From an optimization exercise on the open Yosys and OpenROAD flow, aimed at small area, a short achievable clock period and few clock cycles per item; shortcuts taken in it are not production practice.
Only simulation tests tie the RTL to the original design; equivalence was not proved.
Some runs may be left out. An edit can pass the tests and still lose a function that they never use.

## flow/design.v in outline (module list and top-level ports)
// module Rsa256Core: 393 lines
// module MainTree: 4065 lines
// module SideTree: 161 lines
// module CPA: 1555 lines
// module GP: 4 lines
// module HA: 4 lines
// module HAN: 4 lines
// module FA: 4 lines
module Rsa256Core (
	input          i_clk,
	input          i_rst,
	input          i_start,
	input  [255:0] i_a,
	input  [255:0] i_d,
	input  [255:0] i_n,
	output [255:0] o_a_pow_d,
	output         o_finished
);
  // ...
==> flow/flow/run.sh <==
#!/bin/bash
# Standard ORFS layout (standard.sh) with a larger setup slack margin
# for timing repair; constraints and clock period are unchanged.
set -euo pipefail
MARGIN=9.5
sed -e "s/SETUP_SLACK_MARGIN=[0-9.]*/SETUP_SLACK_MARGIN=${MARGIN}/" standard.sh > standard_margin.sh
bash standard_margin.sh > orfs_make.log 2>&1
==> flow/standard.sh <==
#!/bin/bash
# synth_recipe.tcl (not shown) runs the flow's synth.tcl, then flattens the netlist and writes it again
# the make line also repeats each setting of config.mk as NAME=value (left out here)
make -C /OpenROAD-flow-scripts/flow DESIGN_CONFIG=/design/flow/config.mk WORK_HOME=/design/flow/orfs CLKGATE_MAP_FILE= SYNTH_SCRIPT=/design/flow/synth_recipe.tcl "${@:-finish}"
==> flow/config.mk <==
export PLATFORM = sky130hd
export DESIGN_NAME = Rsa256Core
export DESIGN_NICKNAME = Rsa256Core
export VERILOG_FILES = /design/flow/design.v
export SDC_FILE = /design/flow/constraint.sdc
export NUM_CORES = 8
export LEC_CHECK = 0
export ABC_CLOCK_PERIOD_IN_PS = 4500
export CAP_MARGIN = 20
export CORE_MARGIN = 2
export CORE_UTILIZATION = 55
export SETUP_SLACK_MARGIN = 5
export SLEW_MARGIN = 20
export SYNTH_HIERARCHICAL = 1
export SYNTH_MINIMUM_KEEP_SIZE = 0
==> flow/constraint.sdc <==
create_clock -name core_clock -period 14.0 [get_ports {i_clk}]
set_input_delay 2.8000 -clock core_clock [delete_from_list [all_inputs] [get_ports {i_clk}]]
set_output_delay 2.8000 -clock core_clock [all_outputs]
set_load 0.01 [all_outputs]
Figure 1. Routed metal, one color a layer (run 1).
Two of the layers only.
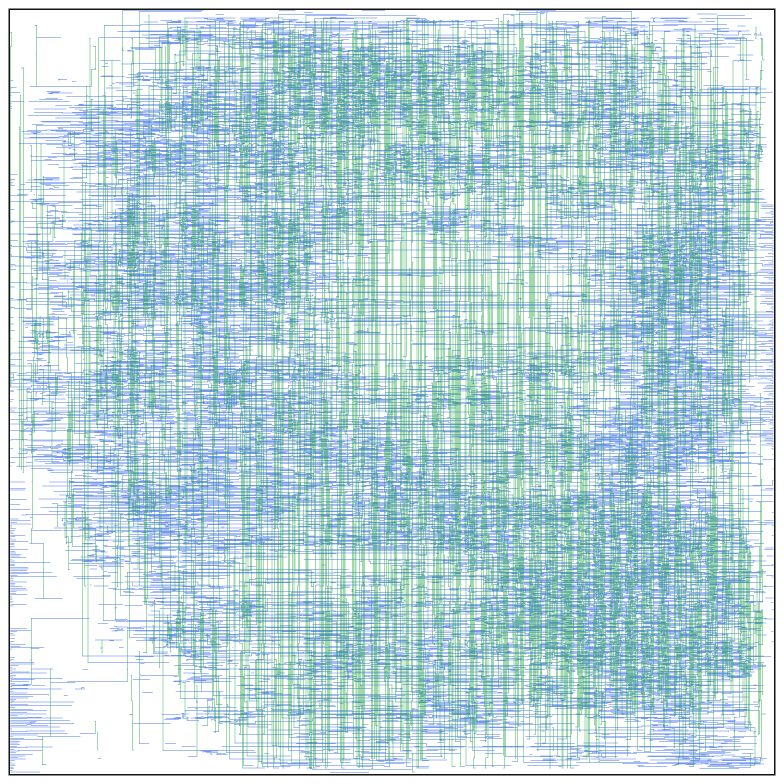
legend:
  met3:
    color: blue
    wire_length: 240 mm
  met4:
    color: green
    wire_length: 170 mm
DR WL/cell: 47.8 um
WL final: 1,290,000 um
Global Route Usage Sum: 60.3%

Figure 2. Layout detail (run 1).
Bar = 10 um. Region (310, 439) to (335, 464) um. Cells in gray, sequential cells in the stronger gray; small squares are vias.
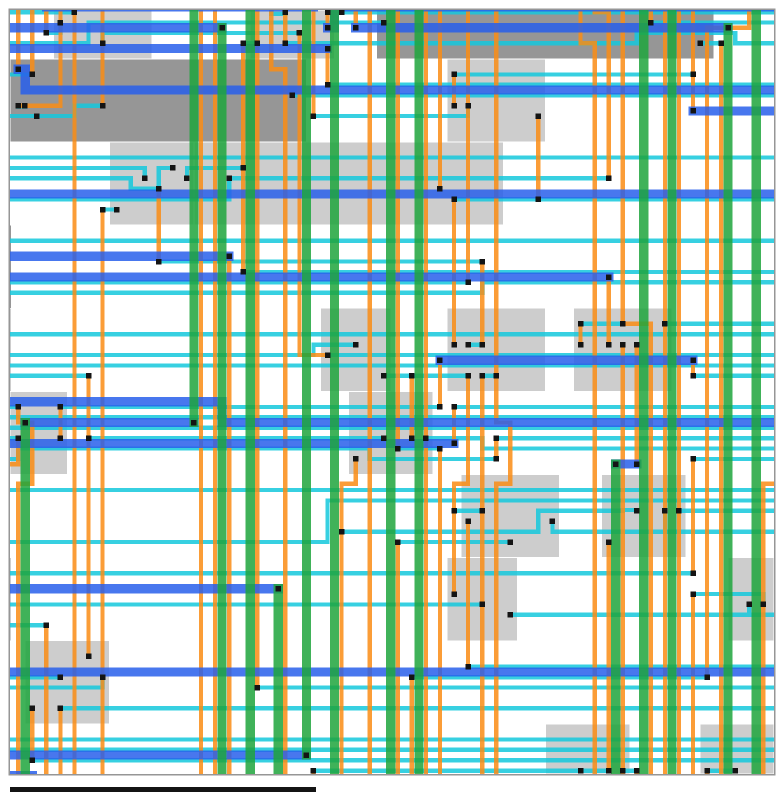
legend:
  met4:
    color: green
  met1:
    color: cyan
  met2:
    color: orange
  met3:
    color: blue
cells with their middle in the window: 19
sequential cells in the window: 2
most frequent: a21o_1 (7), and2_4 (5), and2_1 (3)

Figure 3. Routing congestion (run 1).
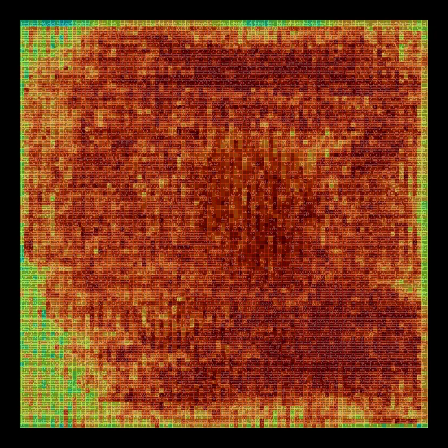
share of the core filled with cells: 70.4%
gr busiest metal: met2
Global Route met3 Usage: 36.8%
met2 usage: 76.9%
GR met1 Demand/Resource: 67.1%

==> impl_metrics.ini, run 1 <==
[critical_path]
r2r_cells = 24
crit_top_cell = a21o_1
critPathLaunchType = flop
slowest_stage = edfxtp_1
path_cells = buf_6 > buf_12 > buf_12 > buf_16 > buf_12 > buf_16 > ha_4 > inv_2 > a221oi_2 > a21oi_1 > ha_1 > ha_4 > a21o_1 > a21o_1 > a21o_1 > a21o_4 > a21o_1 > a21o_1 > a21o_1 > a21o_4 > ha_4 > nor2_4 > xnor2_4 > mux2_4
critPathArrivalTime_ns = 6.33
worstSetupPathType = flop to flop
cp-end-kind = flop
crit_required_ns = 14.76
rrSetupSlack_ns = 8.43
crit_fanout = 7
slowest_delay_ns = 0.42

[finish]
most-common-layout-cells = nand2_1, fa_1, edfxtp_1, fa_2, buf_4
final_common_cell = nand2_1
fin_area_um2 = 288000
final_nets = 26900
drive_above_1_share_pct = 31.9
area_growth_pct = 27.4

[synthesis]
syn_area_per_cell_um2 = 11.3
yosys_warnings = 7
synth_area_um2 = 226000
synthCells = 20000

[min_path]
whs_path_depth = 1
hold_path_class = flop to flop

[floorplan]
die_area_um2 = 416000
core-area_um2 = 409000
fp.dieH_um = 645
num_rows = 235
start_util_pct = 55.2
ios = 1028
die_x_um = 645

[timing]
tightest_slew_ns = 1.50
rsz0062_at_grt = true
slew_violations = 10
max_freq_mhz = 180
setup_viol = 0
period_share_pct = 39.8
whs_ns = 0.539
hold_viol_final = 0
final.min_clock_period_ns = 5.57
skew_ns = 0.0861
max_slew_margin_pct = -0.210
tns_ns = 0

[route]
antenna_left = 0
drt_iter0_markers = 36400
drcViolationCount = 0
vias = 198000
detail_route.vias_per_cell = 7.36
drt_first_pass_iters = 22

[placed_design]
port_buffers = 1027
hpwl_um = 824000
place_congestion = 1.10
dpl-instance-area_um2 = 232000

[clock_tree]
insertion_delay_ns = 1.05
cts.sinks = 2203
ctsLongestPathBuffers = 4
clock-root-buffer = clkbuf_16
cts_buffers = 279
cts_tree = done
clk_pin_slew_ns = 0.06
htreeDepth = 5

[global_routing]
grt_pass1_vias = 190000
antenna_found_initial = 270
grt_pass1_wl_um = 1670000
grt_start_max_net_pins = 142
grt_overflow_total = 0

[status]
status = failed layout checks
so_faults = max-capacitance violations, max-slew violations

[flow_run]
cap_viol_max_count = 1
Testbench counts for the RTL of run 1, summed over its fixed seeds: cycles 300,804, items 24.
## run 1: layout make-up
class                           instances  area, um^2
Clock inverter                        173        1980
Sequential cell                      2203       60600
Clock buffer                          338        7430
Antenna cell                          228         571
Timing Repair Buffer                 3148       40200
Inverter                              287        1120
Fill cell                           28100      121000
Multi-Input combinational cell      15100      169000
Tap cell                             5451        6820
## run 1: metal layers
layer,part of all wire (%),track usage [%],routed length (um)
met1,31,67.1,394000
met5,0.38,4.64,4840
met3,19,36.8,240000
met2,37,76.9,480000
met4,13,58.9,170000
## run 1: timing repair
| action | in CTS | in global routing |
|---|---|---|
| hold buffers | 0 | 0 |
| endpoints found under the setup margin | 2229 | 1798 |
| resized for setup | 5409 | 1227 |
| cloned | 252 | 16 |
| pin swaps | 1845 | 1429 |
| buffers inserted | 1234 | 322 |
## run 1: stage by stage
step           instances  utilization [%]  setup WS [ns]
2_1_floorplan      20000                -           4.49
5_1_grt            26800             70.3           8.43
3_3_place_gp       24400             56.6           6.06
4_1_cts            26400             68.1           8.69
6_report           27000             70.4           8.43
3_5_place_dp       24400             56.6           6.10
## run 1: worst max-delay path, delay by kind of cell, from the launching register on
family / cells / cell delay, ns
compound gates: 10 / 2.12
xor+xnor: 1 / 0.19
fa+ha+maj: 4 / 1.08
buf+inv: 7 / 0.97
flops: 1 / 0.42
mux: 1 / 0.31
simple gates: 1 / 0.13
Figure 4. The metal 4 layer (run 1).
Bar = 200 um.
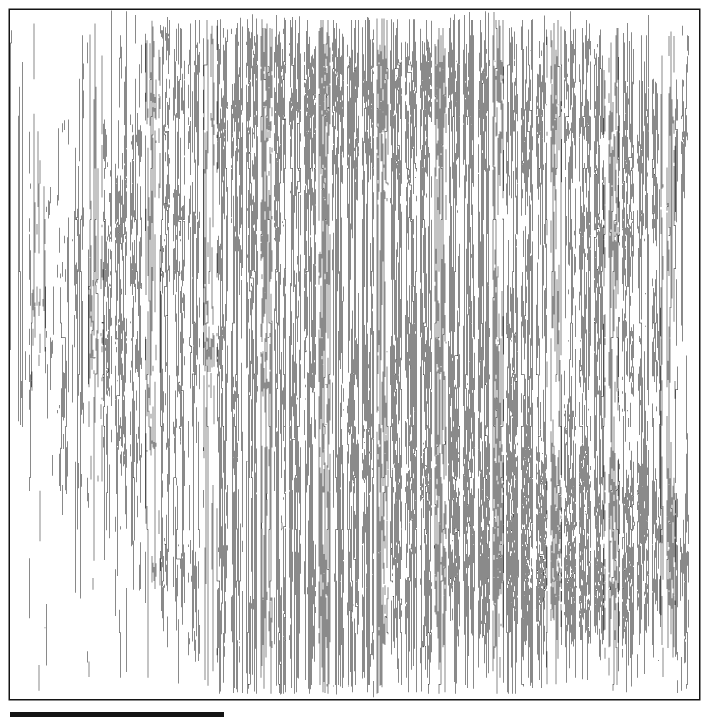

==> run 2, diff against run 1 <==
==> flow/flow/run.sh (replaced) <==
#!/bin/bash
# Standard ORFS layout (standard.sh) with a larger setup slack margin
# for timing repair and single buf_1 port buffers; constraints and clock
# period are unchanged.
set -euo pipefail
MARGIN=8.0
sed -e "s/SETUP_SLACK_MARGIN=[0-9.]*/SETUP_SLACK_MARGIN=${MARGIN} 'BUFFER_PORTS_ARGS=-buffer_cell sky130_fd_sc_hd__buf_1'/" standard.sh > standard_margin.sh
bash standard_margin.sh > orfs_make.log 2>&1
--- a/flow/config.mk
+++ b/flow/config.mk
@@ -6,10 +6,10 @@
 export NUM_CORES = 8
 export LEC_CHECK = 0
 export ABC_CLOCK_PERIOD_IN_PS = 4500
-export CAP_MARGIN = 20
+export CAP_MARGIN = 35
 export CORE_MARGIN = 2
 export CORE_UTILIZATION = 55
 export SETUP_SLACK_MARGIN = 5
-export SLEW_MARGIN = 20
+export SLEW_MARGIN = 35
 export SYNTH_HIERARCHICAL = 1
 export SYNTH_MINIMUM_KEEP_SIZE = 0
Figure 5. The metal 4 layer (run 2).
Bar = 200 um.
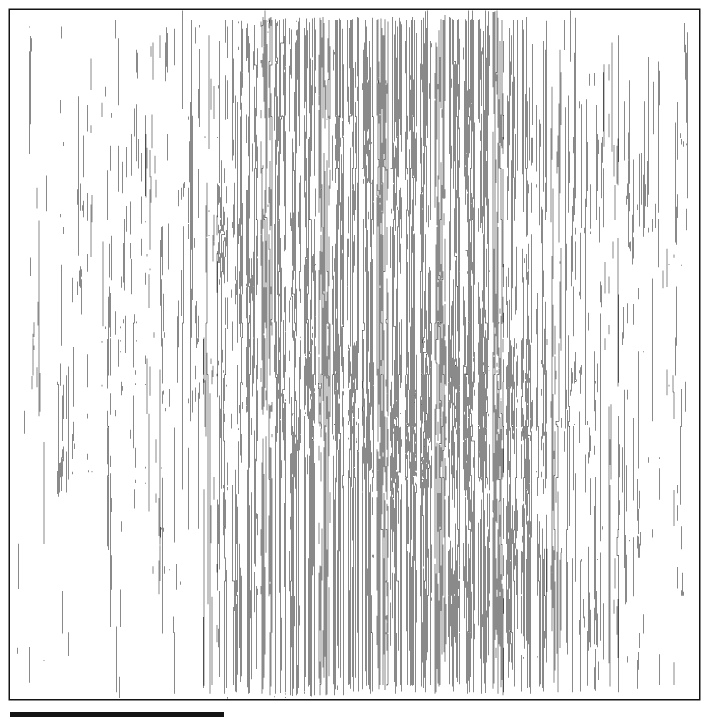
share of all routed wire: 10%
wire length on this layer: 113 mm
nets with wire on the layer: 1,233
main direction: vertical
WL final: 1,090,000 um
vias: 175,000

Figure 6. Pin map (run 2).
Bar = 200 um. Pins as bars across the die edge, other pins in gray.
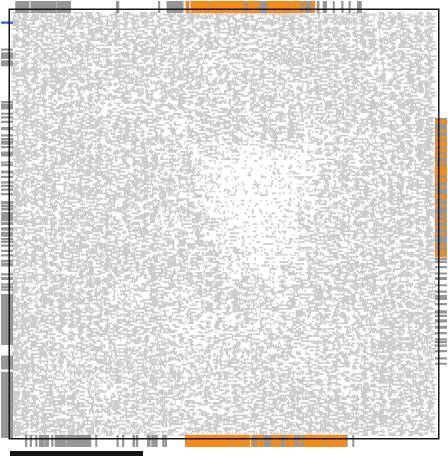
legend:
  `i_a`:
    color: orange
    pins: 256
    direction: input
    edge: 123 bottom, 99 top, 34 right
  `i_clk`:
    color: blue
    pins: 1
    direction: input
    edge: left
Die Wd: 645 um
PortBufs: 1,027
Die Ht: 645 um

Figure 7. Routed metal, one color a layer (run 2).
Two of the layers only.
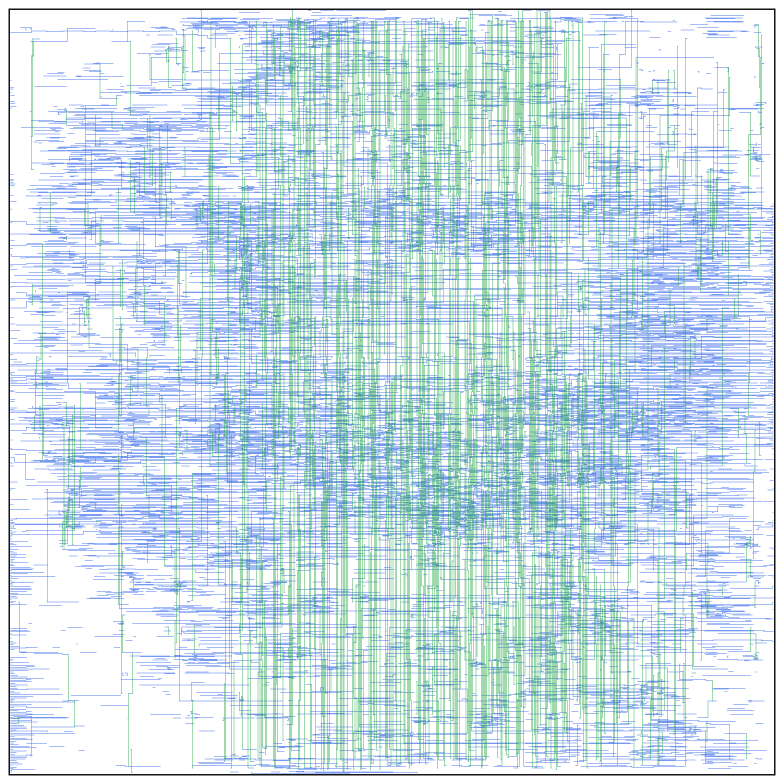
legend:
  met4:
    color: green
    wire_length: 113 mm
  met3:
    color: blue
    wire_length: 173 mm
DR WL/cell: 43.4 um
Global Route Usage Sum: 52.3%

==> run 2 against run 1 <==
Effect of this change: cell area fell by 17%; critical endpoint is now base[109]; area after synthesis did not move; routed wire length fell by 15%; cell count fell by 6.4%; global-route usage fell by 8.0 points; sequential cell count did not move; first-iteration DRC count fell by 24%; the run now finishes clean; via count fell by 12%.
==> impl_metrics.ini, run 2 <==
[min_path]
hold_path_class = flop to flop
whs_path_depth = 1

[global_routing]
grt_pass1_wl_um = 1470000
grt_overflow_total = 0
antenna_found_initial = 236
grt_start_max_net_pins = 173
grt_pass1_vias = 171000

[timing]
period_share_pct = 44.9
max_freq_mhz = 159
whs_ns = 0.543
max_slew_margin_pct = 22.6
final.min_clock_period_ns = 6.28
tns_ns = 0
rsz0062_at_grt = true
tightest_slew_ns = 1.16
skew_ns = 0.0678
hold_viol_final = 0
slew_violations = 0
setup_slack_ns = 7.72
setup_viol = 0

[route]
drt_iter0_markers = 27600
dr_wl_met2_um = 436000
drt_first_pass_iters = 9
drcViolationCount = 0
antenna_left = 0
wl_met1_um = 371000
detail_route.vias_per_cell = 6.95
topRoutingLayerUsed = met5
dr_wl_met3_um = 173000

[floorplan]
num_rows = 235
start_util_pct = 55.2
core-area_um2 = 409000
die_area_um2 = 416000
ios = 1028

[clock_tree]
insertion_delay_ns = 1.03
htreeDepth = 5
cts_tree = done
cts.sinks = 2203
clock-root-buffer = clkbuf_16
ctsLongestPathBuffers = 4
cts_buffers = 284
clk_pin_slew_ns = 0.06

[finish]
area_growth_pct = 5.68
final_common_cell = nand2_1
final_nets = 25200
most-common-layout-cells = nand2_1, fa_1, edfxtp_1, buf_1, ha_1
fin_area_um2 = 239000
drive_above_1_share_pct = 9.10

[critical_path]
r2r_cells = 18
crit_top_cell = and2_1
rrSetupSlack_ns = 7.72
worstSetupPathType = flop to flop
cp-end-kind = flop
crit_required_ns = 14.85
critPathLaunchType = flop
path_cells = nor2b_4 > buf_16 > a221oi_1 > a21oi_1 > ha_1 > ha_1 > and2_1 > and2_1 > and2_1 > and2_1 > and2_1 > a21o_2 > a21o_1 > ha_2 > nor2_2 > xnor2_1 > buf_4 > mux2_2
slowest_delay_ns = 0.58
cp.depth = 18
crit_fanout = 57
critPathArrivalTime_ns = 7.13
slowest_stage = dfrtp_4
crit_family = compound AO/OA/AOI/OAI gates
crit_buf_inv = 2

[synthesis]
synth_area_um2 = 226000
syn_area_per_cell_um2 = 11.3
synthCells = 20000
yosys_warnings = 7

[flow_run]
cap_viol_max_count = 0

[status]
status = no timing/DRC/antenna violations

[placed_design]
place_congestion = 1.11
hpwl_um = 831000
dpl-instance-area_um2 = 226000
dp_slack_ns = 6.54
==> run 2: metrics by stage <==
stage / utilization (%) / instances
2_1_floorplan: - / 20000
3_3_place_gp: 55.0 / 24400
3_5_place_dp: 55.3 / 24400
4_1_cts: 57.9 / 25000
5_1_grt: 58.3 / 25100
6_report: 58.3 / 25200
==> run 2: final cells by class <==
class	count	area, um^2
timing repair buffer	1443	8680
antenna	191	478
sequential	2203	60600
fill	34600	171000
tap	5451	6820
clock inverter	169	1830
multi-input combinational	15100	151000
inverter	287	1120
clock buffer	353	7800
==> run 2: what timing repair did <==
item                                    4_1_cts  5_1_grt
buffers inserted                             17        7
resized for setup                           146      107
hold buffers                                  0        0
gates cloned                                  7        8
endpoints found under the setup margin     1208      501
hold endpoints to repair                      0        0
pin swaps                                     0        3
==> run 2: worst register-to-register path: stages, from the launching register on <==
cell      delay [ns]
dfrtp_4         0.58
nor2b_4         0.35
buf_16          0.27
a221oi_1        0.28
a21oi_1         0.55
ha_1            0.35
ha_1            0.35
and2_1          0.16
and2_1          0.23
and2_1          0.21
and2_1          0.21
and2_1          0.33
a21o_2          0.46
a21o_1          0.53
ha_2            0.31
nor2_2          0.04
xnor2_1         0.46
buf_4           0.28
mux2_2          0.18
==> run 2: layer usage <==
metal  global-route usage (%)  up-vias
met3                     25.1     3892
met1                     63.8    90900
met5                     1.04        -
met4                     43.3      174
met2                     69.5    15900
li1                         -    64500
Figure 8. Layout detail (run 2).
Bar = 10 um. Region (310, 439) to (335, 464) um. Cells in gray, sequential cells in the stronger gray; small squares are vias.
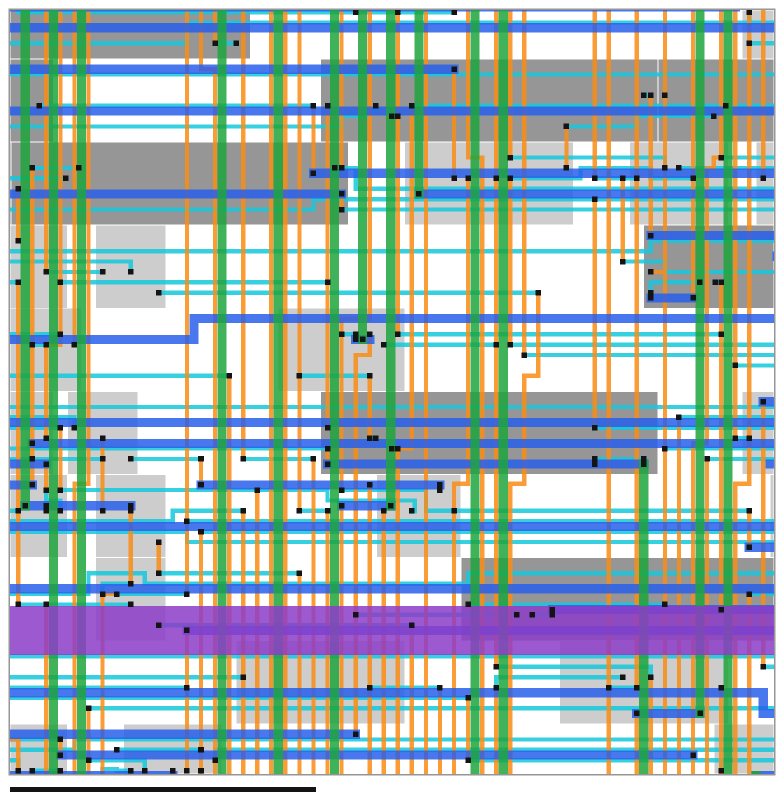

==> run 3, diff against run 2 <==
--- a/flow/flow/run.sh
+++ b/flow/flow/run.sh
@@ -3,6 +3,6 @@
 # for timing repair and single buf_1 port buffers; constraints and clock
 # period are unchanged.
 set -euo pipefail
-MARGIN=8.0
+MARGIN=8.5
 sed -e "s/SETUP_SLACK_MARGIN=[0-9.]*/SETUP_SLACK_MARGIN=${MARGIN} 'BUFFER_PORTS_ARGS=-buffer_cell sky130_fd_sc_hd__buf_1'/" standard.sh > standard_margin.sh
 bash standard_margin.sh > orfs_make.log 2>&1
Figure 9. Layout detail (run 3).
Bar = 10 um. Region (310, 439) to (335, 464) um. Cells in gray, sequential cells in the stronger gray; small squares are vias.
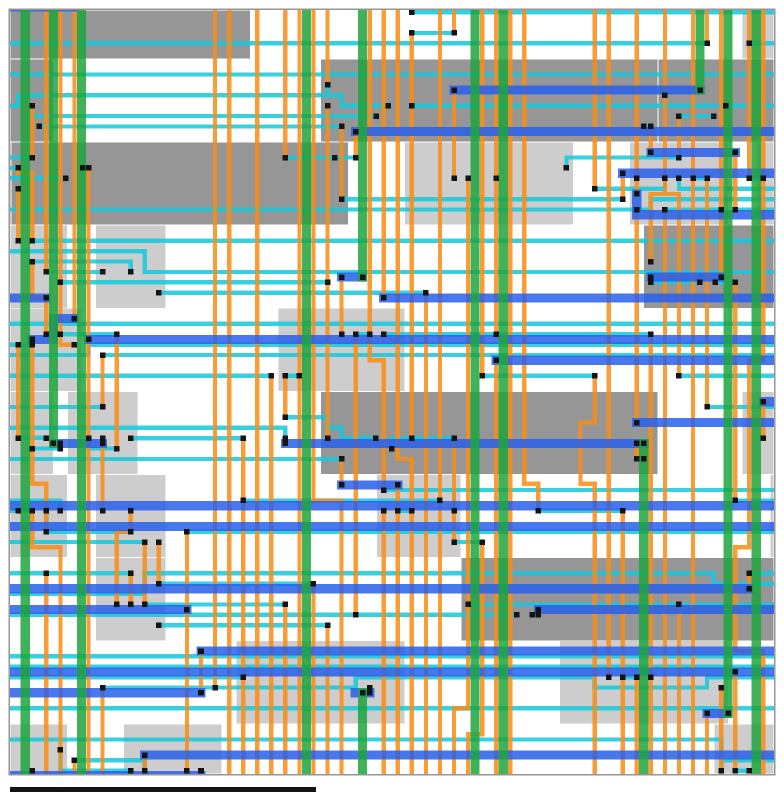
legend:
  met4:
    color: green
  met2:
    color: orange
  met3:
    color: blue
  met1:
    color: cyan
most frequent: edfxtp_1 (5), and2_1 (4), a21o_1 (4)
sequential cells in the window: 5
cells with their middle in the window: 21

Figure 10. Routing congestion (run 3).
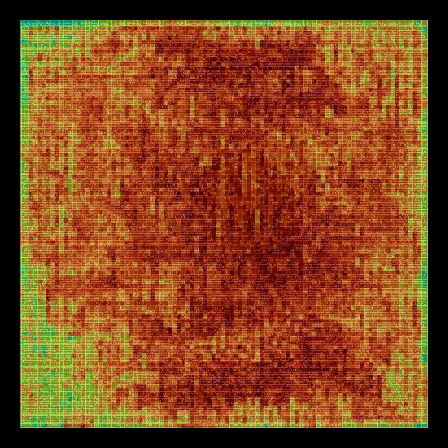
share of the core filled with cells: 59.3%
met2 usage: 70.3%
DR WL/cell: 44.0 um
Global Route met3 Usage: 26.0%
Global Route Usage Sum: 53.1%

Figure 11. The metal 4 layer (run 3).
Bar = 200 um.
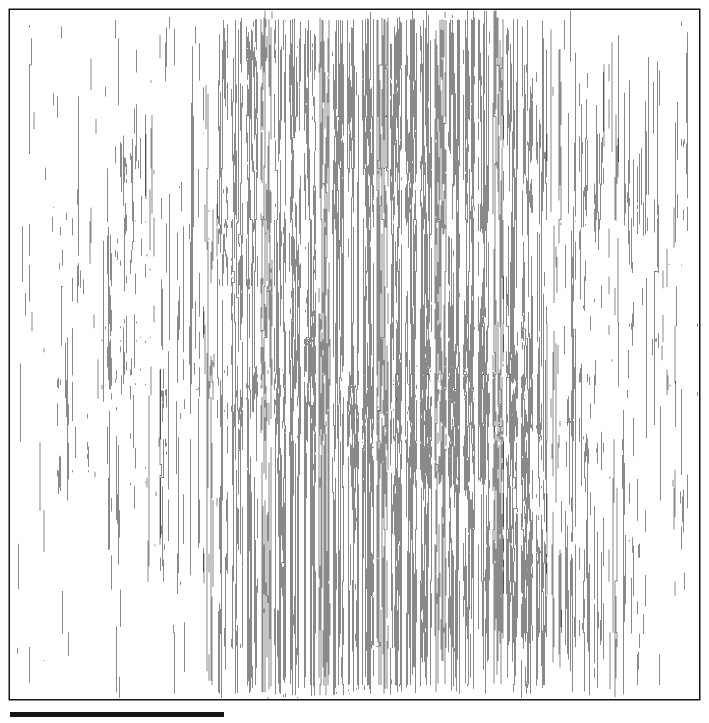
nets with wire on the layer: 1,308
main direction: vertical
share of all routed wire: 10%
vias: 177,000
WL final: 1,120,000 um

==> run 3 against run 2 <==
Effect of this change: first-iteration DRC count increased by 1.9%; routed wire length is 1.9% higher; via count up 0.97%; area after synthesis did not move; setup slack gained 0.63 ns; maximum frequency is 11% higher; core utilization increased by 0.97 points; hold slack hardly changed; global-route usage is 0.82 points higher; count of clock-buffer cells in the layout unchanged; critical path type unchanged; critical endpoint is now base[69].
==> impl_metrics.ini, run 3 <==
[status]
status = no timing/DRC/antenna violations

[timing]
setup_viol = 0
tightest_slew_ns = 1.21
slew_violations = 0
period_share_pct = 40.4
rsz0062_at_grt = true
hold_viol_final = 0
max_freq_mhz = 177
tns_ns = 0
final.min_clock_period_ns = 5.66
max_slew_margin_pct = 19.3
whs_ns = 0.544
skew_ns = 0.0704

[placed_design]
place_congestion = 1.11
place_inst = 24400
dpl-instance-area_um2 = 226000
hpwl_um = 831000
port_buffers = 1027

[critical_path]
r2r_cells = 19
cp-end-kind = flop
worstSetupPathType = flop to flop
crit_fanout = 50
crit_required_ns = 14.88
critPathLaunchType = flop
rrSetupSlack_ns = 8.34
critPathArrivalTime_ns = 6.54

[synthesis]
yosys_warnings = 7
syn_area_per_cell_um2 = 11.3
synthCells = 20000
synth_area_um2 = 226000

[route]
wl_met1_um = 373000
drt_first_pass_iters = 9
topRoutingLayerUsed = met5
detail_route.vias_per_cell = 6.99
dr_wl_met3_um = 182000
dr_wl_met2_um = 441000
antenna_left = 0
drcViolationCount = 0
drt_iter0_markers = 28100

[finish]
fin_area_um2 = 243000
most-common-layout-cells = nand2_1, fa_1, edfxtp_1, buf_1, ha_1
final_common_cell = nand2_1
fillers = 34300
multi_input_area_um2 = 153000
final_nets = 25300
area_growth_pct = 7.43
stdcell_count = 25300
ff_latch_area_um2 = 60600
drive_above_1_share_pct = 10.8

[flow_run]
cap_viol_max_count = 0

[floorplan]
num_rows = 235
die_area_um2 = 416000
fp.dieH_um = 645
core-area_um2 = 409000
die_x_um = 645
ios = 1028
start_util_pct = 55.2

[global_routing]
grt_start_max_net_pins = 173
grt_pass1_vias = 172000
grt_overflow_total = 0
antenna_found_initial = 242
grt_pass1_wl_um = 1490000

[clock_tree]
clk_pin_slew_ns = 0.06
clock-root-buffer = clkbuf_16
insertion_delay_ns = 1.03
hold_buffers = 0
cts_buffers = 284
cts.sinks = 2203
cts_tree = done
ctsLongestPathBuffers = 4
htreeDepth = 5

[min_path]
hold_path_class = flop to flop
whs_path_depth = 1
[run 3: timing repair]
| item | CTS | global route |
|---|---|---|
| pin swaps | 11 | 35 |
| endpoints found under the setup margin | 1486 | 609 |
| buffers inserted | 65 | 45 |
| gates cloned | 31 | 18 |
| gates resized for setup | 404 | 309 |
[run 3: critical path, cell delays in order, from the launching register on]
cell	delay, ns
dfrtp_4	0.52
buf_4	0.22
buf_8	0.39
nand2_1	0.13
nor2_1	0.16
a211oi_1	0.07
a21oi_1	0.16
ha_1	0.24
ha_1	0.40
and2_1	0.17
and2_1	0.27
and2_1	0.37
and2_2	0.35
and2_1	0.29
and2_1	0.20
a21o_4	0.26
ha_2	0.22
nor2_2	0.04
xnor2_2	0.67
mux2_2	0.29
[run 3: per-layer routing]
layer  up-vias  track usage [%]
met5         -             2.24
met1     91500             64.4
met2     16500             70.3
met4       158             44.4
li1      64700                -
met3      4096             26.0
[run 3: final cells by class]
class,instances,area share (%)
repair inverters,1,0.00361
clock buffers,353,3.21
multi-input cells,15100,63.1
diodes,178,0.183
inverters,287,0.461
clock inverters,169,0.753
repair buffers,1558,4.52
well taps,5451,2.81
flip-flops and latches,2203,25.0
[run 3: through the flow]
step	setup slack, ns	utilization, %
after global routing	8.31	59.2
after floorplan	4.49	-
after CTS	8.42	58.5
after global placement	6.55	55.0
final	8.34	59.3
after detailed placement	6.54	55.3
Figure 12. Routed metal, one color a layer (run 3).
Two of the layers only.
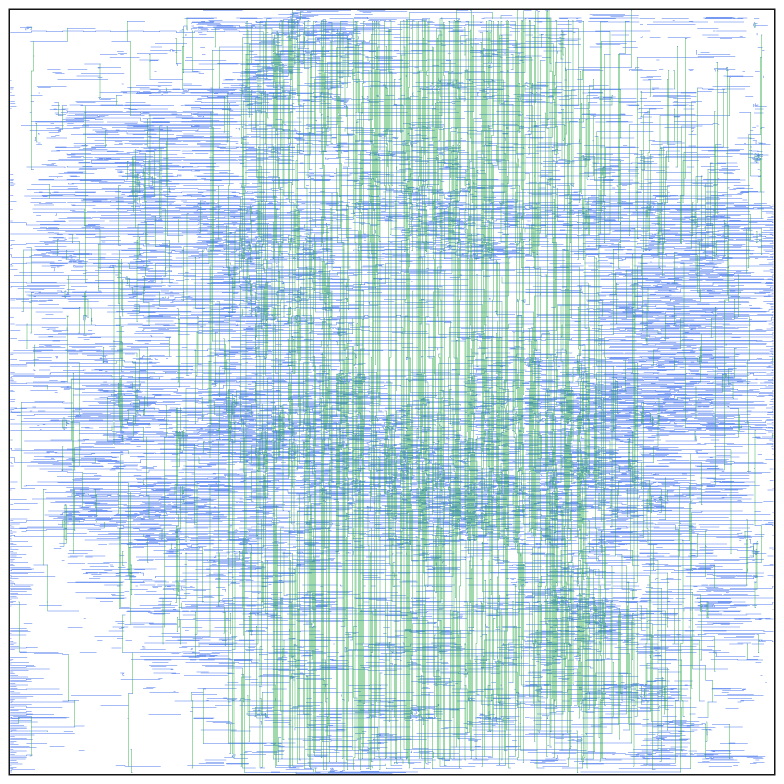

==> run 4, diff against run 3 <==
--- a/flow/design.v
+++ b/flow/design.v
@@ -44,6 +44,10 @@
 	logic [9:0]   p_r;        
 	logic [7:0]   q_r;        
 	logic [7:0]   a_r;        
+	logic [3:0]   state_n;
+	logic [7:0]   a_nx;       
+	logic         a_we;
+	logic [265:0] sum;        
 	assign o_finished = fin_r;
 	assign o_a_pow_d  = base[263:8];
 	function automatic [7:0] neg_inv8(input [6:0] n);
@@ -181,38 +185,72 @@
 	endfunction
 	logic [265:0] so, co;
 	logic [17:0]  tsum;
-	MainTree u_mt (.sn(sn), .cn(cn), .q_r(q_r), .a_r(a_r), .np_r(np_r), .br(br), .so(so), .co(co));
-	SideTree u_st (.s_l(~sn[7:0]), .c_l(~cn[7:0]), .p_r(p_r), .q_r(q_r), .a_r(a_r),
-	               .np_r(np_r[7:0]), .br(br[7:0]), .t(tsum));
+	logic         first;
+	wire [265:0]  sng = sn | {266{first}};
+	wire [265:0]  cng = cn | {266{first}};
+	wire          first_n = (state_n == ST_MU) || (state_n == ST_ITER && state != ST_ITER);
+	wire [7:0]    qd_g    = tsum[7:0] & {8{~first_n}};
+	wire [255:0]  npg = np_r;
+	wire [9:0]    pg  = p_r;
+	wire [7:0][247:0] qpv;
+	wire [7:0][256:0] apv;
+	wire [259:0]      brx = {3'b0, br[264:8]};
+	for (genvar gs = 0; gs < 4; gs++) begin : g_pp
+		wire [495:0] qo;
+		wire [519:0] ao;
+		PPQ u_q (.clk(i_clk), .qd(qd_g), .v(npg[8 + 62*gs +: 62]), .p(qo));
+		PPA u_a (.clk(i_clk), .ad(a_nx), .awe(a_we), .v(brx[65*gs +: 65]), .p(ao));
+		for (genvar t = 0; t < 8; t++) begin : g_t
+			assign qpv[t][62*gs +: 62] = qo[62*t +: 62];
+			if (gs < 3) begin : g_f
+				assign apv[t][65*gs +: 65] = ao[65*t +: 65];
+			end else begin : g_l
+				assign apv[t][256:195] = ao[65*t +: 62];
+			end
+		end
+	end
+	MainTree u_mt (.sn(sng), .cn(cng),
+		.qp0(qpv[0]), .qp1(qpv[1]), .qp2(qpv[2]), .qp3(qpv[3]), .qp4(qpv[4]), .qp5(qpv[5]), .qp6(qpv[6]), .qp7(qpv[7]),
+		.ap0(apv[0]), .ap1(apv[1]), .ap2(apv[2]), .ap3(apv[3]), .ap4(apv[4]), .ap5(apv[5]), .ap6(apv[6]), .ap7(apv[7]),
+		.so(so), .co(co));
+	SideTree u_st (.s_l(~sng[7:0]), .c_l(~cng[7:0]), .p_r(pg), .q_r(q_r), .a_r(a_r),
+	               .np_r(npg[7:0]), .br(br[7:0]), .t(tsum));
 	logic mode_conv, mode_dbl, mode_corr, mode_npc, mode_one;
 	wire neg       = base[264];
 	wire [265:0] mval = {2'b00, nreg, 8'b0};
+	wire [265:0] cx  = {~sn[257:0], q_r};
+	wire [265:0] cy  = {~cn[257:0], 8'b0};
+	wire [265:0] cz  = {248'b0, p_r, 8'b0};
+	wire [265:0] hsc = cx ^ cy ^ cz;
+	wire [265:0] hcc = {(cx[264:0] & cy[264:0]) | (cx[264:0] & cz[264:0]) | (cy[264:0] & cz[264:0]), 1'b0};
 	logic [265:0] ax, ay;
-	logic [9:0]   az;
 	logic         acin;
 	always_comb begin
-		ax = '0; ay = '0; az = '0; acin = 1'b0;
-		if (mode_conv) begin
-			ax = {~sn[257:0], q_r};
-			ay = {~cn[257:0], 8'b0};
-			az = p_r;
-			acin = mode_npc;
-		end else if (mode_dbl) begin
-			ax = {base, 1'b0};
-			ay = neg ? mval : ~mval;
-			acin = ~neg;
-		end else if (mode_corr) begin
-			ax = {base[264], base};
-			ay = neg ? mval : '0;
-		end else if (mode_one) begin
-			acin = 1'b1;
-		end
+		acin = 1'b0;
+		if (mode_conv)     acin = mode_npc;
+		else if (mode_dbl) acin = ~neg;
+		else if (mode_one) acin = 1'b1;
 	end
-	wire [265:0] azw = {248'b0, az, 8'b0};
-	wire [265:0] hs  = ax ^ ay ^ azw;
-	wire [265:0] hc  = {(ax[264:0] & ay[264:0]) | (ax[264:0] & azw[264:0]) | (ay[264:0] & azw[264:0]), 1'b0};
-	wire [265:0] sum;
-	CPA u_cpa (.x(hs), .y(hc), .cin(acin), .s(sum));
+	wire         conv_d = (state_n == ST_NPC) || (state_n == ST_CONV);
+	wire         dbl_d  = (state_n == ST_DBL) || (state_n == ST_FDBL);
+	wire         corr_d = (state_n == ST_CORR) || (state_n == ST_FCORR) || (state_n == ST_COPY);
+	wire         base_we = (state == ST_IDLE) || (state == ST_DBL) || (state == ST_CORR) || (state == ST_ONE) ||
+	                       (state == ST_FDBL) || (state == ST_FCORR) || (state == ST_CONV && op == OP_FIN);
+	wire         neg_d  = (state != ST_IDLE) && sum[264];
+	wire         negn   = base_we ? neg_d : neg;           
+	wire         selm_d = dbl_d || (corr_d && negn);
+	wire         inv_d  = dbl_d && !negn;
+	wire [267:0] hsc_x = {2'b0, hsc}, hcc_x = {2'b0, hcc};
+	wire [267:0] bsh_x = {2'b0, base, 1'b0}, bse_x = {{3{base[264]}}, base}, mv_x = {2'b0, mval};
+	wire [267:0] ax_x, ay_x;
+	for (genvar gs = 0; gs < 4; gs++) begin : g_ops
+		OPS u_o (.clk(i_clk), .conv_d(conv_d), .dbl_d(dbl_d), .corr_d(corr_d), .selm_d(selm_d), .inv_d(inv_d),
+			.hsc(hsc_x[67*gs +: 67]), .hcc(hcc_x[67*gs +: 67]), .bsh(bsh_x[67*gs +: 67]), .bse(bse_x[67*gs +: 67]),
+			.mv(mv_x[67*gs +: 67]), .ax(ax_x[67*gs +: 67]), .ay(ay_x[67*gs +: 67]));
+	end
+	assign ax = ax_x[265:0];
+	assign ay = ay_x[265:0];
+	CPA u_cpa (.x(ax), .y(ay), .cin(acin), .s(sum));
 	wire [271:0] br_x   = {7'b0, br};
 	wire [271:0] base_x = {7'b0, base};
 	wire [271:0] tab3_x = {7'b0, tab3};
@@ -237,7 +275,6 @@
 	wire dc_fin  = (dc_cnt == 9'd0);
 	wire dc_two  = dc_top && dc_nxt && (dc_cnt >= 9'd2);
 	wire iter = (state == ST_ITER) || (state == ST_MU);
-	logic [3:0] state_n;
 	always_comb begin
 		state_n = state;
 		case (state)
@@ -268,7 +305,9 @@
 			mode_corr <= 1'b0;
 			mode_npc  <= 1'b0;
 			mode_one  <= 1'b0;
+			first     <= 1'b0;
 		end else begin
+			first     <= first_n;
 			state     <= state_n;
 			fin_r     <= (state_n == ST_DONE);
 			mode_conv <= (state_n == ST_NPC) || (state_n == ST_CONV);
@@ -278,18 +317,40 @@
 			mode_one  <= (state_n == ST_ONE);
 		end
 	end
+	always_comb begin
+		a_we = 1'b0; a_nx = 8'd0;
+		case (state)
+			ST_PRE:  begin a_we = 1'b1; a_nx = neg_inv8(nreg[7:1]); end
+			ST_CORR: begin a_we = 1'b1; a_nx = sum[7:0]; end
+			ST_ITER: begin
+				a_we = 1'b1;
+				case (op)
+					OP_SQR:  a_nx = dig_br;
+					OP_MUL:  a_nx = msel ? dig_tab3 : dig_base;
+					default: a_nx = 8'd0;
+				endcase
+			end
+			ST_CONV, ST_SHIFT, ST_COPY: begin
+				if (state == ST_CONV && op == OP_FIN) begin
+				end else if (state == ST_CONV && pre) begin
+					if (op == OP_SQR) begin a_we = 1'b1; a_nx = base[7:0]; end
+				end else begin
+					a_we = 1'b1;
+					if (state == ST_CONV && op == OP_SQR && wsq != 2'd1) a_nx = sum[7:0];
+					else if (state == ST_CONV && op == OP_SQR && wmul)   a_nx = wsel ? tab3[7:0] : base[7:0];
+					else if (dc_fin)                                     a_nx = 8'd1;
+					else a_nx = (state == ST_SHIFT) ? br[7:0] : sum[7:0];
+				end
+			end
+			default: ;
+		endcase
+	end
 	always_ff @(posedge i_clk) begin
-		if (iter) begin
-			sn  <= so;
-			cn  <= co;
-			p_r <= tsum[17:8];
-			q_r <= tsum[7:0];
-		end else begin
-			sn  <= '1;
-			cn  <= '1;
-			p_r <= '0;
-			q_r <= '0;
-		end
+		sn  <= so;
+		cn  <= co;
+		p_r <= tsum[17:8] & {10{~first_n}};
+		q_r <= qd_g;
+		if (a_we) a_r <= a_nx;
 		case (state)
 			ST_IDLE: begin
 				nreg <= i_n;
@@ -300,7 +361,6 @@
 				dcnt <= 9'd0;
 			end
 			ST_PRE: begin
-				a_r <= neg_inv8(nreg[7:1]);
 			end
 			ST_NPC: begin
 				np_r <= sum[263:8];
@@ -320,16 +380,10 @@
 				oh   <= 34'd2;
 				op   <= OP_SQR;
 				pre  <= 1'b1;
-				a_r  <= sum[7:0];
 			end
 			ST_ITER: begin
 				it <= it + 6'd1;
 				oh <= {oh[32:0], 1'b0};
-				case (op)
-					OP_SQR:  a_r <= dig_br;
-					OP_MUL:  a_r <= msel ? dig_tab3 : dig_base;
-					default: a_r <= 8'd0;
-				endcase
 			end
 			ST_CONV, ST_SHIFT, ST_COPY: begin
 				it <= 6'd0;
@@ -342,7 +396,6 @@
 					if (op == OP_SQR) begin
 						op   <= OP_MUL;
 						msel <= 1'b0;
-						a_r  <= base[7:0];
 					end else begin
 						tab3 <= sum[264:0];
 						pre  <= 1'b0;
@@ -359,20 +412,16 @@
 					end
 					if (state == ST_CONV && op == OP_SQR && wsq != 2'd1) begin
 						wsq <= wsq - 2'd1;
-						a_r <= sum[7:0];
 					end else if (state == ST_CONV && op == OP_SQR && wmul) begin
 						op   <= OP_MUL;
 						msel <= wsel;
-						a_r  <= wsel ? tab3[7:0] : base[7:0];
 					end else if (dc_fin) begin
 						op  <= OP_FIN;
-						a_r <= 8'd1;
 					end else begin
 						op   <= OP_SQR;
 						wsq  <= dc_two ? 2'd2 : 2'd1;
 						wmul <= dc_top;
 						wsel <= dc_two;
-						a_r  <= (state == ST_SHIFT) ? br[7:0] : sum[7:0];
 					end
 				end
 			end
@@ -391,24 +440,8 @@
 		endcase
 	end
 endmodule
-module MainTree(input [265:0] sn, input [265:0] cn, input [7:0] q_r, input [7:0] a_r,
-  input [255:0] np_r, input [264:0] br, output [265:0] so, output [265:0] co);
-  wire [247:0] qp0 = ~({248{q_r[0]}} & np_r[255:8]);
-  wire [256:0] ap0 = ~({257{a_r[0]}} & br[264:8]);
-  wire [247:0] qp1 = ~({248{q_r[1]}} & np_r[255:8]);
-  wire [256:0] ap1 = ~({257{a_r[1]}} & br[264:8]);
-  wire [247:0] qp2 = ~({248{q_r[2]}} & np_r[255:8]);
-  wire [256:0] ap2 = ~({257{a_r[2]}} & br[264:8]);
-  wire [247:0] qp3 = ~({248{q_r[3]}} & np_r[255:8]);
-  wire [256:0] ap3 = ~({257{a_r[3]}} & br[264:8]);
-  wire [247:0] qp4 = ~({248{q_r[4]}} & np_r[255:8]);
-  wire [256:0] ap4 = ~({257{a_r[4]}} & br[264:8]);
-  wire [247:0] qp5 = ~({248{q_r[5]}} & np_r[255:8]);
-  wire [256:0] ap5 = ~({257{a_r[5]}} & br[264:8]);
-  wire [247:0] qp6 = ~({248{q_r[6]}} & np_r[255:8]);
-  wire [256:0] ap6 = ~({257{a_r[6]}} & br[264:8]);
-  wire [247:0] qp7 = ~({248{q_r[7]}} & np_r[255:8]);
-  wire [256:0] ap7 = ~({257{a_r[7]}} & br[264:8]);
+module MainTree(input [265:0] sn, input [265:0] cn, input [247:0] qp0, input [247:0] qp1, input [247:0] qp2, input [247:0] qp3, input [247:0] qp4, input [247:0] qp5, input [247:0] qp6, input [247:0] qp7, input [256:0] ap0, input [256:0] ap1, input [256:0] ap2, input [256:0] ap3, input [256:0] ap4, input [256:0] ap5, input [256:0] ap6, input [256:0] ap7,
+  output [265:0] so, output [265:0] co);
   wire [8085:0] w;
   HAN h1(sn[13], cn[13], w[0], w[1]);
   FA f2(sn[14], cn[14], qp0[6], w[2], w[3]);
@@ -4617,6 +4650,36 @@
   wire [17:0] y = {1'b0, 1'b0, w[273], w[271], w[269], w[268], w[266], w[264], w[262], w[260], w[258], w[256], w[254], w[252], w[250], w[248], w[246], w[244]};
   assign t = x + y;
 endmodule
+module PPQ(input clk, input [7:0] qd, input [61:0] v, output [495:0] p);
+  logic [7:0] q_c;
+  always_ff @(posedge clk) q_c <= qd;
+  genvar t;
+  for (t = 0; t < 8; t++) begin : g_t
+    assign p[62*t +: 62] = ~({62{q_c[t]}} & v);
+  end
+endmodule
+module PPA(input clk, input [7:0] ad, input awe, input [64:0] v, output [519:0] p);
+  logic [7:0] a_c;
+  always_ff @(posedge clk) if (awe) a_c <= ad;
+  genvar t;
+  for (t = 0; t < 8; t++) begin : g_t
+    assign p[65*t +: 65] = ~({65{a_c[t]}} & v);
+  end
+endmodule
+module OPS(input clk, input conv_d, input dbl_d, input corr_d, input selm_d, input inv_d,
+  input [66:0] hsc, input [66:0] hcc, input [66:0] bsh, input [66:0] bse, input [66:0] mv,
+  output [66:0] ax, output [66:0] ay);
+  logic conv_c, dbl_c, corr_c, selm_c, inv_c;
+  always_ff @(posedge clk) begin
+    conv_c <= conv_d;
+    dbl_c  <= dbl_d;
+    corr_c <= corr_d;
+    selm_c <= selm_d;
+    inv_c  <= inv_d;
+  end
+  assign ax = ({67{conv_c}} & hsc) | ({67{dbl_c}} & bsh) | ({67{corr_c}} & bse);
+  assign ay = ({67{conv_c}} & hcc) | ({67{selm_c}} & (mv ^ {67{inv_c}}));
+endmodule
 module CPA(input [265:0] x, input [265:0] y, input cin, output [265:0] s);
   wire [265:0] g, p, c;
   wire g0x = g[0] | (p[0] & cin);
--- a/flow/config.mk
+++ b/flow/config.mk
@@ -9,6 +9,8 @@
 export CAP_MARGIN = 35
 export CORE_MARGIN = 2
 export CORE_UTILIZATION = 55
+export CTS_CLUSTER_DIAMETER = 100
+export CTS_CLUSTER_SIZE = 20
 export SETUP_SLACK_MARGIN = 5
 export SLEW_MARGIN = 35
 export SYNTH_HIERARCHICAL = 1
Figure 13. Routed metal, one color a layer (run 4).
Two of the layers only.
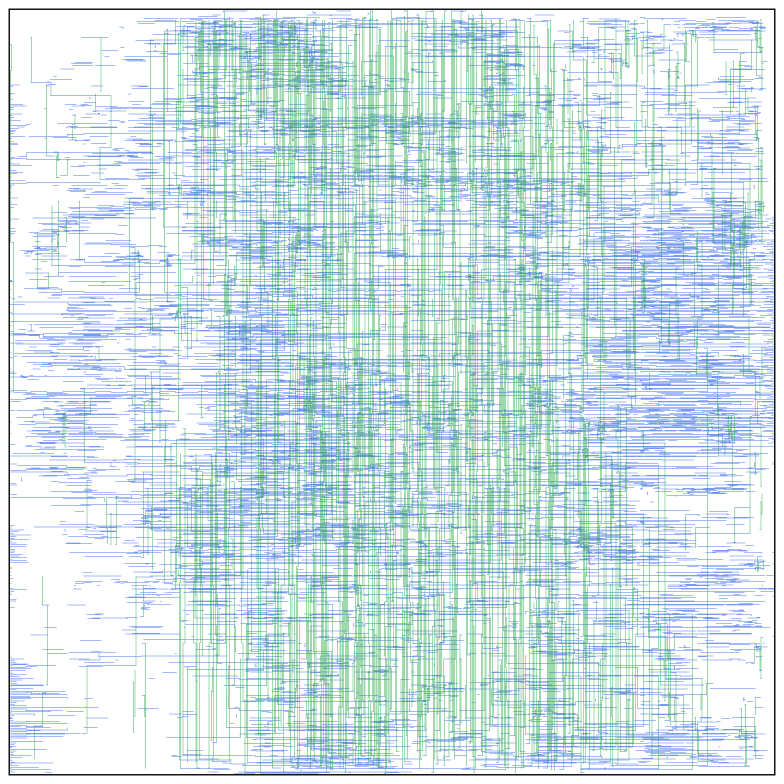
legend:
  met4:
    color: green
    wire_length: 110 mm
  met3:
    color: blue
    wire_length: 151 mm
vias: 168,000
WL final: 1,060,000 um

Figure 14. Layout detail (run 4).
Bar = 10 um. Region (310, 439) to (335, 464) um. Cells in gray, sequential cells in the stronger gray; small squares are vias.
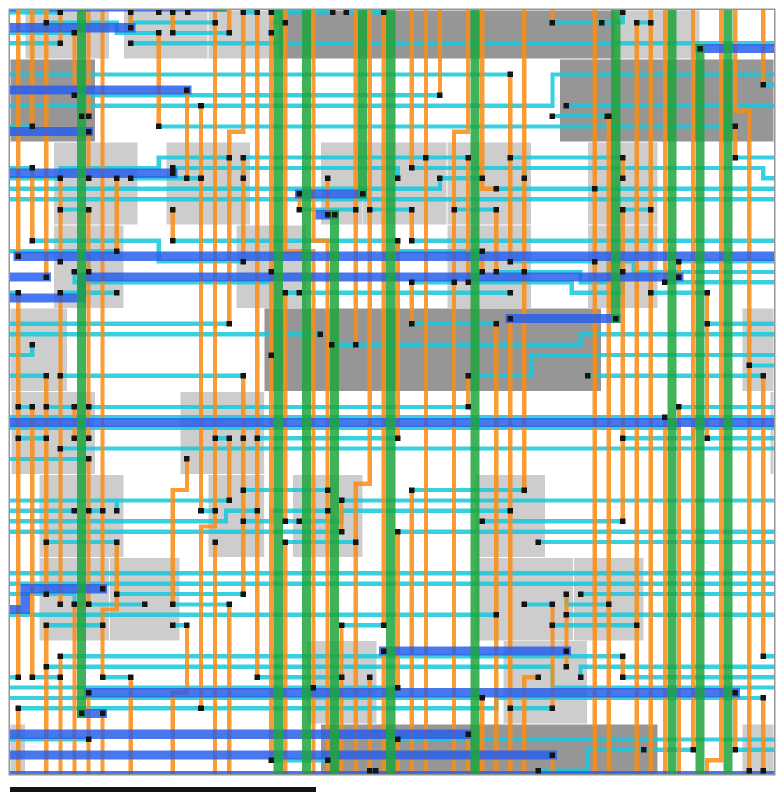
legend:
  met2:
    color: orange
  met3:
    color: blue
  met1:
    color: cyan
  met4:
    color: green
most frequent: and2_1 (12), a21o_1 (9), edfxtp_1 (3)
cells with their middle in the window: 31
sequential cells in the window: 4

Figure 15. Pin map (run 4).
Bar = 200 um. Pins as bars across the die edge, other pins in gray.
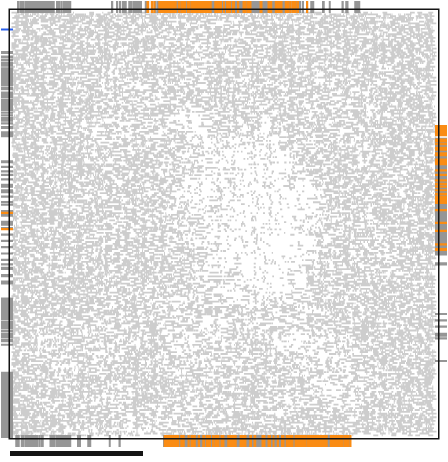
legend:
  `i_clk`:
    color: blue
    pins: 1
    direction: input
    edge: left
  `i_a`:
    color: orange
    pins: 256
    direction: input
    edge: 117 bottom, 95 top, 42 right, 2 left
all pins by edge: 363 bottom, 318 top, 199 left, 148 right
Die Ht: 644 um
Die Wd: 644 um

==> run 4 against run 3 <==
Effect of this change: largest cell class unchanged; still clean; routed wire length is 5.2% lower; area after synthesis decreased by 0.18%; setup slack got worse by 0.073 ns; critical endpoint is now base[181].
==> impl_metrics.ini, run 4 <==
[clock_tree]
cts_tree = done
clk_pin_slew_ns = 0.10
cts_buffers = 161
clock-root-buffer = clkbuf_16
cts.sinks = 2287
ctsLongestPathBuffers = 4
htreeDepth = 4
insertion_delay_ns = 1.00

[flow_run]
cap_viol_max_count = 0

[synthesis]
syn_area_per_cell_um2 = 11.5
synth_area_um2 = 226000
yosys_warnings = 10
synthCells = 19600

[finish]
final_common_cell = nand2_1
most-common-layout-cells = nand2_1, fa_1, edfxtp_1, buf_1, inv_1
final_nets = 24600
area_growth_pct = 3.10
finish.utilization_pct = 56.9
drive_above_1_share_pct = 10.2

[placed_design]
place_congestion = 1.11
hpwl_um = 823000
port_buffers = 1027

[timing]
slew_violations = 0
hold_viol_final = 0
tightest_slew_ns = 1.14
setup_viol = 0
skew_ns = 0.0814
max_slew_margin_pct = 24.0
rsz0062_at_grt = true
period_share_pct = 40.9
final.min_clock_period_ns = 5.73
max_freq_mhz = 174
tns_ns = 0

[route]
drcViolationCount = 0
detail_route.vias_per_cell = 6.77
drt_first_pass_iters = 13
drt_iter0_markers = 25800
antenna_left = 0
wl_per_cell_um = 42.7

[global_routing]
grt_pass1_vias = 167000
grt_overflow_total = 0
grt_start_max_net_pins = 132
antenna_found_initial = 229
grt_pass1_wl_um = 1430000
track_usage_pct = 51.0

[critical_path]
critPathArrivalTime_ns = 6.59
r2r_cells = 15
rrSetupSlack_ns = 8.27
worstSetupPathType = flop to flop
slowest_delay_ns = 0.71
critPathLaunchType = flop
cp-end-kind = flop
path_cells = fa_1 > a222oi_1 > inv_1 > ha_1 > and2_1 > and2_1 > and2_1 > and2_1 > a21o_2 > a21o_2 > a21o_1 > ha_1 > nor2_1 > xnor2_1 > mux2_2
crit_fanout = 6
crit_top_cell = and2_1
crit_family = compound AO/OA/AOI/OAI gates
crit_required_ns = 14.86
slowest_stage = xnor2_1
crit_buf_inv = 1
cp.depth = 15

[floorplan]
ios = 1028
num_rows = 235
core-area_um2 = 409000
start_util_pct = 55.1
die_area_um2 = 415000

[min_path]
hold_path_class = flop to flop
whs_path_depth = 1

[status]
status = no timing/DRC/antenna violations
Testbench counts for the RTL of run 4, summed over its fixed seeds: cycles 300,804, items 24.
==> run 4: cell types whose count changed in the layout (fill, tap and decap cells not counted), moves of 266 or more <==
| cell | previous run | this run |
|---|---|---|
| or3_1 | 544 | 14 |
| or2_2 | 4 | 535 |
| a21oi_1 | 576 | 186 |
| inv_1 | 279 | 875 |
| a22o_1 | 82 | 366 |
| xor2_1 | 15 | 281 |
==> run 4: final cells by class <==
type	count	area, um^2
Inverter	879	3310
Clock buffer	222	4430
Antenna cell	181	453
Timing Repair Buffer	1443	8140
Multi-Input combinational cell	14200	146000
Fill cell	35000	176000
Tap cell	5451	6820
Clock inverter	71	878
Sequential cell	2287	62700
==> run 4: what timing repair did <==
item / CTS / global route
setup endpoints to repair: 659 / 156
endpoints found under the hold margin: 0 / 0
hold buffers: 0 / 0
pin swaps: 1 / 11
gates resized for setup: 51 / 59
setup buffers: 9 / 16
==> run 4: per-layer routing <==
layer	up-vias	GRT usage (%)	share of wire [%]
met1	88000	62.8	34
li1	61700	-	-
met2	14400	69.4	41
met4	102	43.3	10
met5	-	0.798	0.090
met3	3415	20.9	14
==> run 4: worst reg2reg max path: stages (launching register included) <==
cell,delay (ns)
dfxtp_1,0.54
fa_1,0.60
a222oi_1,0.40
inv_1,0.10
ha_1,0.37
and2_1,0.18
and2_1,0.21
and2_1,0.21
and2_1,0.20
a21o_2,0.38
a21o_2,0.48
a21o_1,0.62
ha_1,0.28
nor2_1,0.05
xnor2_1,0.71
mux2_2,0.29
==> run 4: metrics by stage <==
| stage | cells | cell area, um^2 | hold slack (ns) | worst slack, ns |
|---|---|---|---|---|
| 2_1_floorplan | 19600 | 226000 | 0.525 | 5.56 |
| 3_3_place_gp | 24100 | 224000 | 0.526 | 7.37 |
| 3_5_place_dp | 24200 | 225000 | 0.532 | 7.44 |
| 4_1_cts | 24500 | 231000 | 0.546 | 8.51 |
| 5_1_grt | 24600 | 232000 | 0.558 | 8.39 |
| 6_report | 24800 | 233000 | 0.545 | 8.27 |
Figure 16. Routing congestion (run 4).
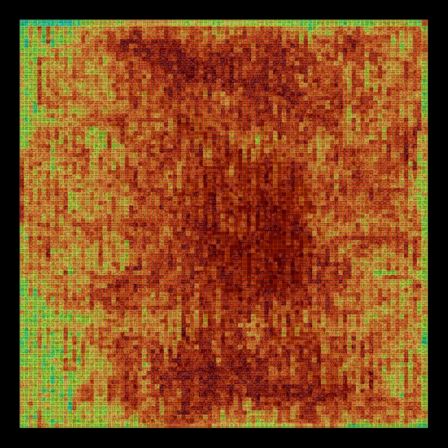

==> run 5, diff against run 4 <==
--- a/flow/flow/run.sh
+++ b/flow/flow/run.sh
@@ -3,6 +3,6 @@
 # for timing repair and single buf_1 port buffers; constraints and clock
 # period are unchanged.
 set -euo pipefail
-MARGIN=8.5
+MARGIN=9.0
 sed -e "s/SETUP_SLACK_MARGIN=[0-9.]*/SETUP_SLACK_MARGIN=${MARGIN} 'BUFFER_PORTS_ARGS=-buffer_cell sky130_fd_sc_hd__buf_1'/" standard.sh > standard_margin.sh
 bash standard_margin.sh > orfs_make.log 2>&1
Figure 17. Routing congestion (run 5).
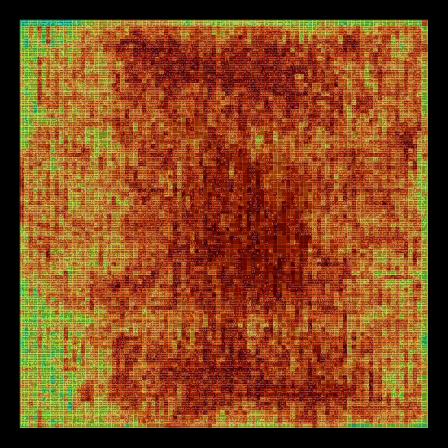
GR met1 Demand/Resource: 63.0%
met2 usage: 69.9%
share of the core filled with cells: 57.5%
Global Route met3 Usage: 21.4%

Figure 18. The metal 4 layer (run 5).
Bar = 200 um.
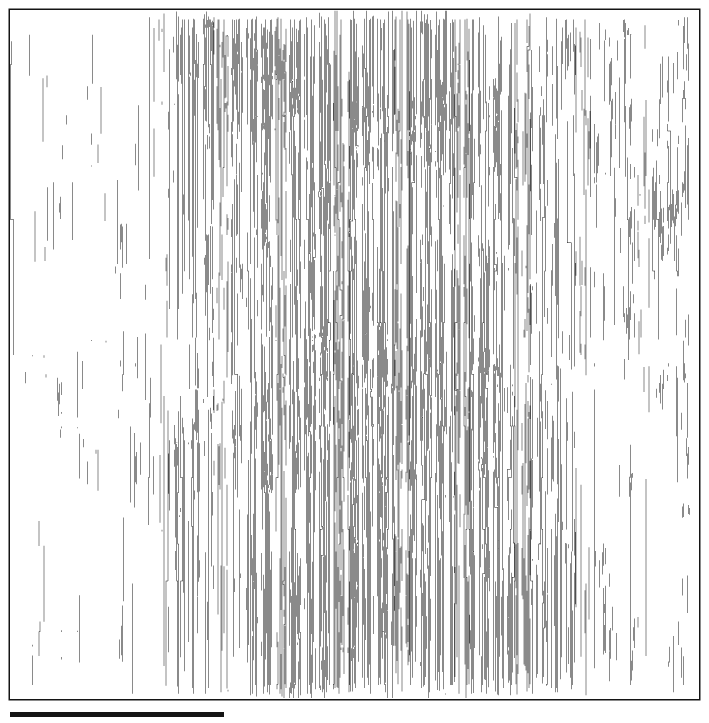
longest straight run: 385 um
wire length on this layer: 113 mm
share of all routed wire: 11%
main direction: vertical
WL final: 1,070,000 um
vias: 169,000

Figure 19. Pin map (run 5).
Bar = 200 um. Pins as bars across the die edge, other pins in gray.
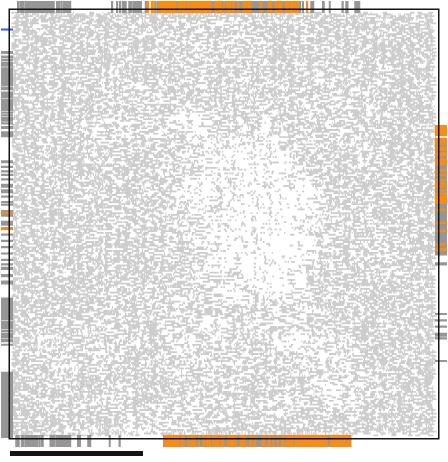
legend:
  `i_clk`:
    color: blue
    pins: 1
    direction: input
    edge: left
  `i_a`:
    color: orange
    pins: 256
    direction: input
    edge: 117 bottom, 95 top, 42 right, 2 left

==> run 5 against run 4 <==
Effect of this change: count of clock-buffer cells in the layout is the same; non-clock buffer count grew 126; synthesized cell count is the same; highest routed layer unchanged.
==> impl_metrics.ini, run 5 <==
[status]
status = no timing/DRC/antenna violations

[timing]
max_freq_mhz = 190
skew_ns = 0.0836
tightest_slew_ns = 1.14
period_share_pct = 37.7
slew_violations = 0
tns_ns = 0
final.min_clock_period_ns = 5.28
max_slew_margin_pct = 24.0
setup_viol = 0
hold_viol_final = 0
rsz0062_at_grt = true

[clock_tree]
insertion_delay_ns = 1.04
hold_buffers = 0
cts_buffers = 161
htreeDepth = 4
ctsLongestPathBuffers = 4
cts.sinks = 2287
clock-root-buffer = clkbuf_16
clk_pin_slew_ns = 0.10
cts_tree = done

[finish]
stdcell_count = 24900
fillers = 34700
most-common-layout-cells = nand2_1, fa_1, edfxtp_1, buf_1, inv_1
final_nets = 24700
area_growth_pct = 4.28
drive_above_1_share_pct = 11.8
final_common_cell = nand2_1

[critical_path]
critPathArrivalTime_ns = 6.19
worstSetupPathType = flop to flop
cp-end-kind = flop
crit_required_ns = 14.91
crit_fanout = 6
r2r_cells = 15
critPathLaunchType = flop
rrSetupSlack_ns = 8.72

[floorplan]
start_util_pct = 55.1
num_rows = 235
ios = 1028
fp.dieH_um = 644
core-area_um2 = 409000
die_x_um = 644
die_area_um2 = 415000

[global_routing]
grt_start_max_net_pins = 132
grt_pass1_wl_um = 1440000
antenna_found_initial = 234
grt_pass1_vias = 168000
grt_overflow_total = 0
track_usage_pct = 51.4

[placed_design]
place_congestion = 1.11
hpwl_um = 823000
port_buffers = 1027

[route]
wl_per_cell_um = 42.9
antenna_left = 0
drcViolationCount = 0
detail_route.vias_per_cell = 6.79
drt_first_pass_iters = 12
drt_iter0_markers = 26400

[synthesis]
synth_area_um2 = 226000
synthCells = 19600
yosys_warnings = 10
syn_area_per_cell_um2 = 11.5

[min_path]
whs_path_depth = 1
hold_path_class = flop to flop

[flow_run]
cap_viol_max_count = 0
==> run 5: metrics by stage <==
| stage | hold slack, ns | setup slack (ns) | instance area, um^2 |
|---|---|---|---|
| 2_1_floorplan | 0.525 | 5.56 | 226000 |
| 3_3_place_gp | 0.526 | 7.37 | 224000 |
| 3_5_place_dp | 0.532 | 7.44 | 225000 |
| 4_1_cts | 0.546 | 8.85 | 233000 |
| 5_1_grt | 0.558 | 8.63 | 235000 |
| 6_report | 0.545 | 8.72 | 235000 |
==> run 5: area by class of cell <==
cell class / count / area [um^2] / area share [%]
Antenna cell: 194 / 485 / 0.206
Clock buffer: 222 / 4430 / 1.88
Clock inverter: 71 / 878 / 0.373
Inverter: 879 / 3310 / 1.41
Multi-Input combinational cell: 14200 / 147000 / 62.4
Sequential cell: 2287 / 62700 / 26.6
Tap cell: 5451 / 6820 / 2.90
Timing Repair Buffer: 1569 / 9850 / 4.19
==> run 5: worst max-delay path, cell delays in order (launching register included) <==
cell,delay [ns]
dfrtp_4,0.56
or2_4,0.28
inv_2,0.06
fa_2,0.48
fa_2,0.61
fa_2,0.46
fa_2,0.35
fa_1,0.45
fa_1,0.53
ha_4,0.22
a21o_1,0.21
a31oi_1,0.22
o31ai_2,0.11
a211oi_2,0.26
xnor2_1,0.19
and2_1,0.20
==> run 5: timing repair <==
item,4_1_cts,5_1_grt
cloned,8,15
pin swaps,34,84
resized for setup,203,191
setup buffers,78,51
setup endpoints to repair,1185,430
==> run 5: routing by layer <==
metal | GRT usage [%] | part of all wire (%) | vias to the layer above
met2 | 69.9 | 41 | 15000
met1 | 63.0 | 34 | 88500
li1 | - | - | 62000
met4 | 43.6 | 11 | 120
met3 | 21.4 | 15 | 3563
met5 | 0.509 | 0.097 | -
Figure 20. Layout detail (run 5).
Bar = 10 um. Region (310, 439) to (335, 464) um. Cells in gray, sequential cells in the stronger gray; small squares are vias.
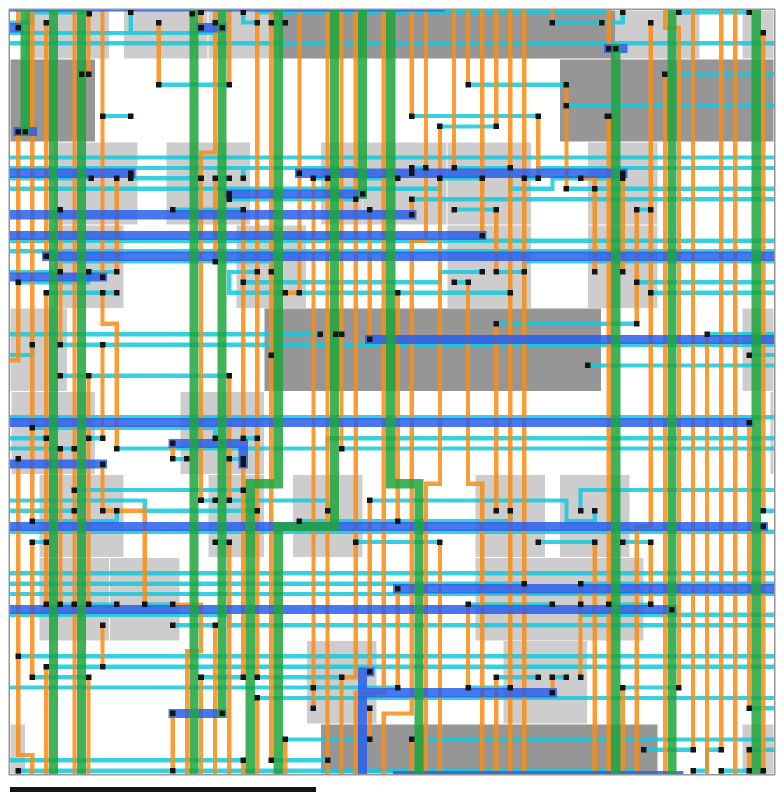

==> run 6, diff against run 5 <==
--- a/flow/design.v
+++ b/flow/design.v
@@ -185,9 +185,8 @@
 	endfunction
 	logic [265:0] so, co;
 	logic [17:0]  tsum;
-	logic         first;
-	wire [265:0]  sng = sn | {266{first}};
-	wire [265:0]  cng = cn | {266{first}};
+	wire [265:0]  sng = sn;
+	wire [265:0]  cng = cn;
 	wire          first_n = (state_n == ST_MU) || (state_n == ST_ITER && state != ST_ITER);
 	wire [7:0]    qd_g    = tsum[7:0] & {8{~first_n}};
 	wire [255:0]  npg = np_r;
@@ -305,9 +304,7 @@
 			mode_corr <= 1'b0;
 			mode_npc  <= 1'b0;
 			mode_one  <= 1'b0;
-			first     <= 1'b0;
 		end else begin
-			first     <= first_n;
 			state     <= state_n;
 			fin_r     <= (state_n == ST_DONE);
 			mode_conv <= (state_n == ST_NPC) || (state_n == ST_CONV);
@@ -346,8 +343,8 @@
 		endcase
 	end
 	always_ff @(posedge i_clk) begin
-		sn  <= so;
-		cn  <= co;
+		sn  <= so | {266{first_n}};
+		cn  <= co | {266{first_n}};
 		p_r <= tsum[17:8] & {10{~first_n}};
 		q_r <= qd_g;
 		if (a_we) a_r <= a_nx;
Figure 21. Layout detail (run 6).
Bar = 10 um. Region (310, 438) to (335, 463) um. Cells in gray, sequential cells in the stronger gray; small squares are vias.
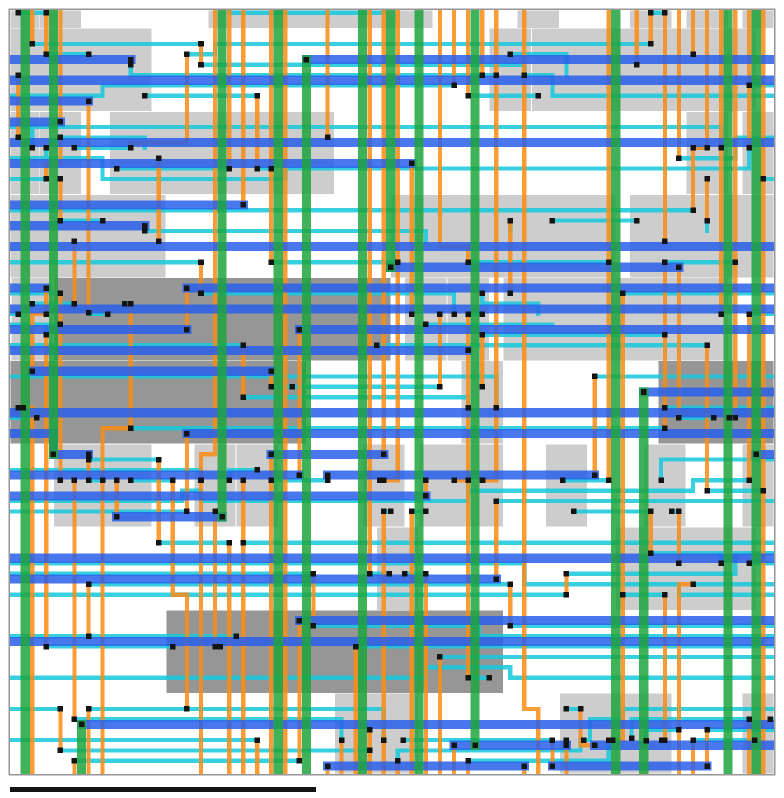
legend:
  met2:
    color: orange
  met1:
    color: cyan
  met4:
    color: green
  met3:
    color: blue
cells with their middle in the window: 31
sequential cells in the window: 3
most frequent: nand2_1 (11), fa_1 (7), inv_1 (5)

Figure 22. Pin map (run 6).
Bar = 200 um. Pins as bars across the die edge, other pins in gray.
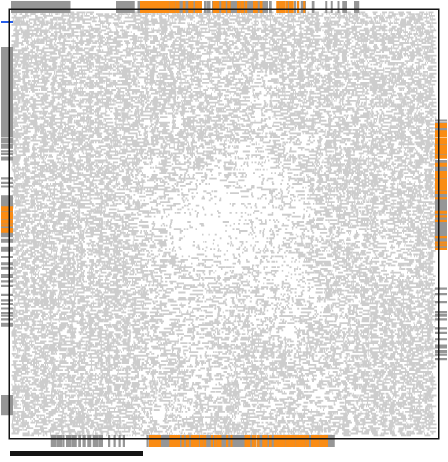
legend:
  `i_a`:
    color: orange
    pins: 256
    direction: input
    edge: 110 bottom, 83 top, 47 right, 16 left
  `i_clk`:
    color: blue
    pins: 1
    direction: input
    edge: left
all pins by edge: 350 top, 335 bottom, 195 left, 148 right
Die Ht: 644 um
Die Wd: 644 um

==> run 6 against run 5 <==
Effect of this change: cell count about the same; hold slack worse by 0.0029 ns; sequential share of layout area up 0.053 points; die area down 0.12%; global-route usage up 0.32 points; clock skew about the same; setup slack better by 0.13 ns; core utilization about the same; non-clock buffer count up 53; sequential cell count down 1; critical path type unchanged; highest routed layer unchanged.
==> impl_metrics.ini, run 6 <==
[status]
status = no timing/DRC/antenna violations

[synthesis]
synth_area_um2 = 225000
synthCells = 19600
yosys_warnings = 10
syn_area_per_cell_um2 = 11.5

[placed_design]
port_buffers = 1027
hpwl_um = 824000
place_congestion = 1.08
place_inst = 24200
dpl-instance-area_um2 = 225000
dp_slack_ns = 7.55

[route]
drt_first_pass_iters = 14
drcViolationCount = 0
detail_route.vias_per_cell = 6.75
drt_iter0_markers = 26000
wl_per_cell_um = 43.0
antenna_left = 0

[clock_tree]
cts.sinks = 2286
hold_buffers = 0
insertion_delay_ns = 1.02
htreeDepth = 4
ctsLongestPathBuffers = 4
clock-root-buffer = clkbuf_16
cts_tree = done
clk_pin_slew_ns = 0.09
cts_buffers = 160

[floorplan]
ios = 1028
core-area_um2 = 409000
num_rows = 235
die_area_um2 = 415000
start_util_pct = 55.1

[critical_path]
critPathArrivalTime_ns = 6.03
cp-end-kind = flop
rrSetupSlack_ns = 8.86
r2r_cells = 14
crit_required_ns = 14.89
worstSetupPathType = flop to flop
critPathLaunchType = flop
crit_fanout = 4

[timing]
tightest_slew_ns = 1.27
skew_ns = 0.0833
tns_ns = 0
max_slew_margin_pct = 15.2
rsz0062_at_grt = true
slew_violations = 0
setup_slack_ns = 8.86
hold_viol_final = 0
max_freq_mhz = 194
setup_viol = 0
whs_ns = 0.542
final.min_clock_period_ns = 5.14
period_share_pct = 36.7

[flow_run]
cap_viol_max_count = 0

[global_routing]
grt_pass1_wl_um = 1440000
track_usage_pct = 51.7
grt_start_max_net_pins = 182
grt_overflow_total = 0
grt_pass1_vias = 167000
antenna_found_initial = 235

[finish]
fillers = 35000
finish.utilization_pct = 57.5
final_nets = 24700
drive_above_1_share_pct = 9.30
multi_input_area_um2 = 146000
most-common-layout-cells = nand2_1, fa_1, edfxtp_1, buf_1, inv_1
ff_latch_area_um2 = 62700
stdcell_count = 24900
fin_area_um2 = 235000
final_common_cell = nand2_1
area_growth_pct = 4.30

[min_path]
hold_path_class = flop to flop
whs_path_depth = 1
Testbench counts for the RTL of run 6, summed over its fixed seeds: cycles 300,804, items 24.
Figure 23. The metal 4 layer (run 6).
Bar = 200 um.
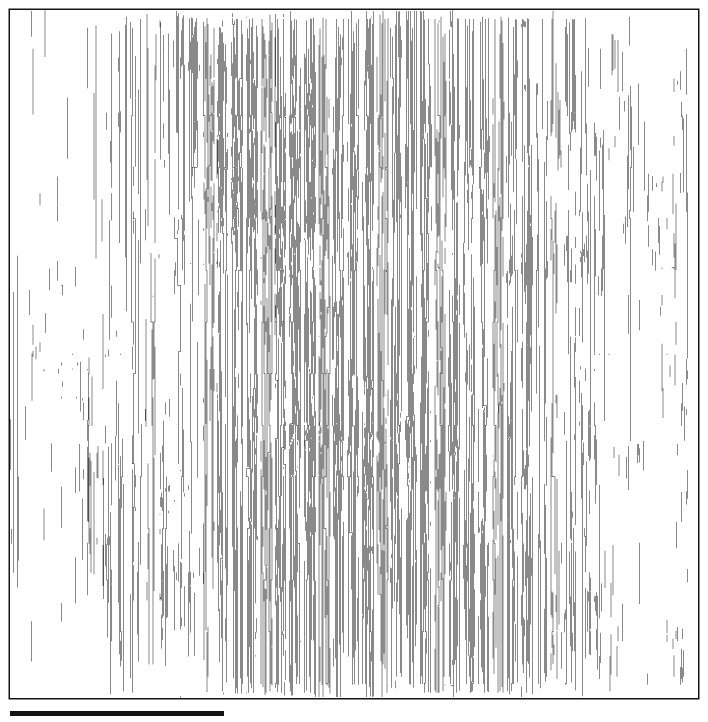
wire length on this layer: 118 mm
nets with wire on the layer: 1,127
longest straight run: 338 um
main direction: vertical
vias: 168,000
WL final: 1,070,000 um

[run 6: cell count changes in the layout (fill, tap and decap cells not counted), moves of 27 or more]
| cell | before | now |
|---|---|---|
| and2_1 | 720 | 691 |
| and2_2 | 10 | 37 |
| buf_4 | 330 | 360 |
| buf_6 | 69 | 100 |
| dfxtp_1 | 548 | 478 |
| dfxtp_2 | 33 | 102 |
| diode_2 | 194 | 154 |
| fa_1 | 4067 | 4150 |
| fa_2 | 92 | 9 |
| nand2b_1 | 13 | 543 |
| or2_2 | 531 | 1 |
[run 6: final cells by class]
type,count,share of cell area (%)
clock inverter,68,0.390
multi-input combinational,14200,62.2
sequential,2286,26.7
clock buffer,224,1.90
timing repair buffer,1622,4.32
antenna,154,0.164
tap,5451,2.90
inverter,868,1.40
[run 6: layer usage]
layer,vias up,GRT usage (%),wire (um),share of wire [%]
met4,151,45.5,118000,11
met3,3450,20.9,150000,14
li1,62000,-,-,-
met2,14100,70.8,437000,41
met5,-,0.266,1190,0.11
met1,88200,62.9,363000,34
[run 6: worst max-delay path, cell delays in order, from the launching register on]
cell and delay [ns]:
edfxtp_1 0.72, a222oi_1 0.40, inv_1 0.08, ha_1 0.33, and2_1 0.18, and2_1 0.36, and2_1 0.30, and2_2 0.28
and2_1 0.34, and2_1 0.22, and2_1 0.13, a21o_1 0.35, a21oi_1 0.17, xnor2_2 0.82, mux2_2 0.30
[run 6: what timing repair did]
action | in CTS | in global routing
gates resized for setup | 206 | 218
pin swaps | 31 | 49
endpoints found under the setup margin | 1039 | 337
cloned | 1 | 4
buffers inserted | 118 | 60
Figure 24. Routed metal, one color a layer (run 6).
Two of the layers only.
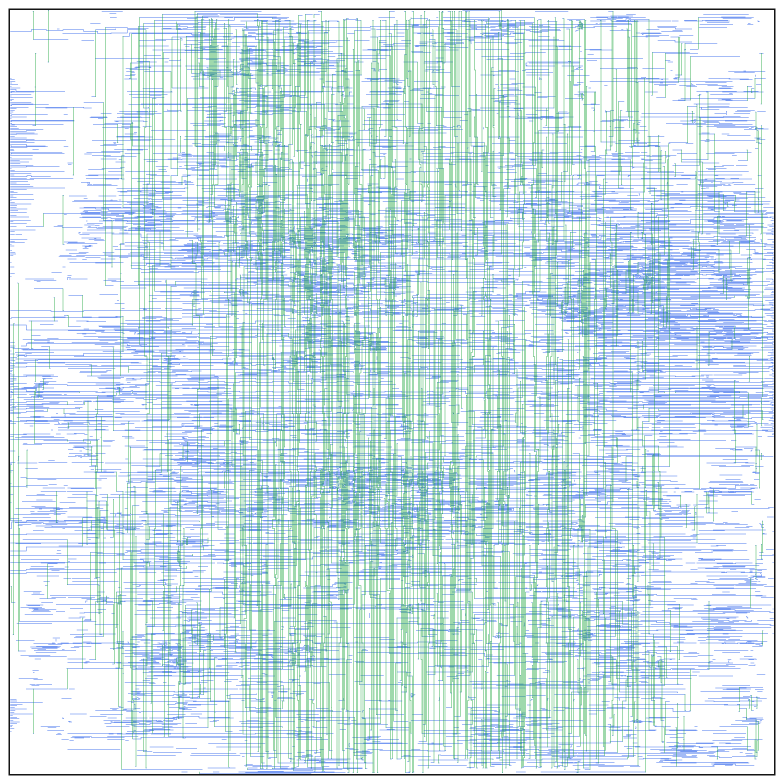

--- run 7: outline of the changes from run 6 ---
flow/design.v: 6250 -> 8411 lines; modules unchanged: 4
  Rsa256Core: edited, 439 -> 324 lines
  MainTree: edited, 4049 -> 6044 lines
  SideTree: edited, 161 -> 355 lines
  PPQ: edited, 8 -> 8 lines
  PPA: edited, 8 -> 8 lines
  OPS: edited, 14 -> 14 lines
  CPA: edited, 1555 -> 1582 lines
  SADD: new, 60 lines
==> module PPA as of run 7 <==
module PPA(input clk, input [11:0] ad, input awe, input [64:0] v, output [779:0] p);
  logic [11:0] a_c;
  always_ff @(posedge clk) if (awe) a_c <= ad;
  genvar t;
  for (t = 0; t < 12; t++) begin : g_t
    assign p[65*t +: 65] = ~({65{a_c[t]}} & v);
  end
endmodule
==> module PPQ as of run 7 <==
module PPQ(input clk, input [11:0] qd, input [60:0] v, output [731:0] p);
  logic [11:0] q_c;
  always_ff @(posedge clk) q_c <= qd;
  genvar t;
  for (t = 0; t < 12; t++) begin : g_t
    assign p[61*t +: 61] = ~({61{q_c[t]}} & v);
  end
endmodule
==> module OPS as of run 7 <==
module OPS(input clk, input conv_d, input dbl_d, input corr_d, input selm_d, input inv_d,
  input [67:0] hsc, input [67:0] hcc, input [67:0] bsh, input [67:0] bse, input [67:0] mv,
  output [67:0] ax, output [67:0] ay);
  logic conv_c, dbl_c, corr_c, selm_c, inv_c;
  always_ff @(posedge clk) begin
    conv_c <= conv_d;
    dbl_c  <= dbl_d;
    corr_c <= corr_d;
    selm_c <= selm_d;
    inv_c  <= inv_d;
  end
  assign ax = ({68{conv_c}} & hsc) | ({68{dbl_c}} & bsh) | ({68{corr_c}} & bse);
  assign ay = ({68{conv_c}} & hcc) | ({68{selm_c}} & (mv ^ {68{inv_c}}));
endmodule
==> module SADD as of run 7 <==
module SADD(input [12:0] x, input [12:0] y, input cin, output [12:0] s);
  wire [12:0] g, p, c;
  wire g0x = g[0] | (p[0] & cin);
  HA b0(x[0], y[0], p[0], g[0]);
  HA b1(x[1], y[1], p[1], g[1]);
  HA b2(x[2], y[2], p[2], g[2]);
  HA b3(x[3], y[3], p[3], g[3]);
  HA b4(x[4], y[4], p[4], g[4]);
  HA b5(x[5], y[5], p[5], g[5]);
  HA b6(x[6], y[6], p[6], g[6]);
  HA b7(x[7], y[7], p[7], g[7]);
  HA b8(x[8], y[8], p[8], g[8]);
  HA b9(x[9], y[9], p[9], g[9]);
  HA b10(x[10], y[10], p[10], g[10]);
  HA b11(x[11], y[11], p[11], g[11]);
  HA b12(x[12], y[12], p[12], g[12]);
  wire [3:0] q1g, q1p, q2g, q2p, q3g, q3p, k0g, k0p;
  GP u1_0(g[1], p[1], g0x, p[0], q1g[0], q1p[0]);
  GP u2_0(g[2], p[2], q1g[0], q1p[0], q2g[0], q2p[0]);
  wire t23g_0, t23p_0;
  GP u23_0(g[3], p[3], g[2], p[2], t23g_0, t23p_0);
  GP u3_0(t23g_0, t23p_0, q1g[0], q1p[0], q3g[0], q3p[0]);
  GP u1_1(g[5], p[5], g[4], p[4], q1g[1], q1p[1]);
  GP u2_1(g[6], p[6], q1g[1], q1p[1], q2g[1], q2p[1]);
  wire t23g_1, t23p_1;
  GP u23_1(g[7], p[7], g[6], p[6], t23g_1, t23p_1);
  GP u3_1(t23g_1, t23p_1, q1g[1], q1p[1], q3g[1], q3p[1]);
  GP u1_2(g[9], p[9], g[8], p[8], q1g[2], q1p[2]);
  GP u2_2(g[10], p[10], q1g[2], q1p[2], q2g[2], q2p[2]);
  wire t23g_2, t23p_2;
  GP u23_2(g[11], p[11], g[10], p[10], t23g_2, t23p_2);
  GP u3_2(t23g_2, t23p_2, q1g[2], q1p[2], q3g[2], q3p[2]);
  assign q1g[3] = g[12]; assign q1p[3] = p[12];
  assign q2g[3] = q1g[3]; assign q2p[3] = q1p[3];
  assign q3g[3] = q2g[3]; assign q3p[3] = q2p[3];
  wire ks0g_1, ks0p_1;
  GP k0_1(q3g[1], q3p[1], q3g[0], q3p[0], ks0g_1, ks0p_1);
  wire ks0g_2, ks0p_2;
  GP k0_2(q3g[2], q3p[2], q3g[1], q3p[1], ks0g_2, ks0p_2);
  wire ks0g_3, ks0p_3;
  GP k0_3(q3g[3], q3p[3], q3g[2], q3p[2], ks0g_3, ks0p_3);
  wire ks1g_2, ks1p_2;
  GP k1_2(ks0g_2, ks0p_2, q3g[0], q3p[0], ks1g_2, ks1p_2);
  wire ks1g_3, ks1p_3;
  GP k1_3(ks0g_3, ks0p_3, ks0g_1, ks0p_1, ks1g_3, ks1p_3);
  assign c[0] = cin;
  assign c[1] = g0x;
  assign c[2] = q1g[0];
  assign c[3] = q2g[0];
  assign c[4] = q3g[0];
  assign c[5] = g[4] | (p[4] & q3g[0]);
  assign c[6] = q1g[1] | (q1p[1] & q3g[0]);
  assign c[7] = q2g[1] | (q2p[1] & q3g[0]);
  assign c[8] = ks0g_1;
  assign c[9] = g[8] | (p[8] & ks0g_1);
  assign c[10] = q1g[2] | (q1p[2] & ks0g_1);
  assign c[11] = q2g[2] | (q2p[2] & ks0g_1);
  assign c[12] = ks1g_2;
  assign s = p ^ c;
endmodule
--- a/flow/flow/run.sh
+++ b/flow/flow/run.sh
@@ -4,5 +4,5 @@
 # period are unchanged.
 set -euo pipefail
-MARGIN=9.0
+MARGIN=8.5
 sed -e "s/SETUP_SLACK_MARGIN=[0-9.]*/SETUP_SLACK_MARGIN=${MARGIN} 'BUFFER_PORTS_ARGS=-buffer_cell sky130_fd_sc_hd__buf_1'/" standard.sh > standard_margin.sh
 bash standard_margin.sh > orfs_make.log 2>&1
Figure 25. Routed metal, one color a layer (run 7).
Two of the layers only.
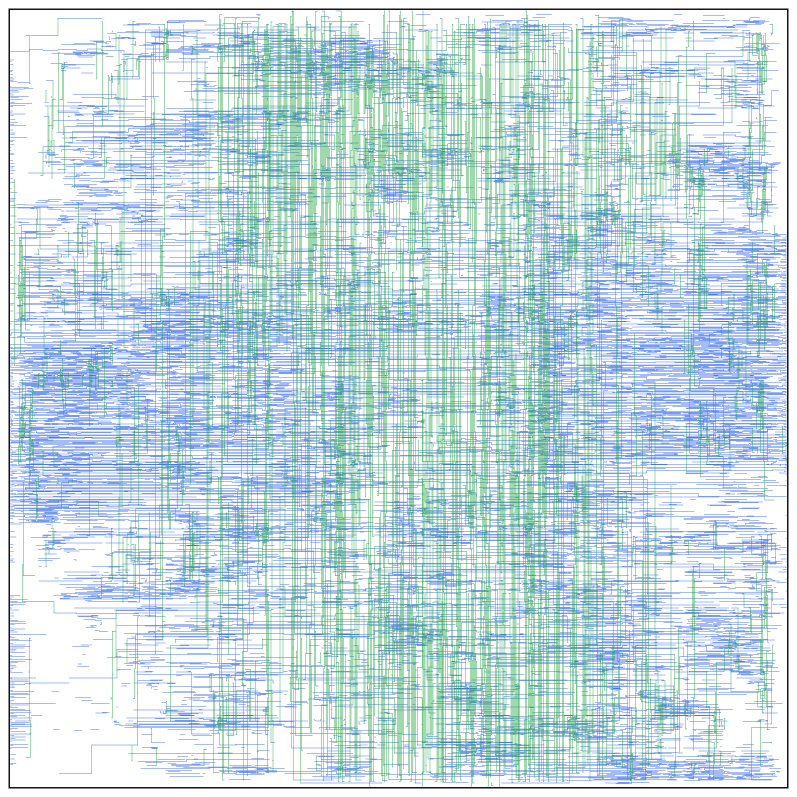
legend:
  met4:
    color: green
    wire_length: 143 mm
  met3:
    color: blue
    wire_length: 230 mm
WL final: 1,400,000 um
vias: 217,000
DR WL/cell: 44.5 um
Global Route Usage Sum: 53.3%

Figure 26. Pin map (run 7).
Bar = 200 um. Pins as bars across the die edge, other pins in gray.
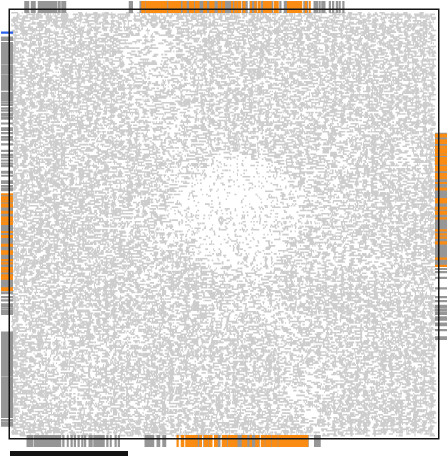
legend:
  `i_a`:
    color: orange
    pins: 256
    direction: input
    edge: 95 top, 84 bottom, 43 right, 34 left
  `i_clk`:
    color: blue
    pins: 1
    direction: input
    edge: left
all pins by edge: 309 left, 284 top, 251 bottom, 184 right
Die Wd: 724 um
Die Ht: 724 um

==> run 7 against run 6 <==
Effect of this change: hold slack better by 0.0065 ns; routed wire length up 30%; global-route usage up 1.6 points; area after synthesis up 27%; setup slack worse by 0.61 ns; cell count up 26%; count of clock-buffer cells in the layout up 3; critical endpoint is now g_ops[1].u_o.selm_c.
==> impl_metrics.ini, run 7 <==
[critical_path]
crit_top_cell = and2_1
slowest_stage = dfxtp_1
crit_family = simple AND/OR/NAND/NOR gates
r2r_cells = 21
cp-end-kind = flop
slowest_delay_ns = 0.59
critPathLaunchType = flop
worstSetupPathType = flop to flop
crit_fanout = 4
critPathArrivalTime_ns = 6.63
path_cells = inv_1 > ha_1 > ha_1 > a222oi_1 > inv_1 > ha_1 > and2_1 > and2_1 > and2_1 > and2_2 > and2_1 > and2_1 > and2_1 > and2_1 > a21o_4 > ha_4 > nor2b_4 > mux2_4 > o211ai_1 > o31ai_2 > a22o_4
crit_buf_inv = 2
rrSetupSlack_ns = 8.25
cp.depth = 21
crit_required_ns = 14.88

[finish]
fin_area_um2 = 296000
drive_above_1_share_pct = 9.58
ff_latch_area_um2 = 64800
multi_input_area_um2 = 202000
final_common_cell = nand2_1
area_growth_pct = 3.81
finish.utilization_pct = 57.3
most-common-layout-cells = nand2_1, fa_1, edfxtp_1, buf_1, inv_1
final_nets = 32100
fillers = 44100
stdcell_count = 31400

[clock_tree]
ctsLongestPathBuffers = 4
cts_tree = done
clock-root-buffer = clkbuf_16
insertion_delay_ns = 1.04
cts_buffers = 170
clk_pin_slew_ns = 0.10
htreeDepth = 4
hold_buffers = 0
cts.sinks = 2370

[timing]
tns_ns = 0
setup_slack_ns = 8.25
period_share_pct = 41.1
max_freq_mhz = 174
tightest_slew_ns = 1.16
max_slew_margin_pct = 22.6
hold_viol_final = 0
setup_viol = 0
whs_ns = 0.548
slew_violations = 0
skew_ns = 0.0808
rsz0062_at_grt = true
final.min_clock_period_ns = 5.75

[floorplan]
die_area_um2 = 524000
num_rows = 264
ios = 1028
core-area_um2 = 517000
start_util_pct = 55.2

[route]
detail_route.vias_per_cell = 6.92
drt_first_pass_iters = 14
drt_iter0_markers = 33800
antenna_left = 0
drcViolationCount = 0

[min_path]
hold_path_class = flop to flop
whs_path_depth = 1

[global_routing]
grt_overflow_total = 0
grt_start_max_net_pins = 144
antenna_found_initial = 230
grt_pass1_vias = 219000
grt_pass1_wl_um = 1880000

[status]
status = no timing/DRC/antenna violations

[synthesis]
synthCells = 24400
syn_area_per_cell_um2 = 11.7
synth_area_um2 = 285000
yosys_warnings = 10

[placed_design]
dp_slack_ns = 6.87
port_buffers = 1027
dpl-instance-area_um2 = 287000
hpwl_um = 1070000
place_congestion = 1.11
place_inst = 30800

[flow_run]
cap_viol_max_count = 0

[pwr]
Testbench counts for the RTL of run 7, summed over its fixed seeds: cycles 211,305, items 24.
Figure 27. Layout detail (run 7).
Bar = 10 um. Region (350, 494) to (375, 519) um. Cells in gray, sequential cells in the stronger gray; small squares are vias.
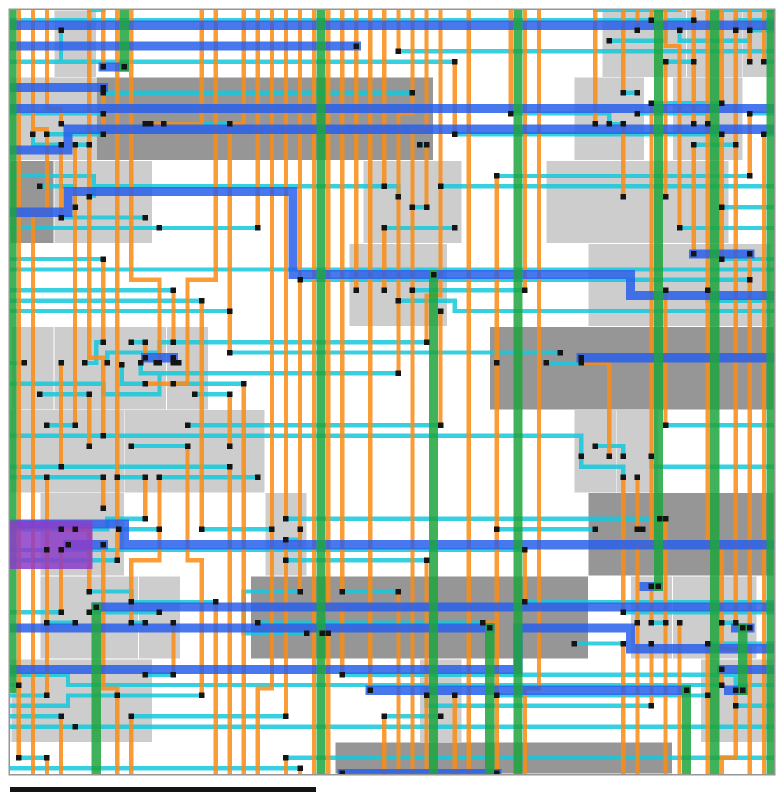
legend:
  met4:
    color: green
  met5:
    color: purple
  met3:
    color: blue
  met2:
    color: orange
  met1:
    color: cyan
cells with their middle in the window: 31
most frequent: nand2_1 (5), edfxtp_1 (4), ha_1 (3)
sequential cells in the window: 4

run 7: what timing repair did:
item,in CTS,in global routing
resized for setup,218,129
cloned,0,0
buffers inserted,47,19
setup endpoints to repair,1014,459
pin swaps,39,37
run 7: per-layer routing:
metal,track usage (%),part of all wire (%),vias to the layer above
met5,0.797,0.12,-
met1,64.7,34,114000
met3,27.2,16,5213
li1,-,-,77200
met4,43.0,10,156
met2,70.7,40,20700
run 7: final cells by class:
type                            count  area share (%)
Clock buffer                      227            1.55
Timing Repair Buffer             1778            3.78
Antenna cell                      191           0.161
Clock inverter                     76           0.381
Multi-Input combinational cell  18900            68.1
Sequential cell                  2370            21.9
Inverter                          912            1.16
Tap cell                         6916            2.92
Figure 28. Routing congestion (run 7).
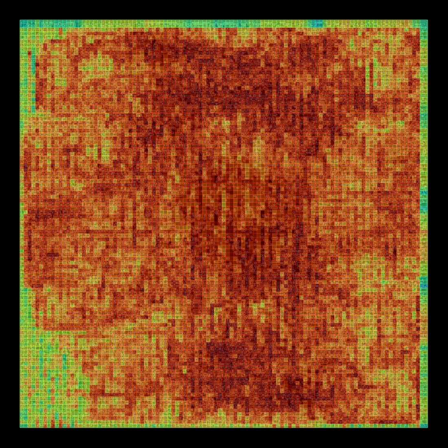

==> run 8, diff against run 7 <==
--- a/flow/design.v
+++ b/flow/design.v
@@ -112,14 +112,11 @@
 	wire         base_we = (state == ST_IDLE) || (state == ST_DBL) || (state == ST_CORR) || (state == ST_ONE) ||
 	                       (state == ST_FDBL) || (state == ST_FCORR) || (state == ST_CONV && op == OP_FIN);
 	wire         neg_d  = (state != ST_IDLE) && sum[268];
-	wire         negn   = base_we ? neg_d : neg;           
-	wire         selm_d = dbl_d || (corr_d && negn);
-	wire         inv_d  = dbl_d && !negn;
 	wire [271:0] hsc_x = {2'b0, hsc}, hcc_x = {2'b0, hcc};
 	wire [271:0] bsh_x = {2'b0, base, 1'b0}, bse_x = {{3{base[268]}}, base}, mv_x = {2'b0, mval};
 	wire [271:0] ax_x, ay_x;
 	for (genvar gs = 0; gs < 4; gs++) begin : g_ops
-		OPS u_o (.clk(i_clk), .conv_d(conv_d), .dbl_d(dbl_d), .corr_d(corr_d), .selm_d(selm_d), .inv_d(inv_d),
+		OPS u_o (.clk(i_clk), .conv_d(conv_d), .dbl_d(dbl_d), .corr_d(corr_d), .neg_we(base_we), .neg_d(neg_d),
 			.hsc(hsc_x[68*gs +: 68]), .hcc(hcc_x[68*gs +: 68]), .bsh(bsh_x[68*gs +: 68]), .bse(bse_x[68*gs +: 68]),
 			.mv(mv_x[68*gs +: 68]), .ax(ax_x[68*gs +: 68]), .ay(ay_x[68*gs +: 68]));
 	end
@@ -6737,19 +6734,18 @@
     assign p[65*t +: 65] = ~({65{a_c[t]}} & v);
   end
 endmodule
-module OPS(input clk, input conv_d, input dbl_d, input corr_d, input selm_d, input inv_d,
+module OPS(input clk, input conv_d, input dbl_d, input corr_d, input neg_we, input neg_d,
   input [67:0] hsc, input [67:0] hcc, input [67:0] bsh, input [67:0] bse, input [67:0] mv,
   output [67:0] ax, output [67:0] ay);
-  logic conv_c, dbl_c, corr_c, selm_c, inv_c;
+  logic conv_c, dbl_c, corr_c, neg_c;
   always_ff @(posedge clk) begin
     conv_c <= conv_d;
     dbl_c  <= dbl_d;
     corr_c <= corr_d;
-    selm_c <= selm_d;
-    inv_c  <= inv_d;
+    if (neg_we) neg_c <= neg_d;
   end
   assign ax = ({68{conv_c}} & hsc) | ({68{dbl_c}} & bsh) | ({68{corr_c}} & bse);
-  assign ay = ({68{conv_c}} & hcc) | ({68{selm_c}} & (mv ^ {68{inv_c}}));
+  assign ay = ({68{conv_c}} & hcc) | ({68{dbl_c}} & (mv ^ {68{~neg_c}})) | ({68{corr_c & neg_c}} & mv);
 endmodule
 module CPA(input [269:0] x, input [269:0] y, input cin, output [269:0] s);
   wire [269:0] g, p, c;
Figure 29. Routing congestion (run 8).
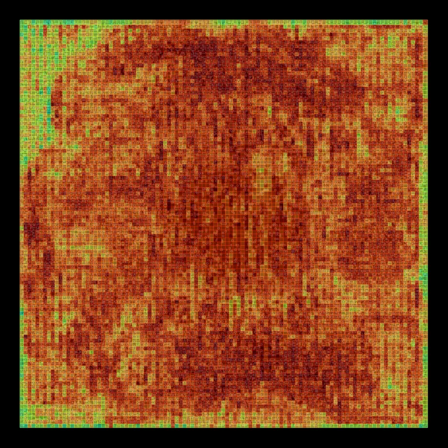
GR met1 Demand/Resource: 64.4%
share of the core filled with cells: 57.2%
Global Route met3 Usage: 28.4%
DR WL/cell: 44.5 um

Figure 30. The metal 4 layer (run 8).
Bar = 200 um.
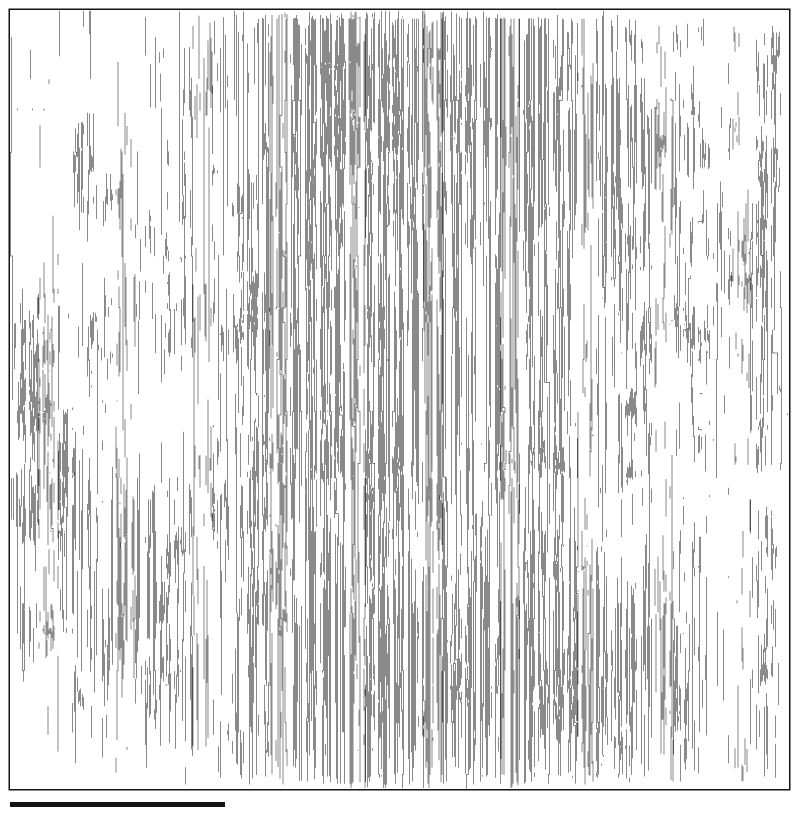
share of all routed wire: 11%
main direction: vertical
longest straight run: 337 um
nets with wire on the layer: 1,790
wire length on this layer: 156 mm
WL final: 1,440,000 um
vias: 224,000

Figure 31. Layout detail (run 8).
Bar = 10 um. Region (350, 496) to (375, 521) um. Cells in gray, sequential cells in the stronger gray; small squares are vias.
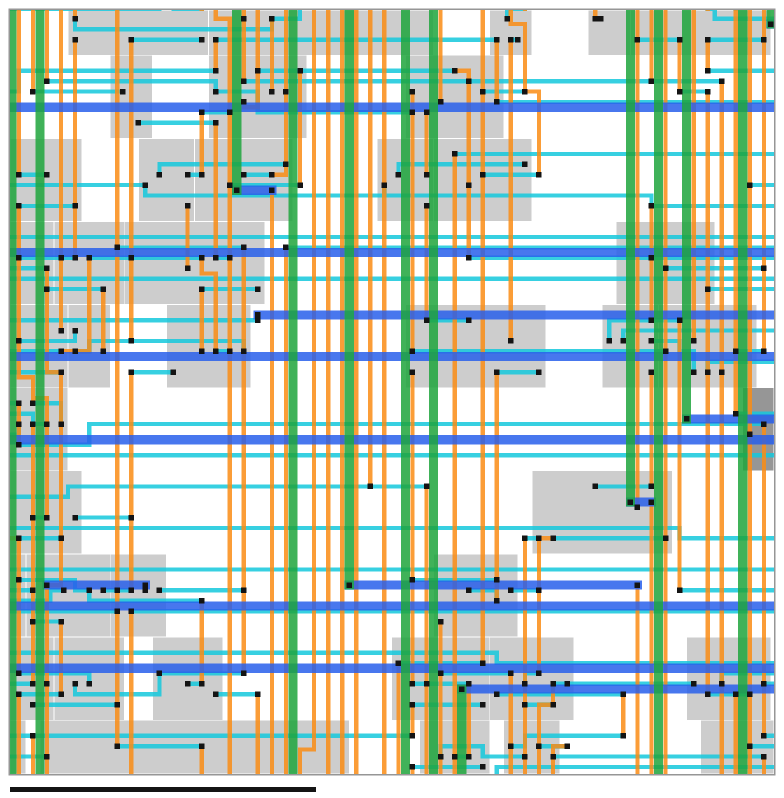
legend:
  met3:
    color: blue
  met2:
    color: orange
  met1:
    color: cyan
  met4:
    color: green
cells with their middle in the window: 38
most frequent: ha_1 (7), a21o_1 (7), and2_1 (4)
sequential cells in the window: 0

==> run 8 against run 7 <==
Effect of this change: sequential cell count decreased by 4; register-to-register slack improved by 0.04 ns; via count increased by 3.3%; critical path type unchanged; critical endpoint is now base[79].
==> impl_metrics.ini, run 8 <==
[status]
status = no timing/DRC/antenna violations

[timing]
setup_viol = 0
skew_ns = 0.0924
rsz0062_at_grt = true
hold_viol_final = 0
final.min_clock_period_ns = 5.71
max_slew_margin_pct = 21.9
period_share_pct = 40.8
tns_ns = 0

[min_path]
whs_path_depth = 2
hold_path_class = flop to flop

[synthesis]
syn_area_per_cell_um2 = 11.3
yosys_warnings = 10
synth_area_um2 = 287000
synthCells = 25300

[placed_design]
place_congestion = 1.11
dp_slack_ns = 7.22
port_buffers = 1027
hpwl_um = 1080000
dpl-instance-area_um2 = 288000
place_inst = 31600

[floorplan]
die_x_um = 726
start_util_pct = 55.1
die_area_um2 = 527000
num_rows = 265
fp.dieH_um = 726
core-area_um2 = 520000
ios = 1028

[route]
antenna_left = 0
detail_route.vias_per_cell = 6.96
drt_first_pass_iters = 12
drt_iter0_markers = 34500
drcViolationCount = 0

[critical_path]
slowest_delay_ns = 0.68
path_cells = inv_1 > ha_1 > ha_1 > a222oi_1 > inv_1 > ha_1 > and2_1 > and2_1 > and2_1 > and2_1 > and2_2 > and2_1 > a21o_2 > a21oi_1 > xnor2_1 > buf_4 > mux2_2
slowest_stage = xnor2_1
rrSetupSlack_ns = 8.29
crit_fanout = 4
crit_buf_inv = 3
cp-end-kind = flop
cp.depth = 17
critPathArrivalTime_ns = 6.60
worstSetupPathType = flop to flop
r2r_cells = 17
crit_top_cell = and2_1

[global_routing]
grt_start_max_net_pins = 215
grt_pass1_vias = 226000
grt_overflow_total = 0
antenna_found_initial = 245
track_usage_pct = 54.4

[clock_tree]
insertion_delay_ns = 1.06
cts_tree = done
ctsLongestPathBuffers = 4
cts.sinks = 2366
clk_pin_slew_ns = 0.09
cts_buffers = 181

[finish]
area_growth_pct = 3.79
final_common_cell = nand2_1
most-common-layout-cells = nand2_1, fa_1, edfxtp_1, buf_1, inv_1
fin_area_um2 = 298000
drive_above_1_share_pct = 8.29
fillers = 44700
ff_latch_area_um2 = 64800
multi_input_area_um2 = 203000

[flow_run]
cap_viol_max_count = 0
Testbench counts for the RTL of run 8, summed over its fixed seeds: cycles 211,305, items 24.
## run 8: metal layers
metal	GRT usage [%]	routed length (um)	vias to the layer above
li1	-	-	79800
met1	64.4	470000	116000
met2	72.5	568000	22300
met3	28.4	238000	5763
met4	45.6	156000	128
met5	2.34	3060	-
## run 8: what timing repair did
item	4_1_cts	5_1_grt
gates resized for setup	158	188
hold buffers	0	0
cloned	2	0
endpoints found under the setup margin	993	618
pin swaps	0	9
buffers inserted	67	8
## run 8: metrics by stage
step                hold WS, ns
global placement          0.486
global route              0.533
CTS                       0.516
floorplan                 0.484
detailed placement        0.495
finish                    0.512
## run 8: tightest hold or removal path, stage by stage (launching register included)
cell,delay (ns)
edfxtp_1,0.32
nand2_1,0.04
nand2_1,0.05
## run 8: final cells by class
type	instances	area share, %
diodes	224	0.188
clock buffers	240	1.62
repair buffers	1754	3.78
clock inverters	90	0.407
well taps	6942	2.92
multi-input cells	19700	68.2
inverters	916	1.16
flip-flops and latches	2366	21.8
Figure 32. Routed metal, one color a layer (run 8).
Two of the layers only.
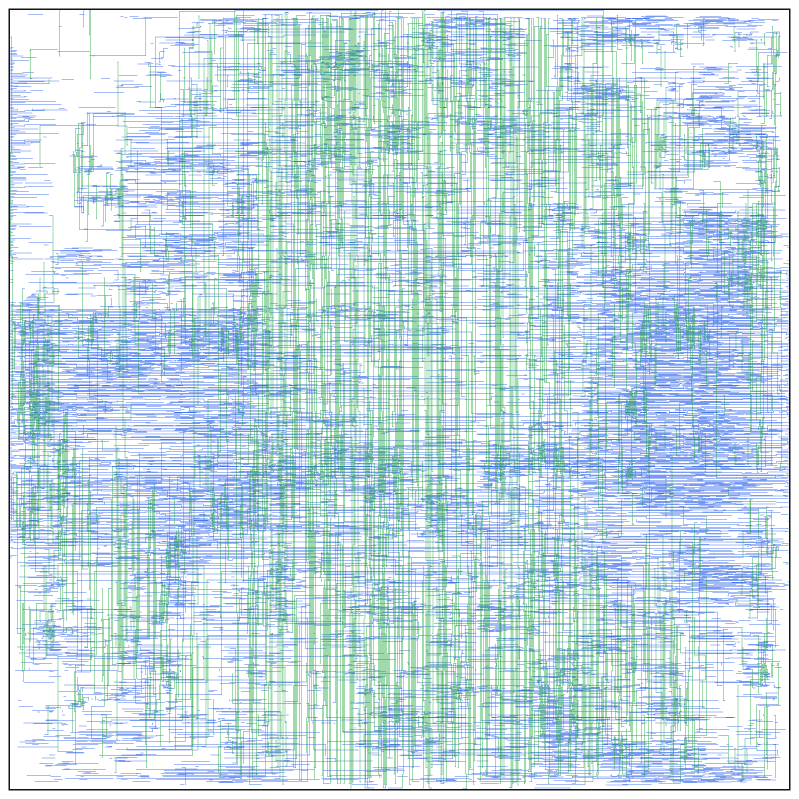

==> run 9, diff against run 8 <==
--- a/flow/design.v
+++ b/flow/design.v
@@ -21,7 +21,8 @@
 	                 ST_FCORR = 4'd10,
 	                 ST_DONE  = 4'd11,
 	                 ST_SHIFT = 4'd12,
-	                 ST_COPY  = 4'd13;
+	                 ST_COPY  = 4'd13,
+	                 ST_NPL   = 4'd15;
 	localparam [1:0] OP_SQR = 2'd0, OP_MUL = 2'd1, OP_FIN = 2'd2;
 	logic [3:0]   state;
 	logic [1:0]   op;
@@ -59,7 +60,10 @@
 	logic [13:0]  tps, tpc;
 	wire [269:0]  sng = sn;
 	wire [269:0]  cng = cn;
-	wire          first_n = (state_n == ST_MU) || (state_n == ST_ITER && state != ST_ITER);
+	wire          first_n = (state == ST_PRE && dcnt == 9'd11) ||
+	                        (state == ST_CORR && cnt != 9'd0) ||
+	                        (state == ST_SHIFT) || (state == ST_COPY) ||
+	                        (state == ST_CONV && op != OP_FIN && !(pre && op == OP_MUL));
 	wire [11:0]   qd_g    = tq & {12{~first_n}};
 	wire [255:0]  npg = np_r;
 	wire [11:0][243:0] qpv;
@@ -94,10 +98,21 @@
 	wire [269:0] cy  = {~cn[257:0], 12'b0};
 	wire [269:0] cz  = {244'b0, ps_r, pcb_r, 11'b0};    
 	wire [269:0] cw  = {244'b0, pc_r, pcb_r, 11'b0};
-	wire [269:0] hs1 = cx ^ cy ^ cz;
-	wire [269:0] hc1 = {(cx[268:0] & cy[268:0]) | (cx[268:0] & cz[268:0]) | (cy[268:0] & cz[268:0]), 1'b0};
-	wire [269:0] hsc = hs1 ^ hc1 ^ cw;
-	wire [269:0] hcc = {(hs1[268:0] & hc1[268:0]) | (hs1[268:0] & cw[268:0]) | (hc1[268:0] & cw[268:0]), 1'b0};
+	wire [270:0] hs1, hc1, hsx, hcx;
+	assign hc1[0] = 1'b0;
+	assign hcx[0] = 1'b0;
+	for (genvar i = 0; i < 26; i++) begin : g_cl
+		assign hs1[i]   = cx[i] ^ cy[i] ^ cz[i];
+		assign hc1[i+1] = (cx[i] & cy[i]) | (cx[i] & cz[i]) | (cy[i] & cz[i]);
+		assign hsx[i]   = hs1[i] ^ hc1[i] ^ cw[i];
+		assign hcx[i+1] = (hs1[i] & hc1[i]) | (hs1[i] & cw[i]) | (hc1[i] & cw[i]);
+	end
+	for (genvar i = 26; i < 270; i++) begin : g_ch
+		HAI u_1 (sn[i-12], cn[i-12], hs1[i], hc1[i+1]);
+		HA  u_2 (hs1[i], hc1[i], hsx[i], hcx[i+1]);
+	end
+	wire [269:0] hsc = hsx[269:0];
+	wire [269:0] hcc = hcx[269:0];
 	logic [269:0] ax, ay;
 	logic         acin;
 	always_comb begin
@@ -153,7 +168,8 @@
 			ST_IDLE:  if (i_start) state_n = ST_PRE;
 			ST_PRE:   if (dcnt == 9'd11) state_n = ST_MU;
 			ST_MU:    state_n = ST_NPC;
-			ST_NPC:   state_n = ST_DBL;
+			ST_NPC:   state_n = ST_NPL;
+			ST_NPL:   state_n = ST_DBL;
 			ST_DBL:   if (dcnt == 9'd263) state_n = ST_CORR;
 			ST_CORR:  state_n = (cnt == 9'd0) ? ST_ONE : ST_ITER;
 			ST_ITER:  if (it == 6'd23) state_n = ST_CONV;
@@ -242,7 +258,10 @@
 				dcnt <= 9'd0;
 			end
 			ST_NPC: begin
-				np_r <= sum[267:12];
+				br <= sum[268:0];
+			end
+			ST_NPL: begin
+				np_r <= br[267:12];
 			end
 			ST_DBL: begin
 				base <= sum[268:0];
@@ -266,6 +285,7 @@
 			end
 			ST_CONV, ST_SHIFT, ST_COPY: begin
 				it <= 6'd0;
+				if (state != ST_CONV) tab3 <= br;    
 				oh <= 23'd2;
 				if (state == ST_CONV && op == OP_FIN) begin
 					base <= sum[268:0];
@@ -276,7 +296,6 @@
 						op   <= OP_MUL;
 						msel <= 1'b0;
 					end else begin
-						tab3 <= sum[268:0];
 						pre  <= 1'b0;
 						if (cnt >= 9'd2 && dreg[254]) begin
 							dreg <= {dreg[254:0], 1'b0};
@@ -8397,6 +8416,10 @@
   assign s = a ^ b;
   assign co = a & b;
 endmodule
+module HAI(input a, input b, output s, output co);
+  assign s = a ^ b;
+  assign co = ~(a | b);
+endmodule
 module HAN(input a, input b, output s, output co);
   assign s = ~(a ^ b);
   assign co = a | b;
Figure 33. Routed metal, one color a layer (run 9).
Two of the layers only.
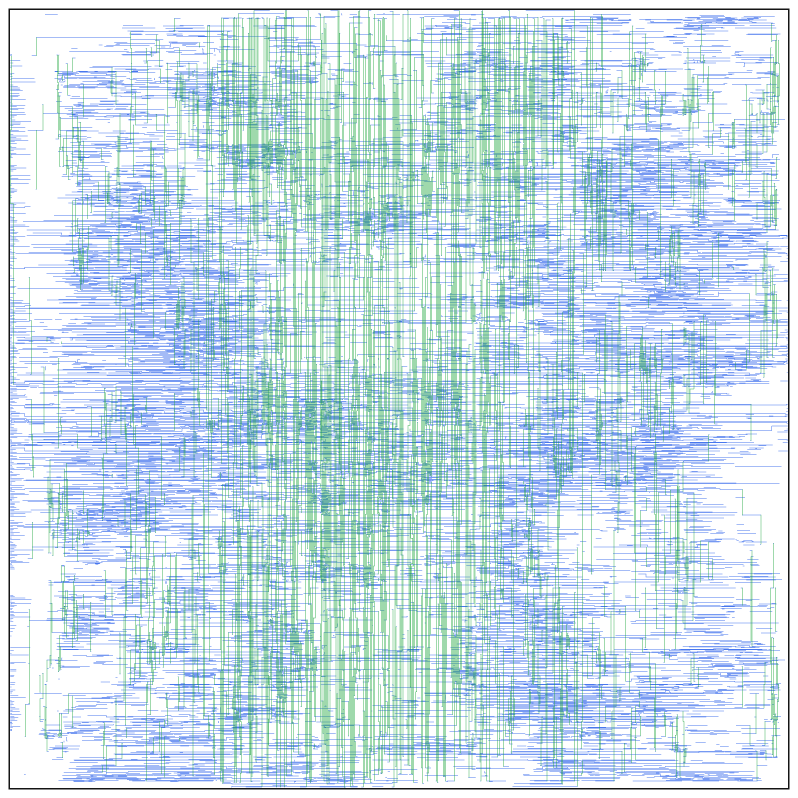
legend:
  met4:
    color: green
    wire_length: 130 mm
  met3:
    color: blue
    wire_length: 217 mm
vias: 215,000
DR WL/cell: 43.4 um

Figure 34. Pin map (run 9).
Bar = 200 um. Pins as bars across the die edge, other pins in gray.
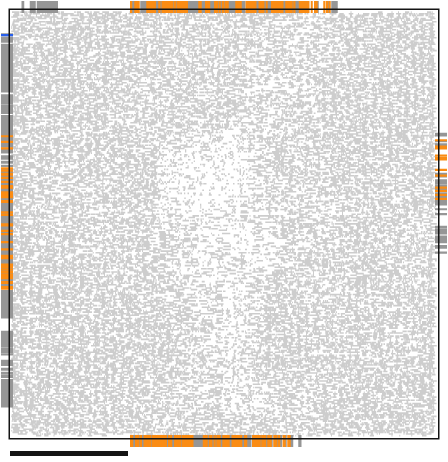
legend:
  `i_clk`:
    color: blue
    pins: 1
    direction: input
    edge: left
  `i_a`:
    color: orange
    pins: 256
    direction: input
    edge: 104 top, 96 bottom, 43 left, 13 right
Die Wd: 726 um
Die Ht: 726 um

Figure 35. Routing congestion (run 9).
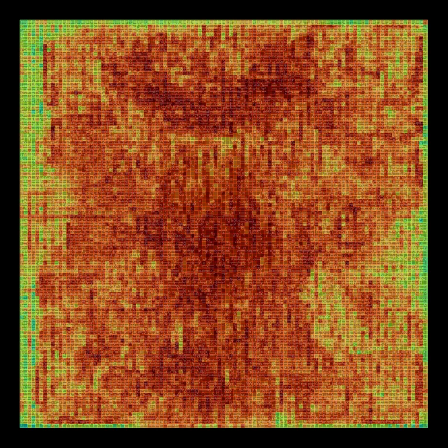
GR met1 Demand/Resource: 62.6%
share of the core filled with cells: 57.0%
Global Route Usage Sum: 51.4%
Global Route met3 Usage: 24.7%
met2 usage: 69.9%

==> run 9 against run 8 <==
Effect of this change: still clean on timing, DRC and antenna; sequential share of layout area increased by 0.079 points; area after synthesis about the same; maximum frequency about the same; via count decreased by 4.0%; first-iteration DRC count decreased by 6.9%; global-route usage decreased by 3.0 points.
==> impl_metrics.ini, run 9 <==
[status]
status = no timing/DRC/antenna violations

[clock_tree]
ctsLongestPathBuffers = 4
cts_tree = done
clk_pin_slew_ns = 0.10
hold_buffers = 0
cts_buffers = 179
cts.sinks = 2366
htreeDepth = 4
insertion_delay_ns = 1.05
clock-root-buffer = clkbuf_16

[timing]
setup_viol = 0
tightest_slew_ns = 1.25
setup_slack_ns = 8.29
slew_violations = 0
max_freq_mhz = 175
hold_viol_final = 0
period_share_pct = 40.8
max_slew_margin_pct = 16.8
skew_ns = 0.0927
final.min_clock_period_ns = 5.71
rsz0062_at_grt = true
tns_ns = 0

[critical_path]
cp-end-kind = flop
critPathArrivalTime_ns = 6.61
crit_fanout = 4
critPathLaunchType = flop
worstSetupPathType = flop to flop
r2r_cells = 17
rrSetupSlack_ns = 8.29
crit_required_ns = 14.90

[floorplan]
start_util_pct = 55.1
die_area_um2 = 527000
ios = 1028
core-area_um2 = 520000
num_rows = 265

[global_routing]
grt_overflow_total = 0
grt-busiest-layer = met2
grt_pass1_vias = 221000
grt_start_max_net_pins = 146
grt_pass1_wl_um = 1840000
antenna_found_initial = 199

[placed_design]
hpwl_um = 1010000
place_congestion = 1.08
dp_slack_ns = 7.44
port_buffers = 1027

[flow_run]
cap_viol_max_count = 0

[finish]
final_common_cell = fa_1
final_nets = 31900
fillers = 44400
multi_input_area_um2 = 202000
drive_above_1_share_pct = 8.29
area_growth_pct = 3.44
ff_latch_area_um2 = 64800
most-common-layout-cells = fa_1, nand2_1, edfxtp_1, buf_1, inv_1

[route]
drt_first_pass_iters = 14
routed_wl_um = 1350000
drt_iter0_markers = 32200
detail_route.vias_per_cell = 6.90
antenna_left = 0
drcViolationCount = 0

[synthesis]
synth_area_um2 = 287000
synthCells = 24200
syn_area_per_cell_um2 = 11.8
yosys_warnings = 10

[min_path]
whs_path_depth = 0
hold_path_class = flop to flop
Testbench counts for the RTL of run 9, summed over its fixed seeds: cycles 211,329, items 24.
[run 9: per-stage QoR]
step           std cells  cell area, um^2  hold WS [ns]
3_5_place_dp       30600           288000         0.493
2_1_floorplan      24300           287000         0.480
6_report           31200           296000         0.514
4_1_cts            30900           295000         0.514
3_3_place_gp       30500           287000         0.500
5_1_grt            31000           296000         0.554
[run 9: final cells by class]
class	count	area share, %
antenna	221	0.187
clock buffer	239	1.64
clock inverter	93	0.388
inverter	919	1.17
multi-input combinational	18700	68.3
sequential	2366	21.9
tap	6942	2.93
timing repair buffer	1744	3.54
[run 9: layer usage]
metal  routed length [um]  up-vias
met1               456000   113000
li1                     -    77400
met5                  990        -
met4               130000       72
met3               217000     4808
met2               550000    20200
[run 9: what timing repair did]
item                       in CTS  in global routing
hold endpoints to repair        0                  0
setup buffers                  54                 18
setup endpoints to repair     612                349
gates resized for setup        87                123
pin swaps                       2                 13
cloned                          3                  0
[run 9: critical path, cell delays in order (launching register included)]
cell and delay, ns:
dfxtp_1 0.54, inv_1 0.09, ha_1 0.30, ha_1 0.34, a222oi_1 0.25, inv_1 0.07
ha_1 0.32, and2_1 0.18, and2_1 0.33, and2_1 0.34, and2_1 0.41, and2_1 0.41
and2_1 0.27, a21o_1 0.39, a21o_1 0.32, a21oi_1 0.15, xnor2_2 0.59, mux2_2 0.28
Figure 36. The metal 4 layer (run 9).
Bar = 200 um.
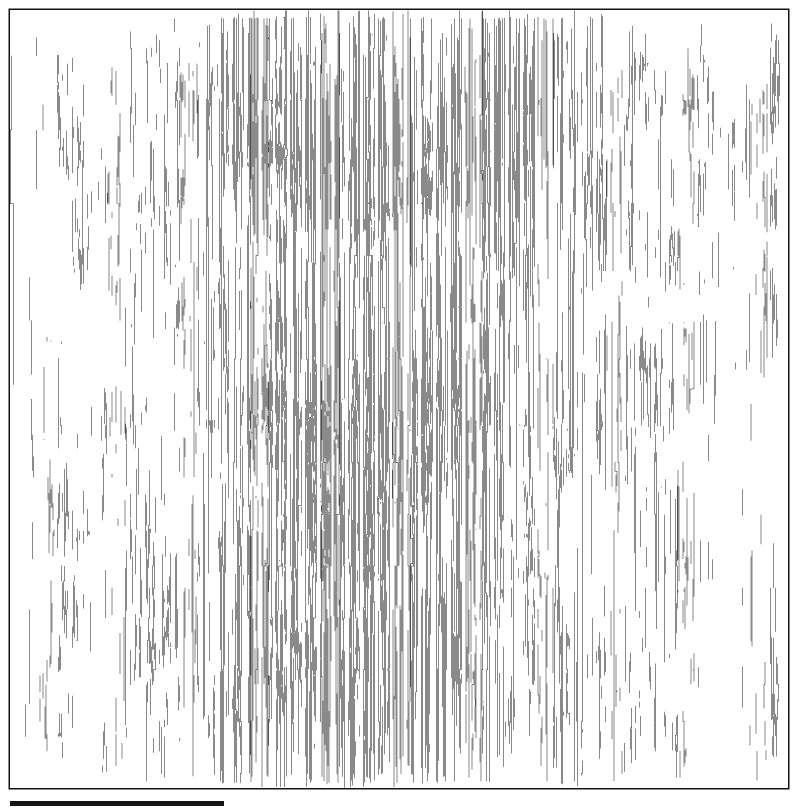

==> run 10, diff against run 9 <==
--- a/flow/flow/run.sh
+++ b/flow/flow/run.sh
@@ -3,6 +3,6 @@
 # for timing repair and single buf_1 port buffers; constraints and clock
 # period are unchanged.
 set -euo pipefail
-MARGIN=8.5
+MARGIN=8.75
 sed -e "s/SETUP_SLACK_MARGIN=[0-9.]*/SETUP_SLACK_MARGIN=${MARGIN} 'BUFFER_PORTS_ARGS=-buffer_cell sky130_fd_sc_hd__buf_1'/" standard.sh > standard_margin.sh
 bash standard_margin.sh > orfs_make.log 2>&1
--- a/flow/config.mk
+++ b/flow/config.mk
@@ -8,7 +8,7 @@
 export ABC_CLOCK_PERIOD_IN_PS = 4500
 export CAP_MARGIN = 35
 export CORE_MARGIN = 2
-export CORE_UTILIZATION = 55
+export CORE_UTILIZATION = 52
 export CTS_CLUSTER_DIAMETER = 100
 export CTS_CLUSTER_SIZE = 20
 export SETUP_SLACK_MARGIN = 5
Figure 37. The metal 4 layer (run 10).
Bar = 200 um.
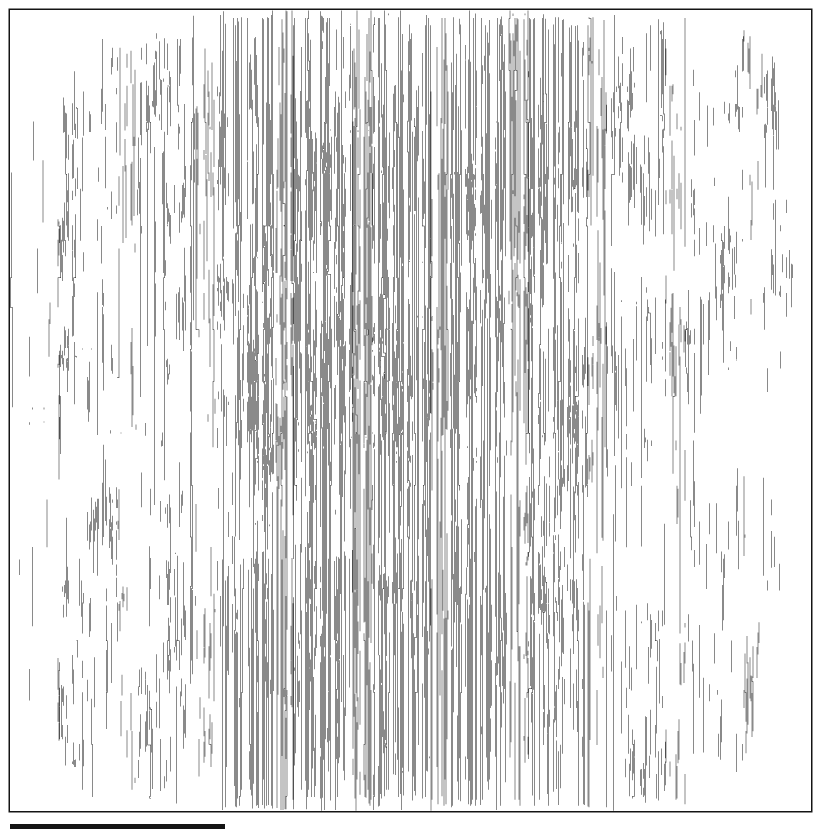
main direction: vertical
longest straight run: 450 um
nets with wire on the layer: 1,346
WL final: 1,350,000 um
vias: 213,000

Figure 38. Routed metal, one color a layer (run 10).
Two of the layers only.
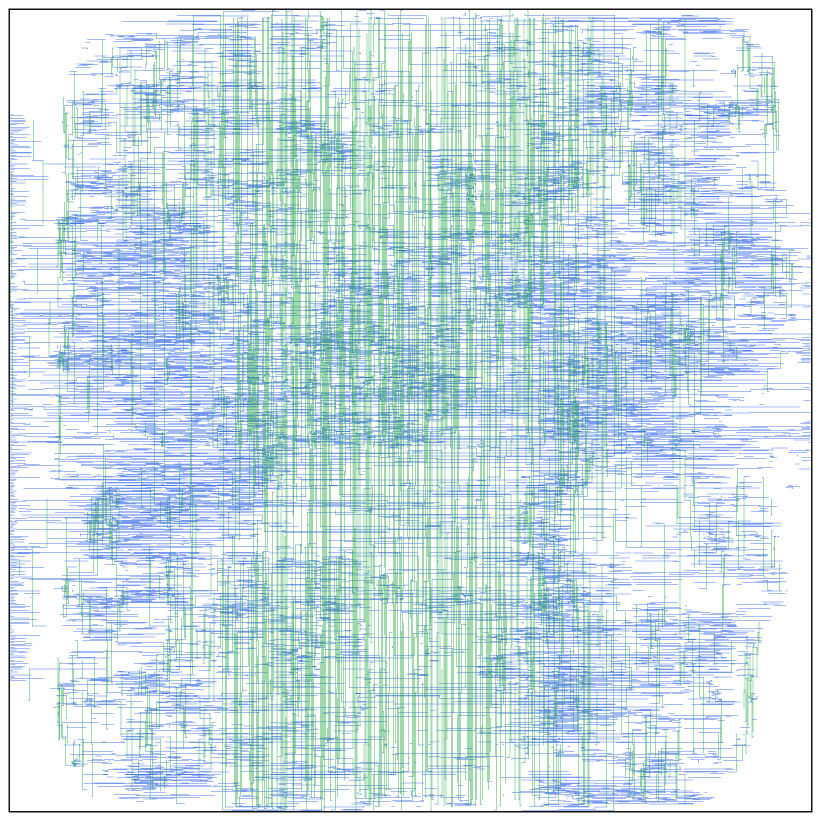
legend:
  met4:
    color: green
    wire_length: 143 mm
  met3:
    color: blue
    wire_length: 214 mm
DR WL/cell: 42.8 um
Global Route Usage Sum: 48.3%

Figure 39. Routing congestion (run 10).
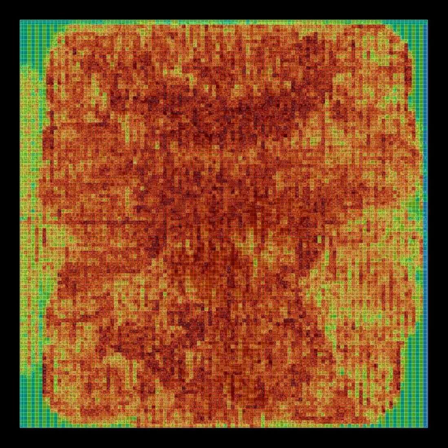
met2 usage: 65.8%
share of the core filled with cells: 54.3%
Global Route met3 Usage: 23.5%

==> run 10 against run 9 <==
Effect of this change: cell count rose by 1.2%; synthesized cell count did not move; routed wire length fell by 0.26%; via count fell by 0.96%; maximum frequency rose by 4.4%; hold slack improved by 0.019 ns; global-route usage fell by 3.1 points; sequential share of layout area fell by 0.13 points; area after synthesis did not move; largest cell class unchanged; highest routed layer unchanged.
==> impl_metrics.ini, run 10 <==
[status]
status = no timing/DRC/antenna violations

[clock_tree]
clock-root-buffer = clkbuf_16
htreeDepth = 4
postCtsSetupRepairBufs = 102
cts.sinks = 2366
insertion_delay_ns = 1.07

[global_routing]
grt_overflow_total = 0
grt_pass1_vias = 221000
grt_pass1_wl_um = 1840000
antenna_found_initial = 202

[finish]
drive_above_1_share_pct = 8.69
stdcell_count = 31600
final_common_cell = fa_1
area_growth_pct = 4.08

[floorplan]
num_rows = 272
core-area_um2 = 549000
start_util_pct = 52.2

[critical_path]
critPathArrivalTime_ns = 6.29
worstSetupPathType = flop to flop

[synthesis]
synthCells = 24200
yosys_warnings = 10

[route]
detail_route.vias_per_cell = 6.76
drcViolationCount = 0
drt_first_pass_iters = 14

[timing]
tns_ns = 0
slew_violations = 0
final.min_clock_period_ns = 5.47
tightest_slew_ns = 1.40
max_freq_mhz = 183

[placed_design]
place_inst = 30900
hpwl_um = 1010000
==> run 10: cell count changes in the layout (fill, tap and decap cells not counted), sizes merged <==
cell,change
diode,-33
clkinvlp,+8
clkinv,-5
inv,-4
buf,+80
bufbuf,-3
bufinv,-1
==> run 10: through the flow <==
stage	util [%]	setup slack [ns]	instance area [um^2]
final	54.3	8.53	298000
after global routing	54.3	8.56	298000
after CTS	53.9	8.61	296000
after detailed placement	52.6	7.12	288000
after global placement	52.3	7.16	287000
after floorplan	-	3.33	287000
==> run 10: cell type report <==
| class | count | area [um^2] |
|---|---|---|
| Fill cell | 47600 | 251000 |
| Multi-Input combinational cell | 18700 | 202000 |
| Sequential cell | 2366 | 64800 |
| Timing Repair Buffer | 1824 | 12100 |
| Tap cell | 7261 | 9080 |
| Clock buffer | 236 | 4810 |
| Inverter | 919 | 3460 |
| Clock inverter | 91 | 1110 |
| Antenna cell | 188 | 470 |
==> run 10: metal layers <==
layer | track usage (%) | part of all wire, %
met1 | 57.4 | 33
met2 | 65.8 | 40
met3 | 23.5 | 16
met4 | 40.0 | 11
met5 | 1.64 | 0.097
==> run 10: critical path, cell delays in order, from the launching register on <==
cell,delay (ns)
edfxtp_1,0.44
buf_16,0.24
xor2_1,0.33
o21ai_0,0.61
ha_1,0.28
and2_1,0.18
and2_1,0.39
and2_1,0.24
and2_1,0.22
and2_1,0.21
and2_1,0.32
and2_1,0.19
a21o_1,0.56
ha_1,0.26
nor2_1,0.05
xnor2_1,0.18
mux2_2,0.29

-- re-timing with driven ports --
No port has a modelled driver above. Below, the same layouts with a new extraction and two added sets of constraints. Step 1, drivers: a clkbuf_16 drives i_clk and a buf_2 each remaining input, both assumed. Step 2 also shifts input and output timing later by t, the mid clock arrival at the registers, as if the neighbouring blocks saw the same clock. Slacks: ideal / step 1 / step 2; pairs: ideal / step 1.
run	t (ns)	setup slack, ns	worst setup path after step 2	latest minus earliest clock arrival (ns)	slew at the worst register clock pin (ns)
run 1	1.137	8.430 / 8.430 / 8.430	register to register	0.086 / 0.086	0.09 / 0.09
run 2	1.131	7.715 / 7.715 / 7.715	register to register	0.068 / 0.067	0.07 / 0.07
run 3	1.136	8.342 / 8.342 / 8.342	register to register	0.070 / 0.070	0.07 / 0.07
run 4	1.100	8.268 / 8.268 / 8.268	register to register	0.081 / 0.082	0.11 / 0.11
run 5	1.128	8.724 / 8.724 / 8.448	input to register	0.083 / 0.083	0.10 / 0.10
run 6	1.119	8.857 / 8.738 / 8.810	input to register	0.083 / 0.083	0.10 / 0.10
run 7	1.151	8.251 / 8.251 / 7.406	input to register	0.081 / 0.081	0.10 / 0.10
run 8	1.163	8.289 / 8.270 / 7.608	input to register	0.092 / 0.093	0.11 / 0.11
run 9	1.154	8.291 / 8.291 / 8.291	register to register	0.093 / 0.092	0.10 / 0.10
run 10	1.162	8.533 / 8.501 / 8.533	register to register	0.119 / 0.119	0.10 / 0.10
For run 7, which loses most, drivers alone change the setup slack by 0.000 ns; drivers and shift together by -0.845 ns.
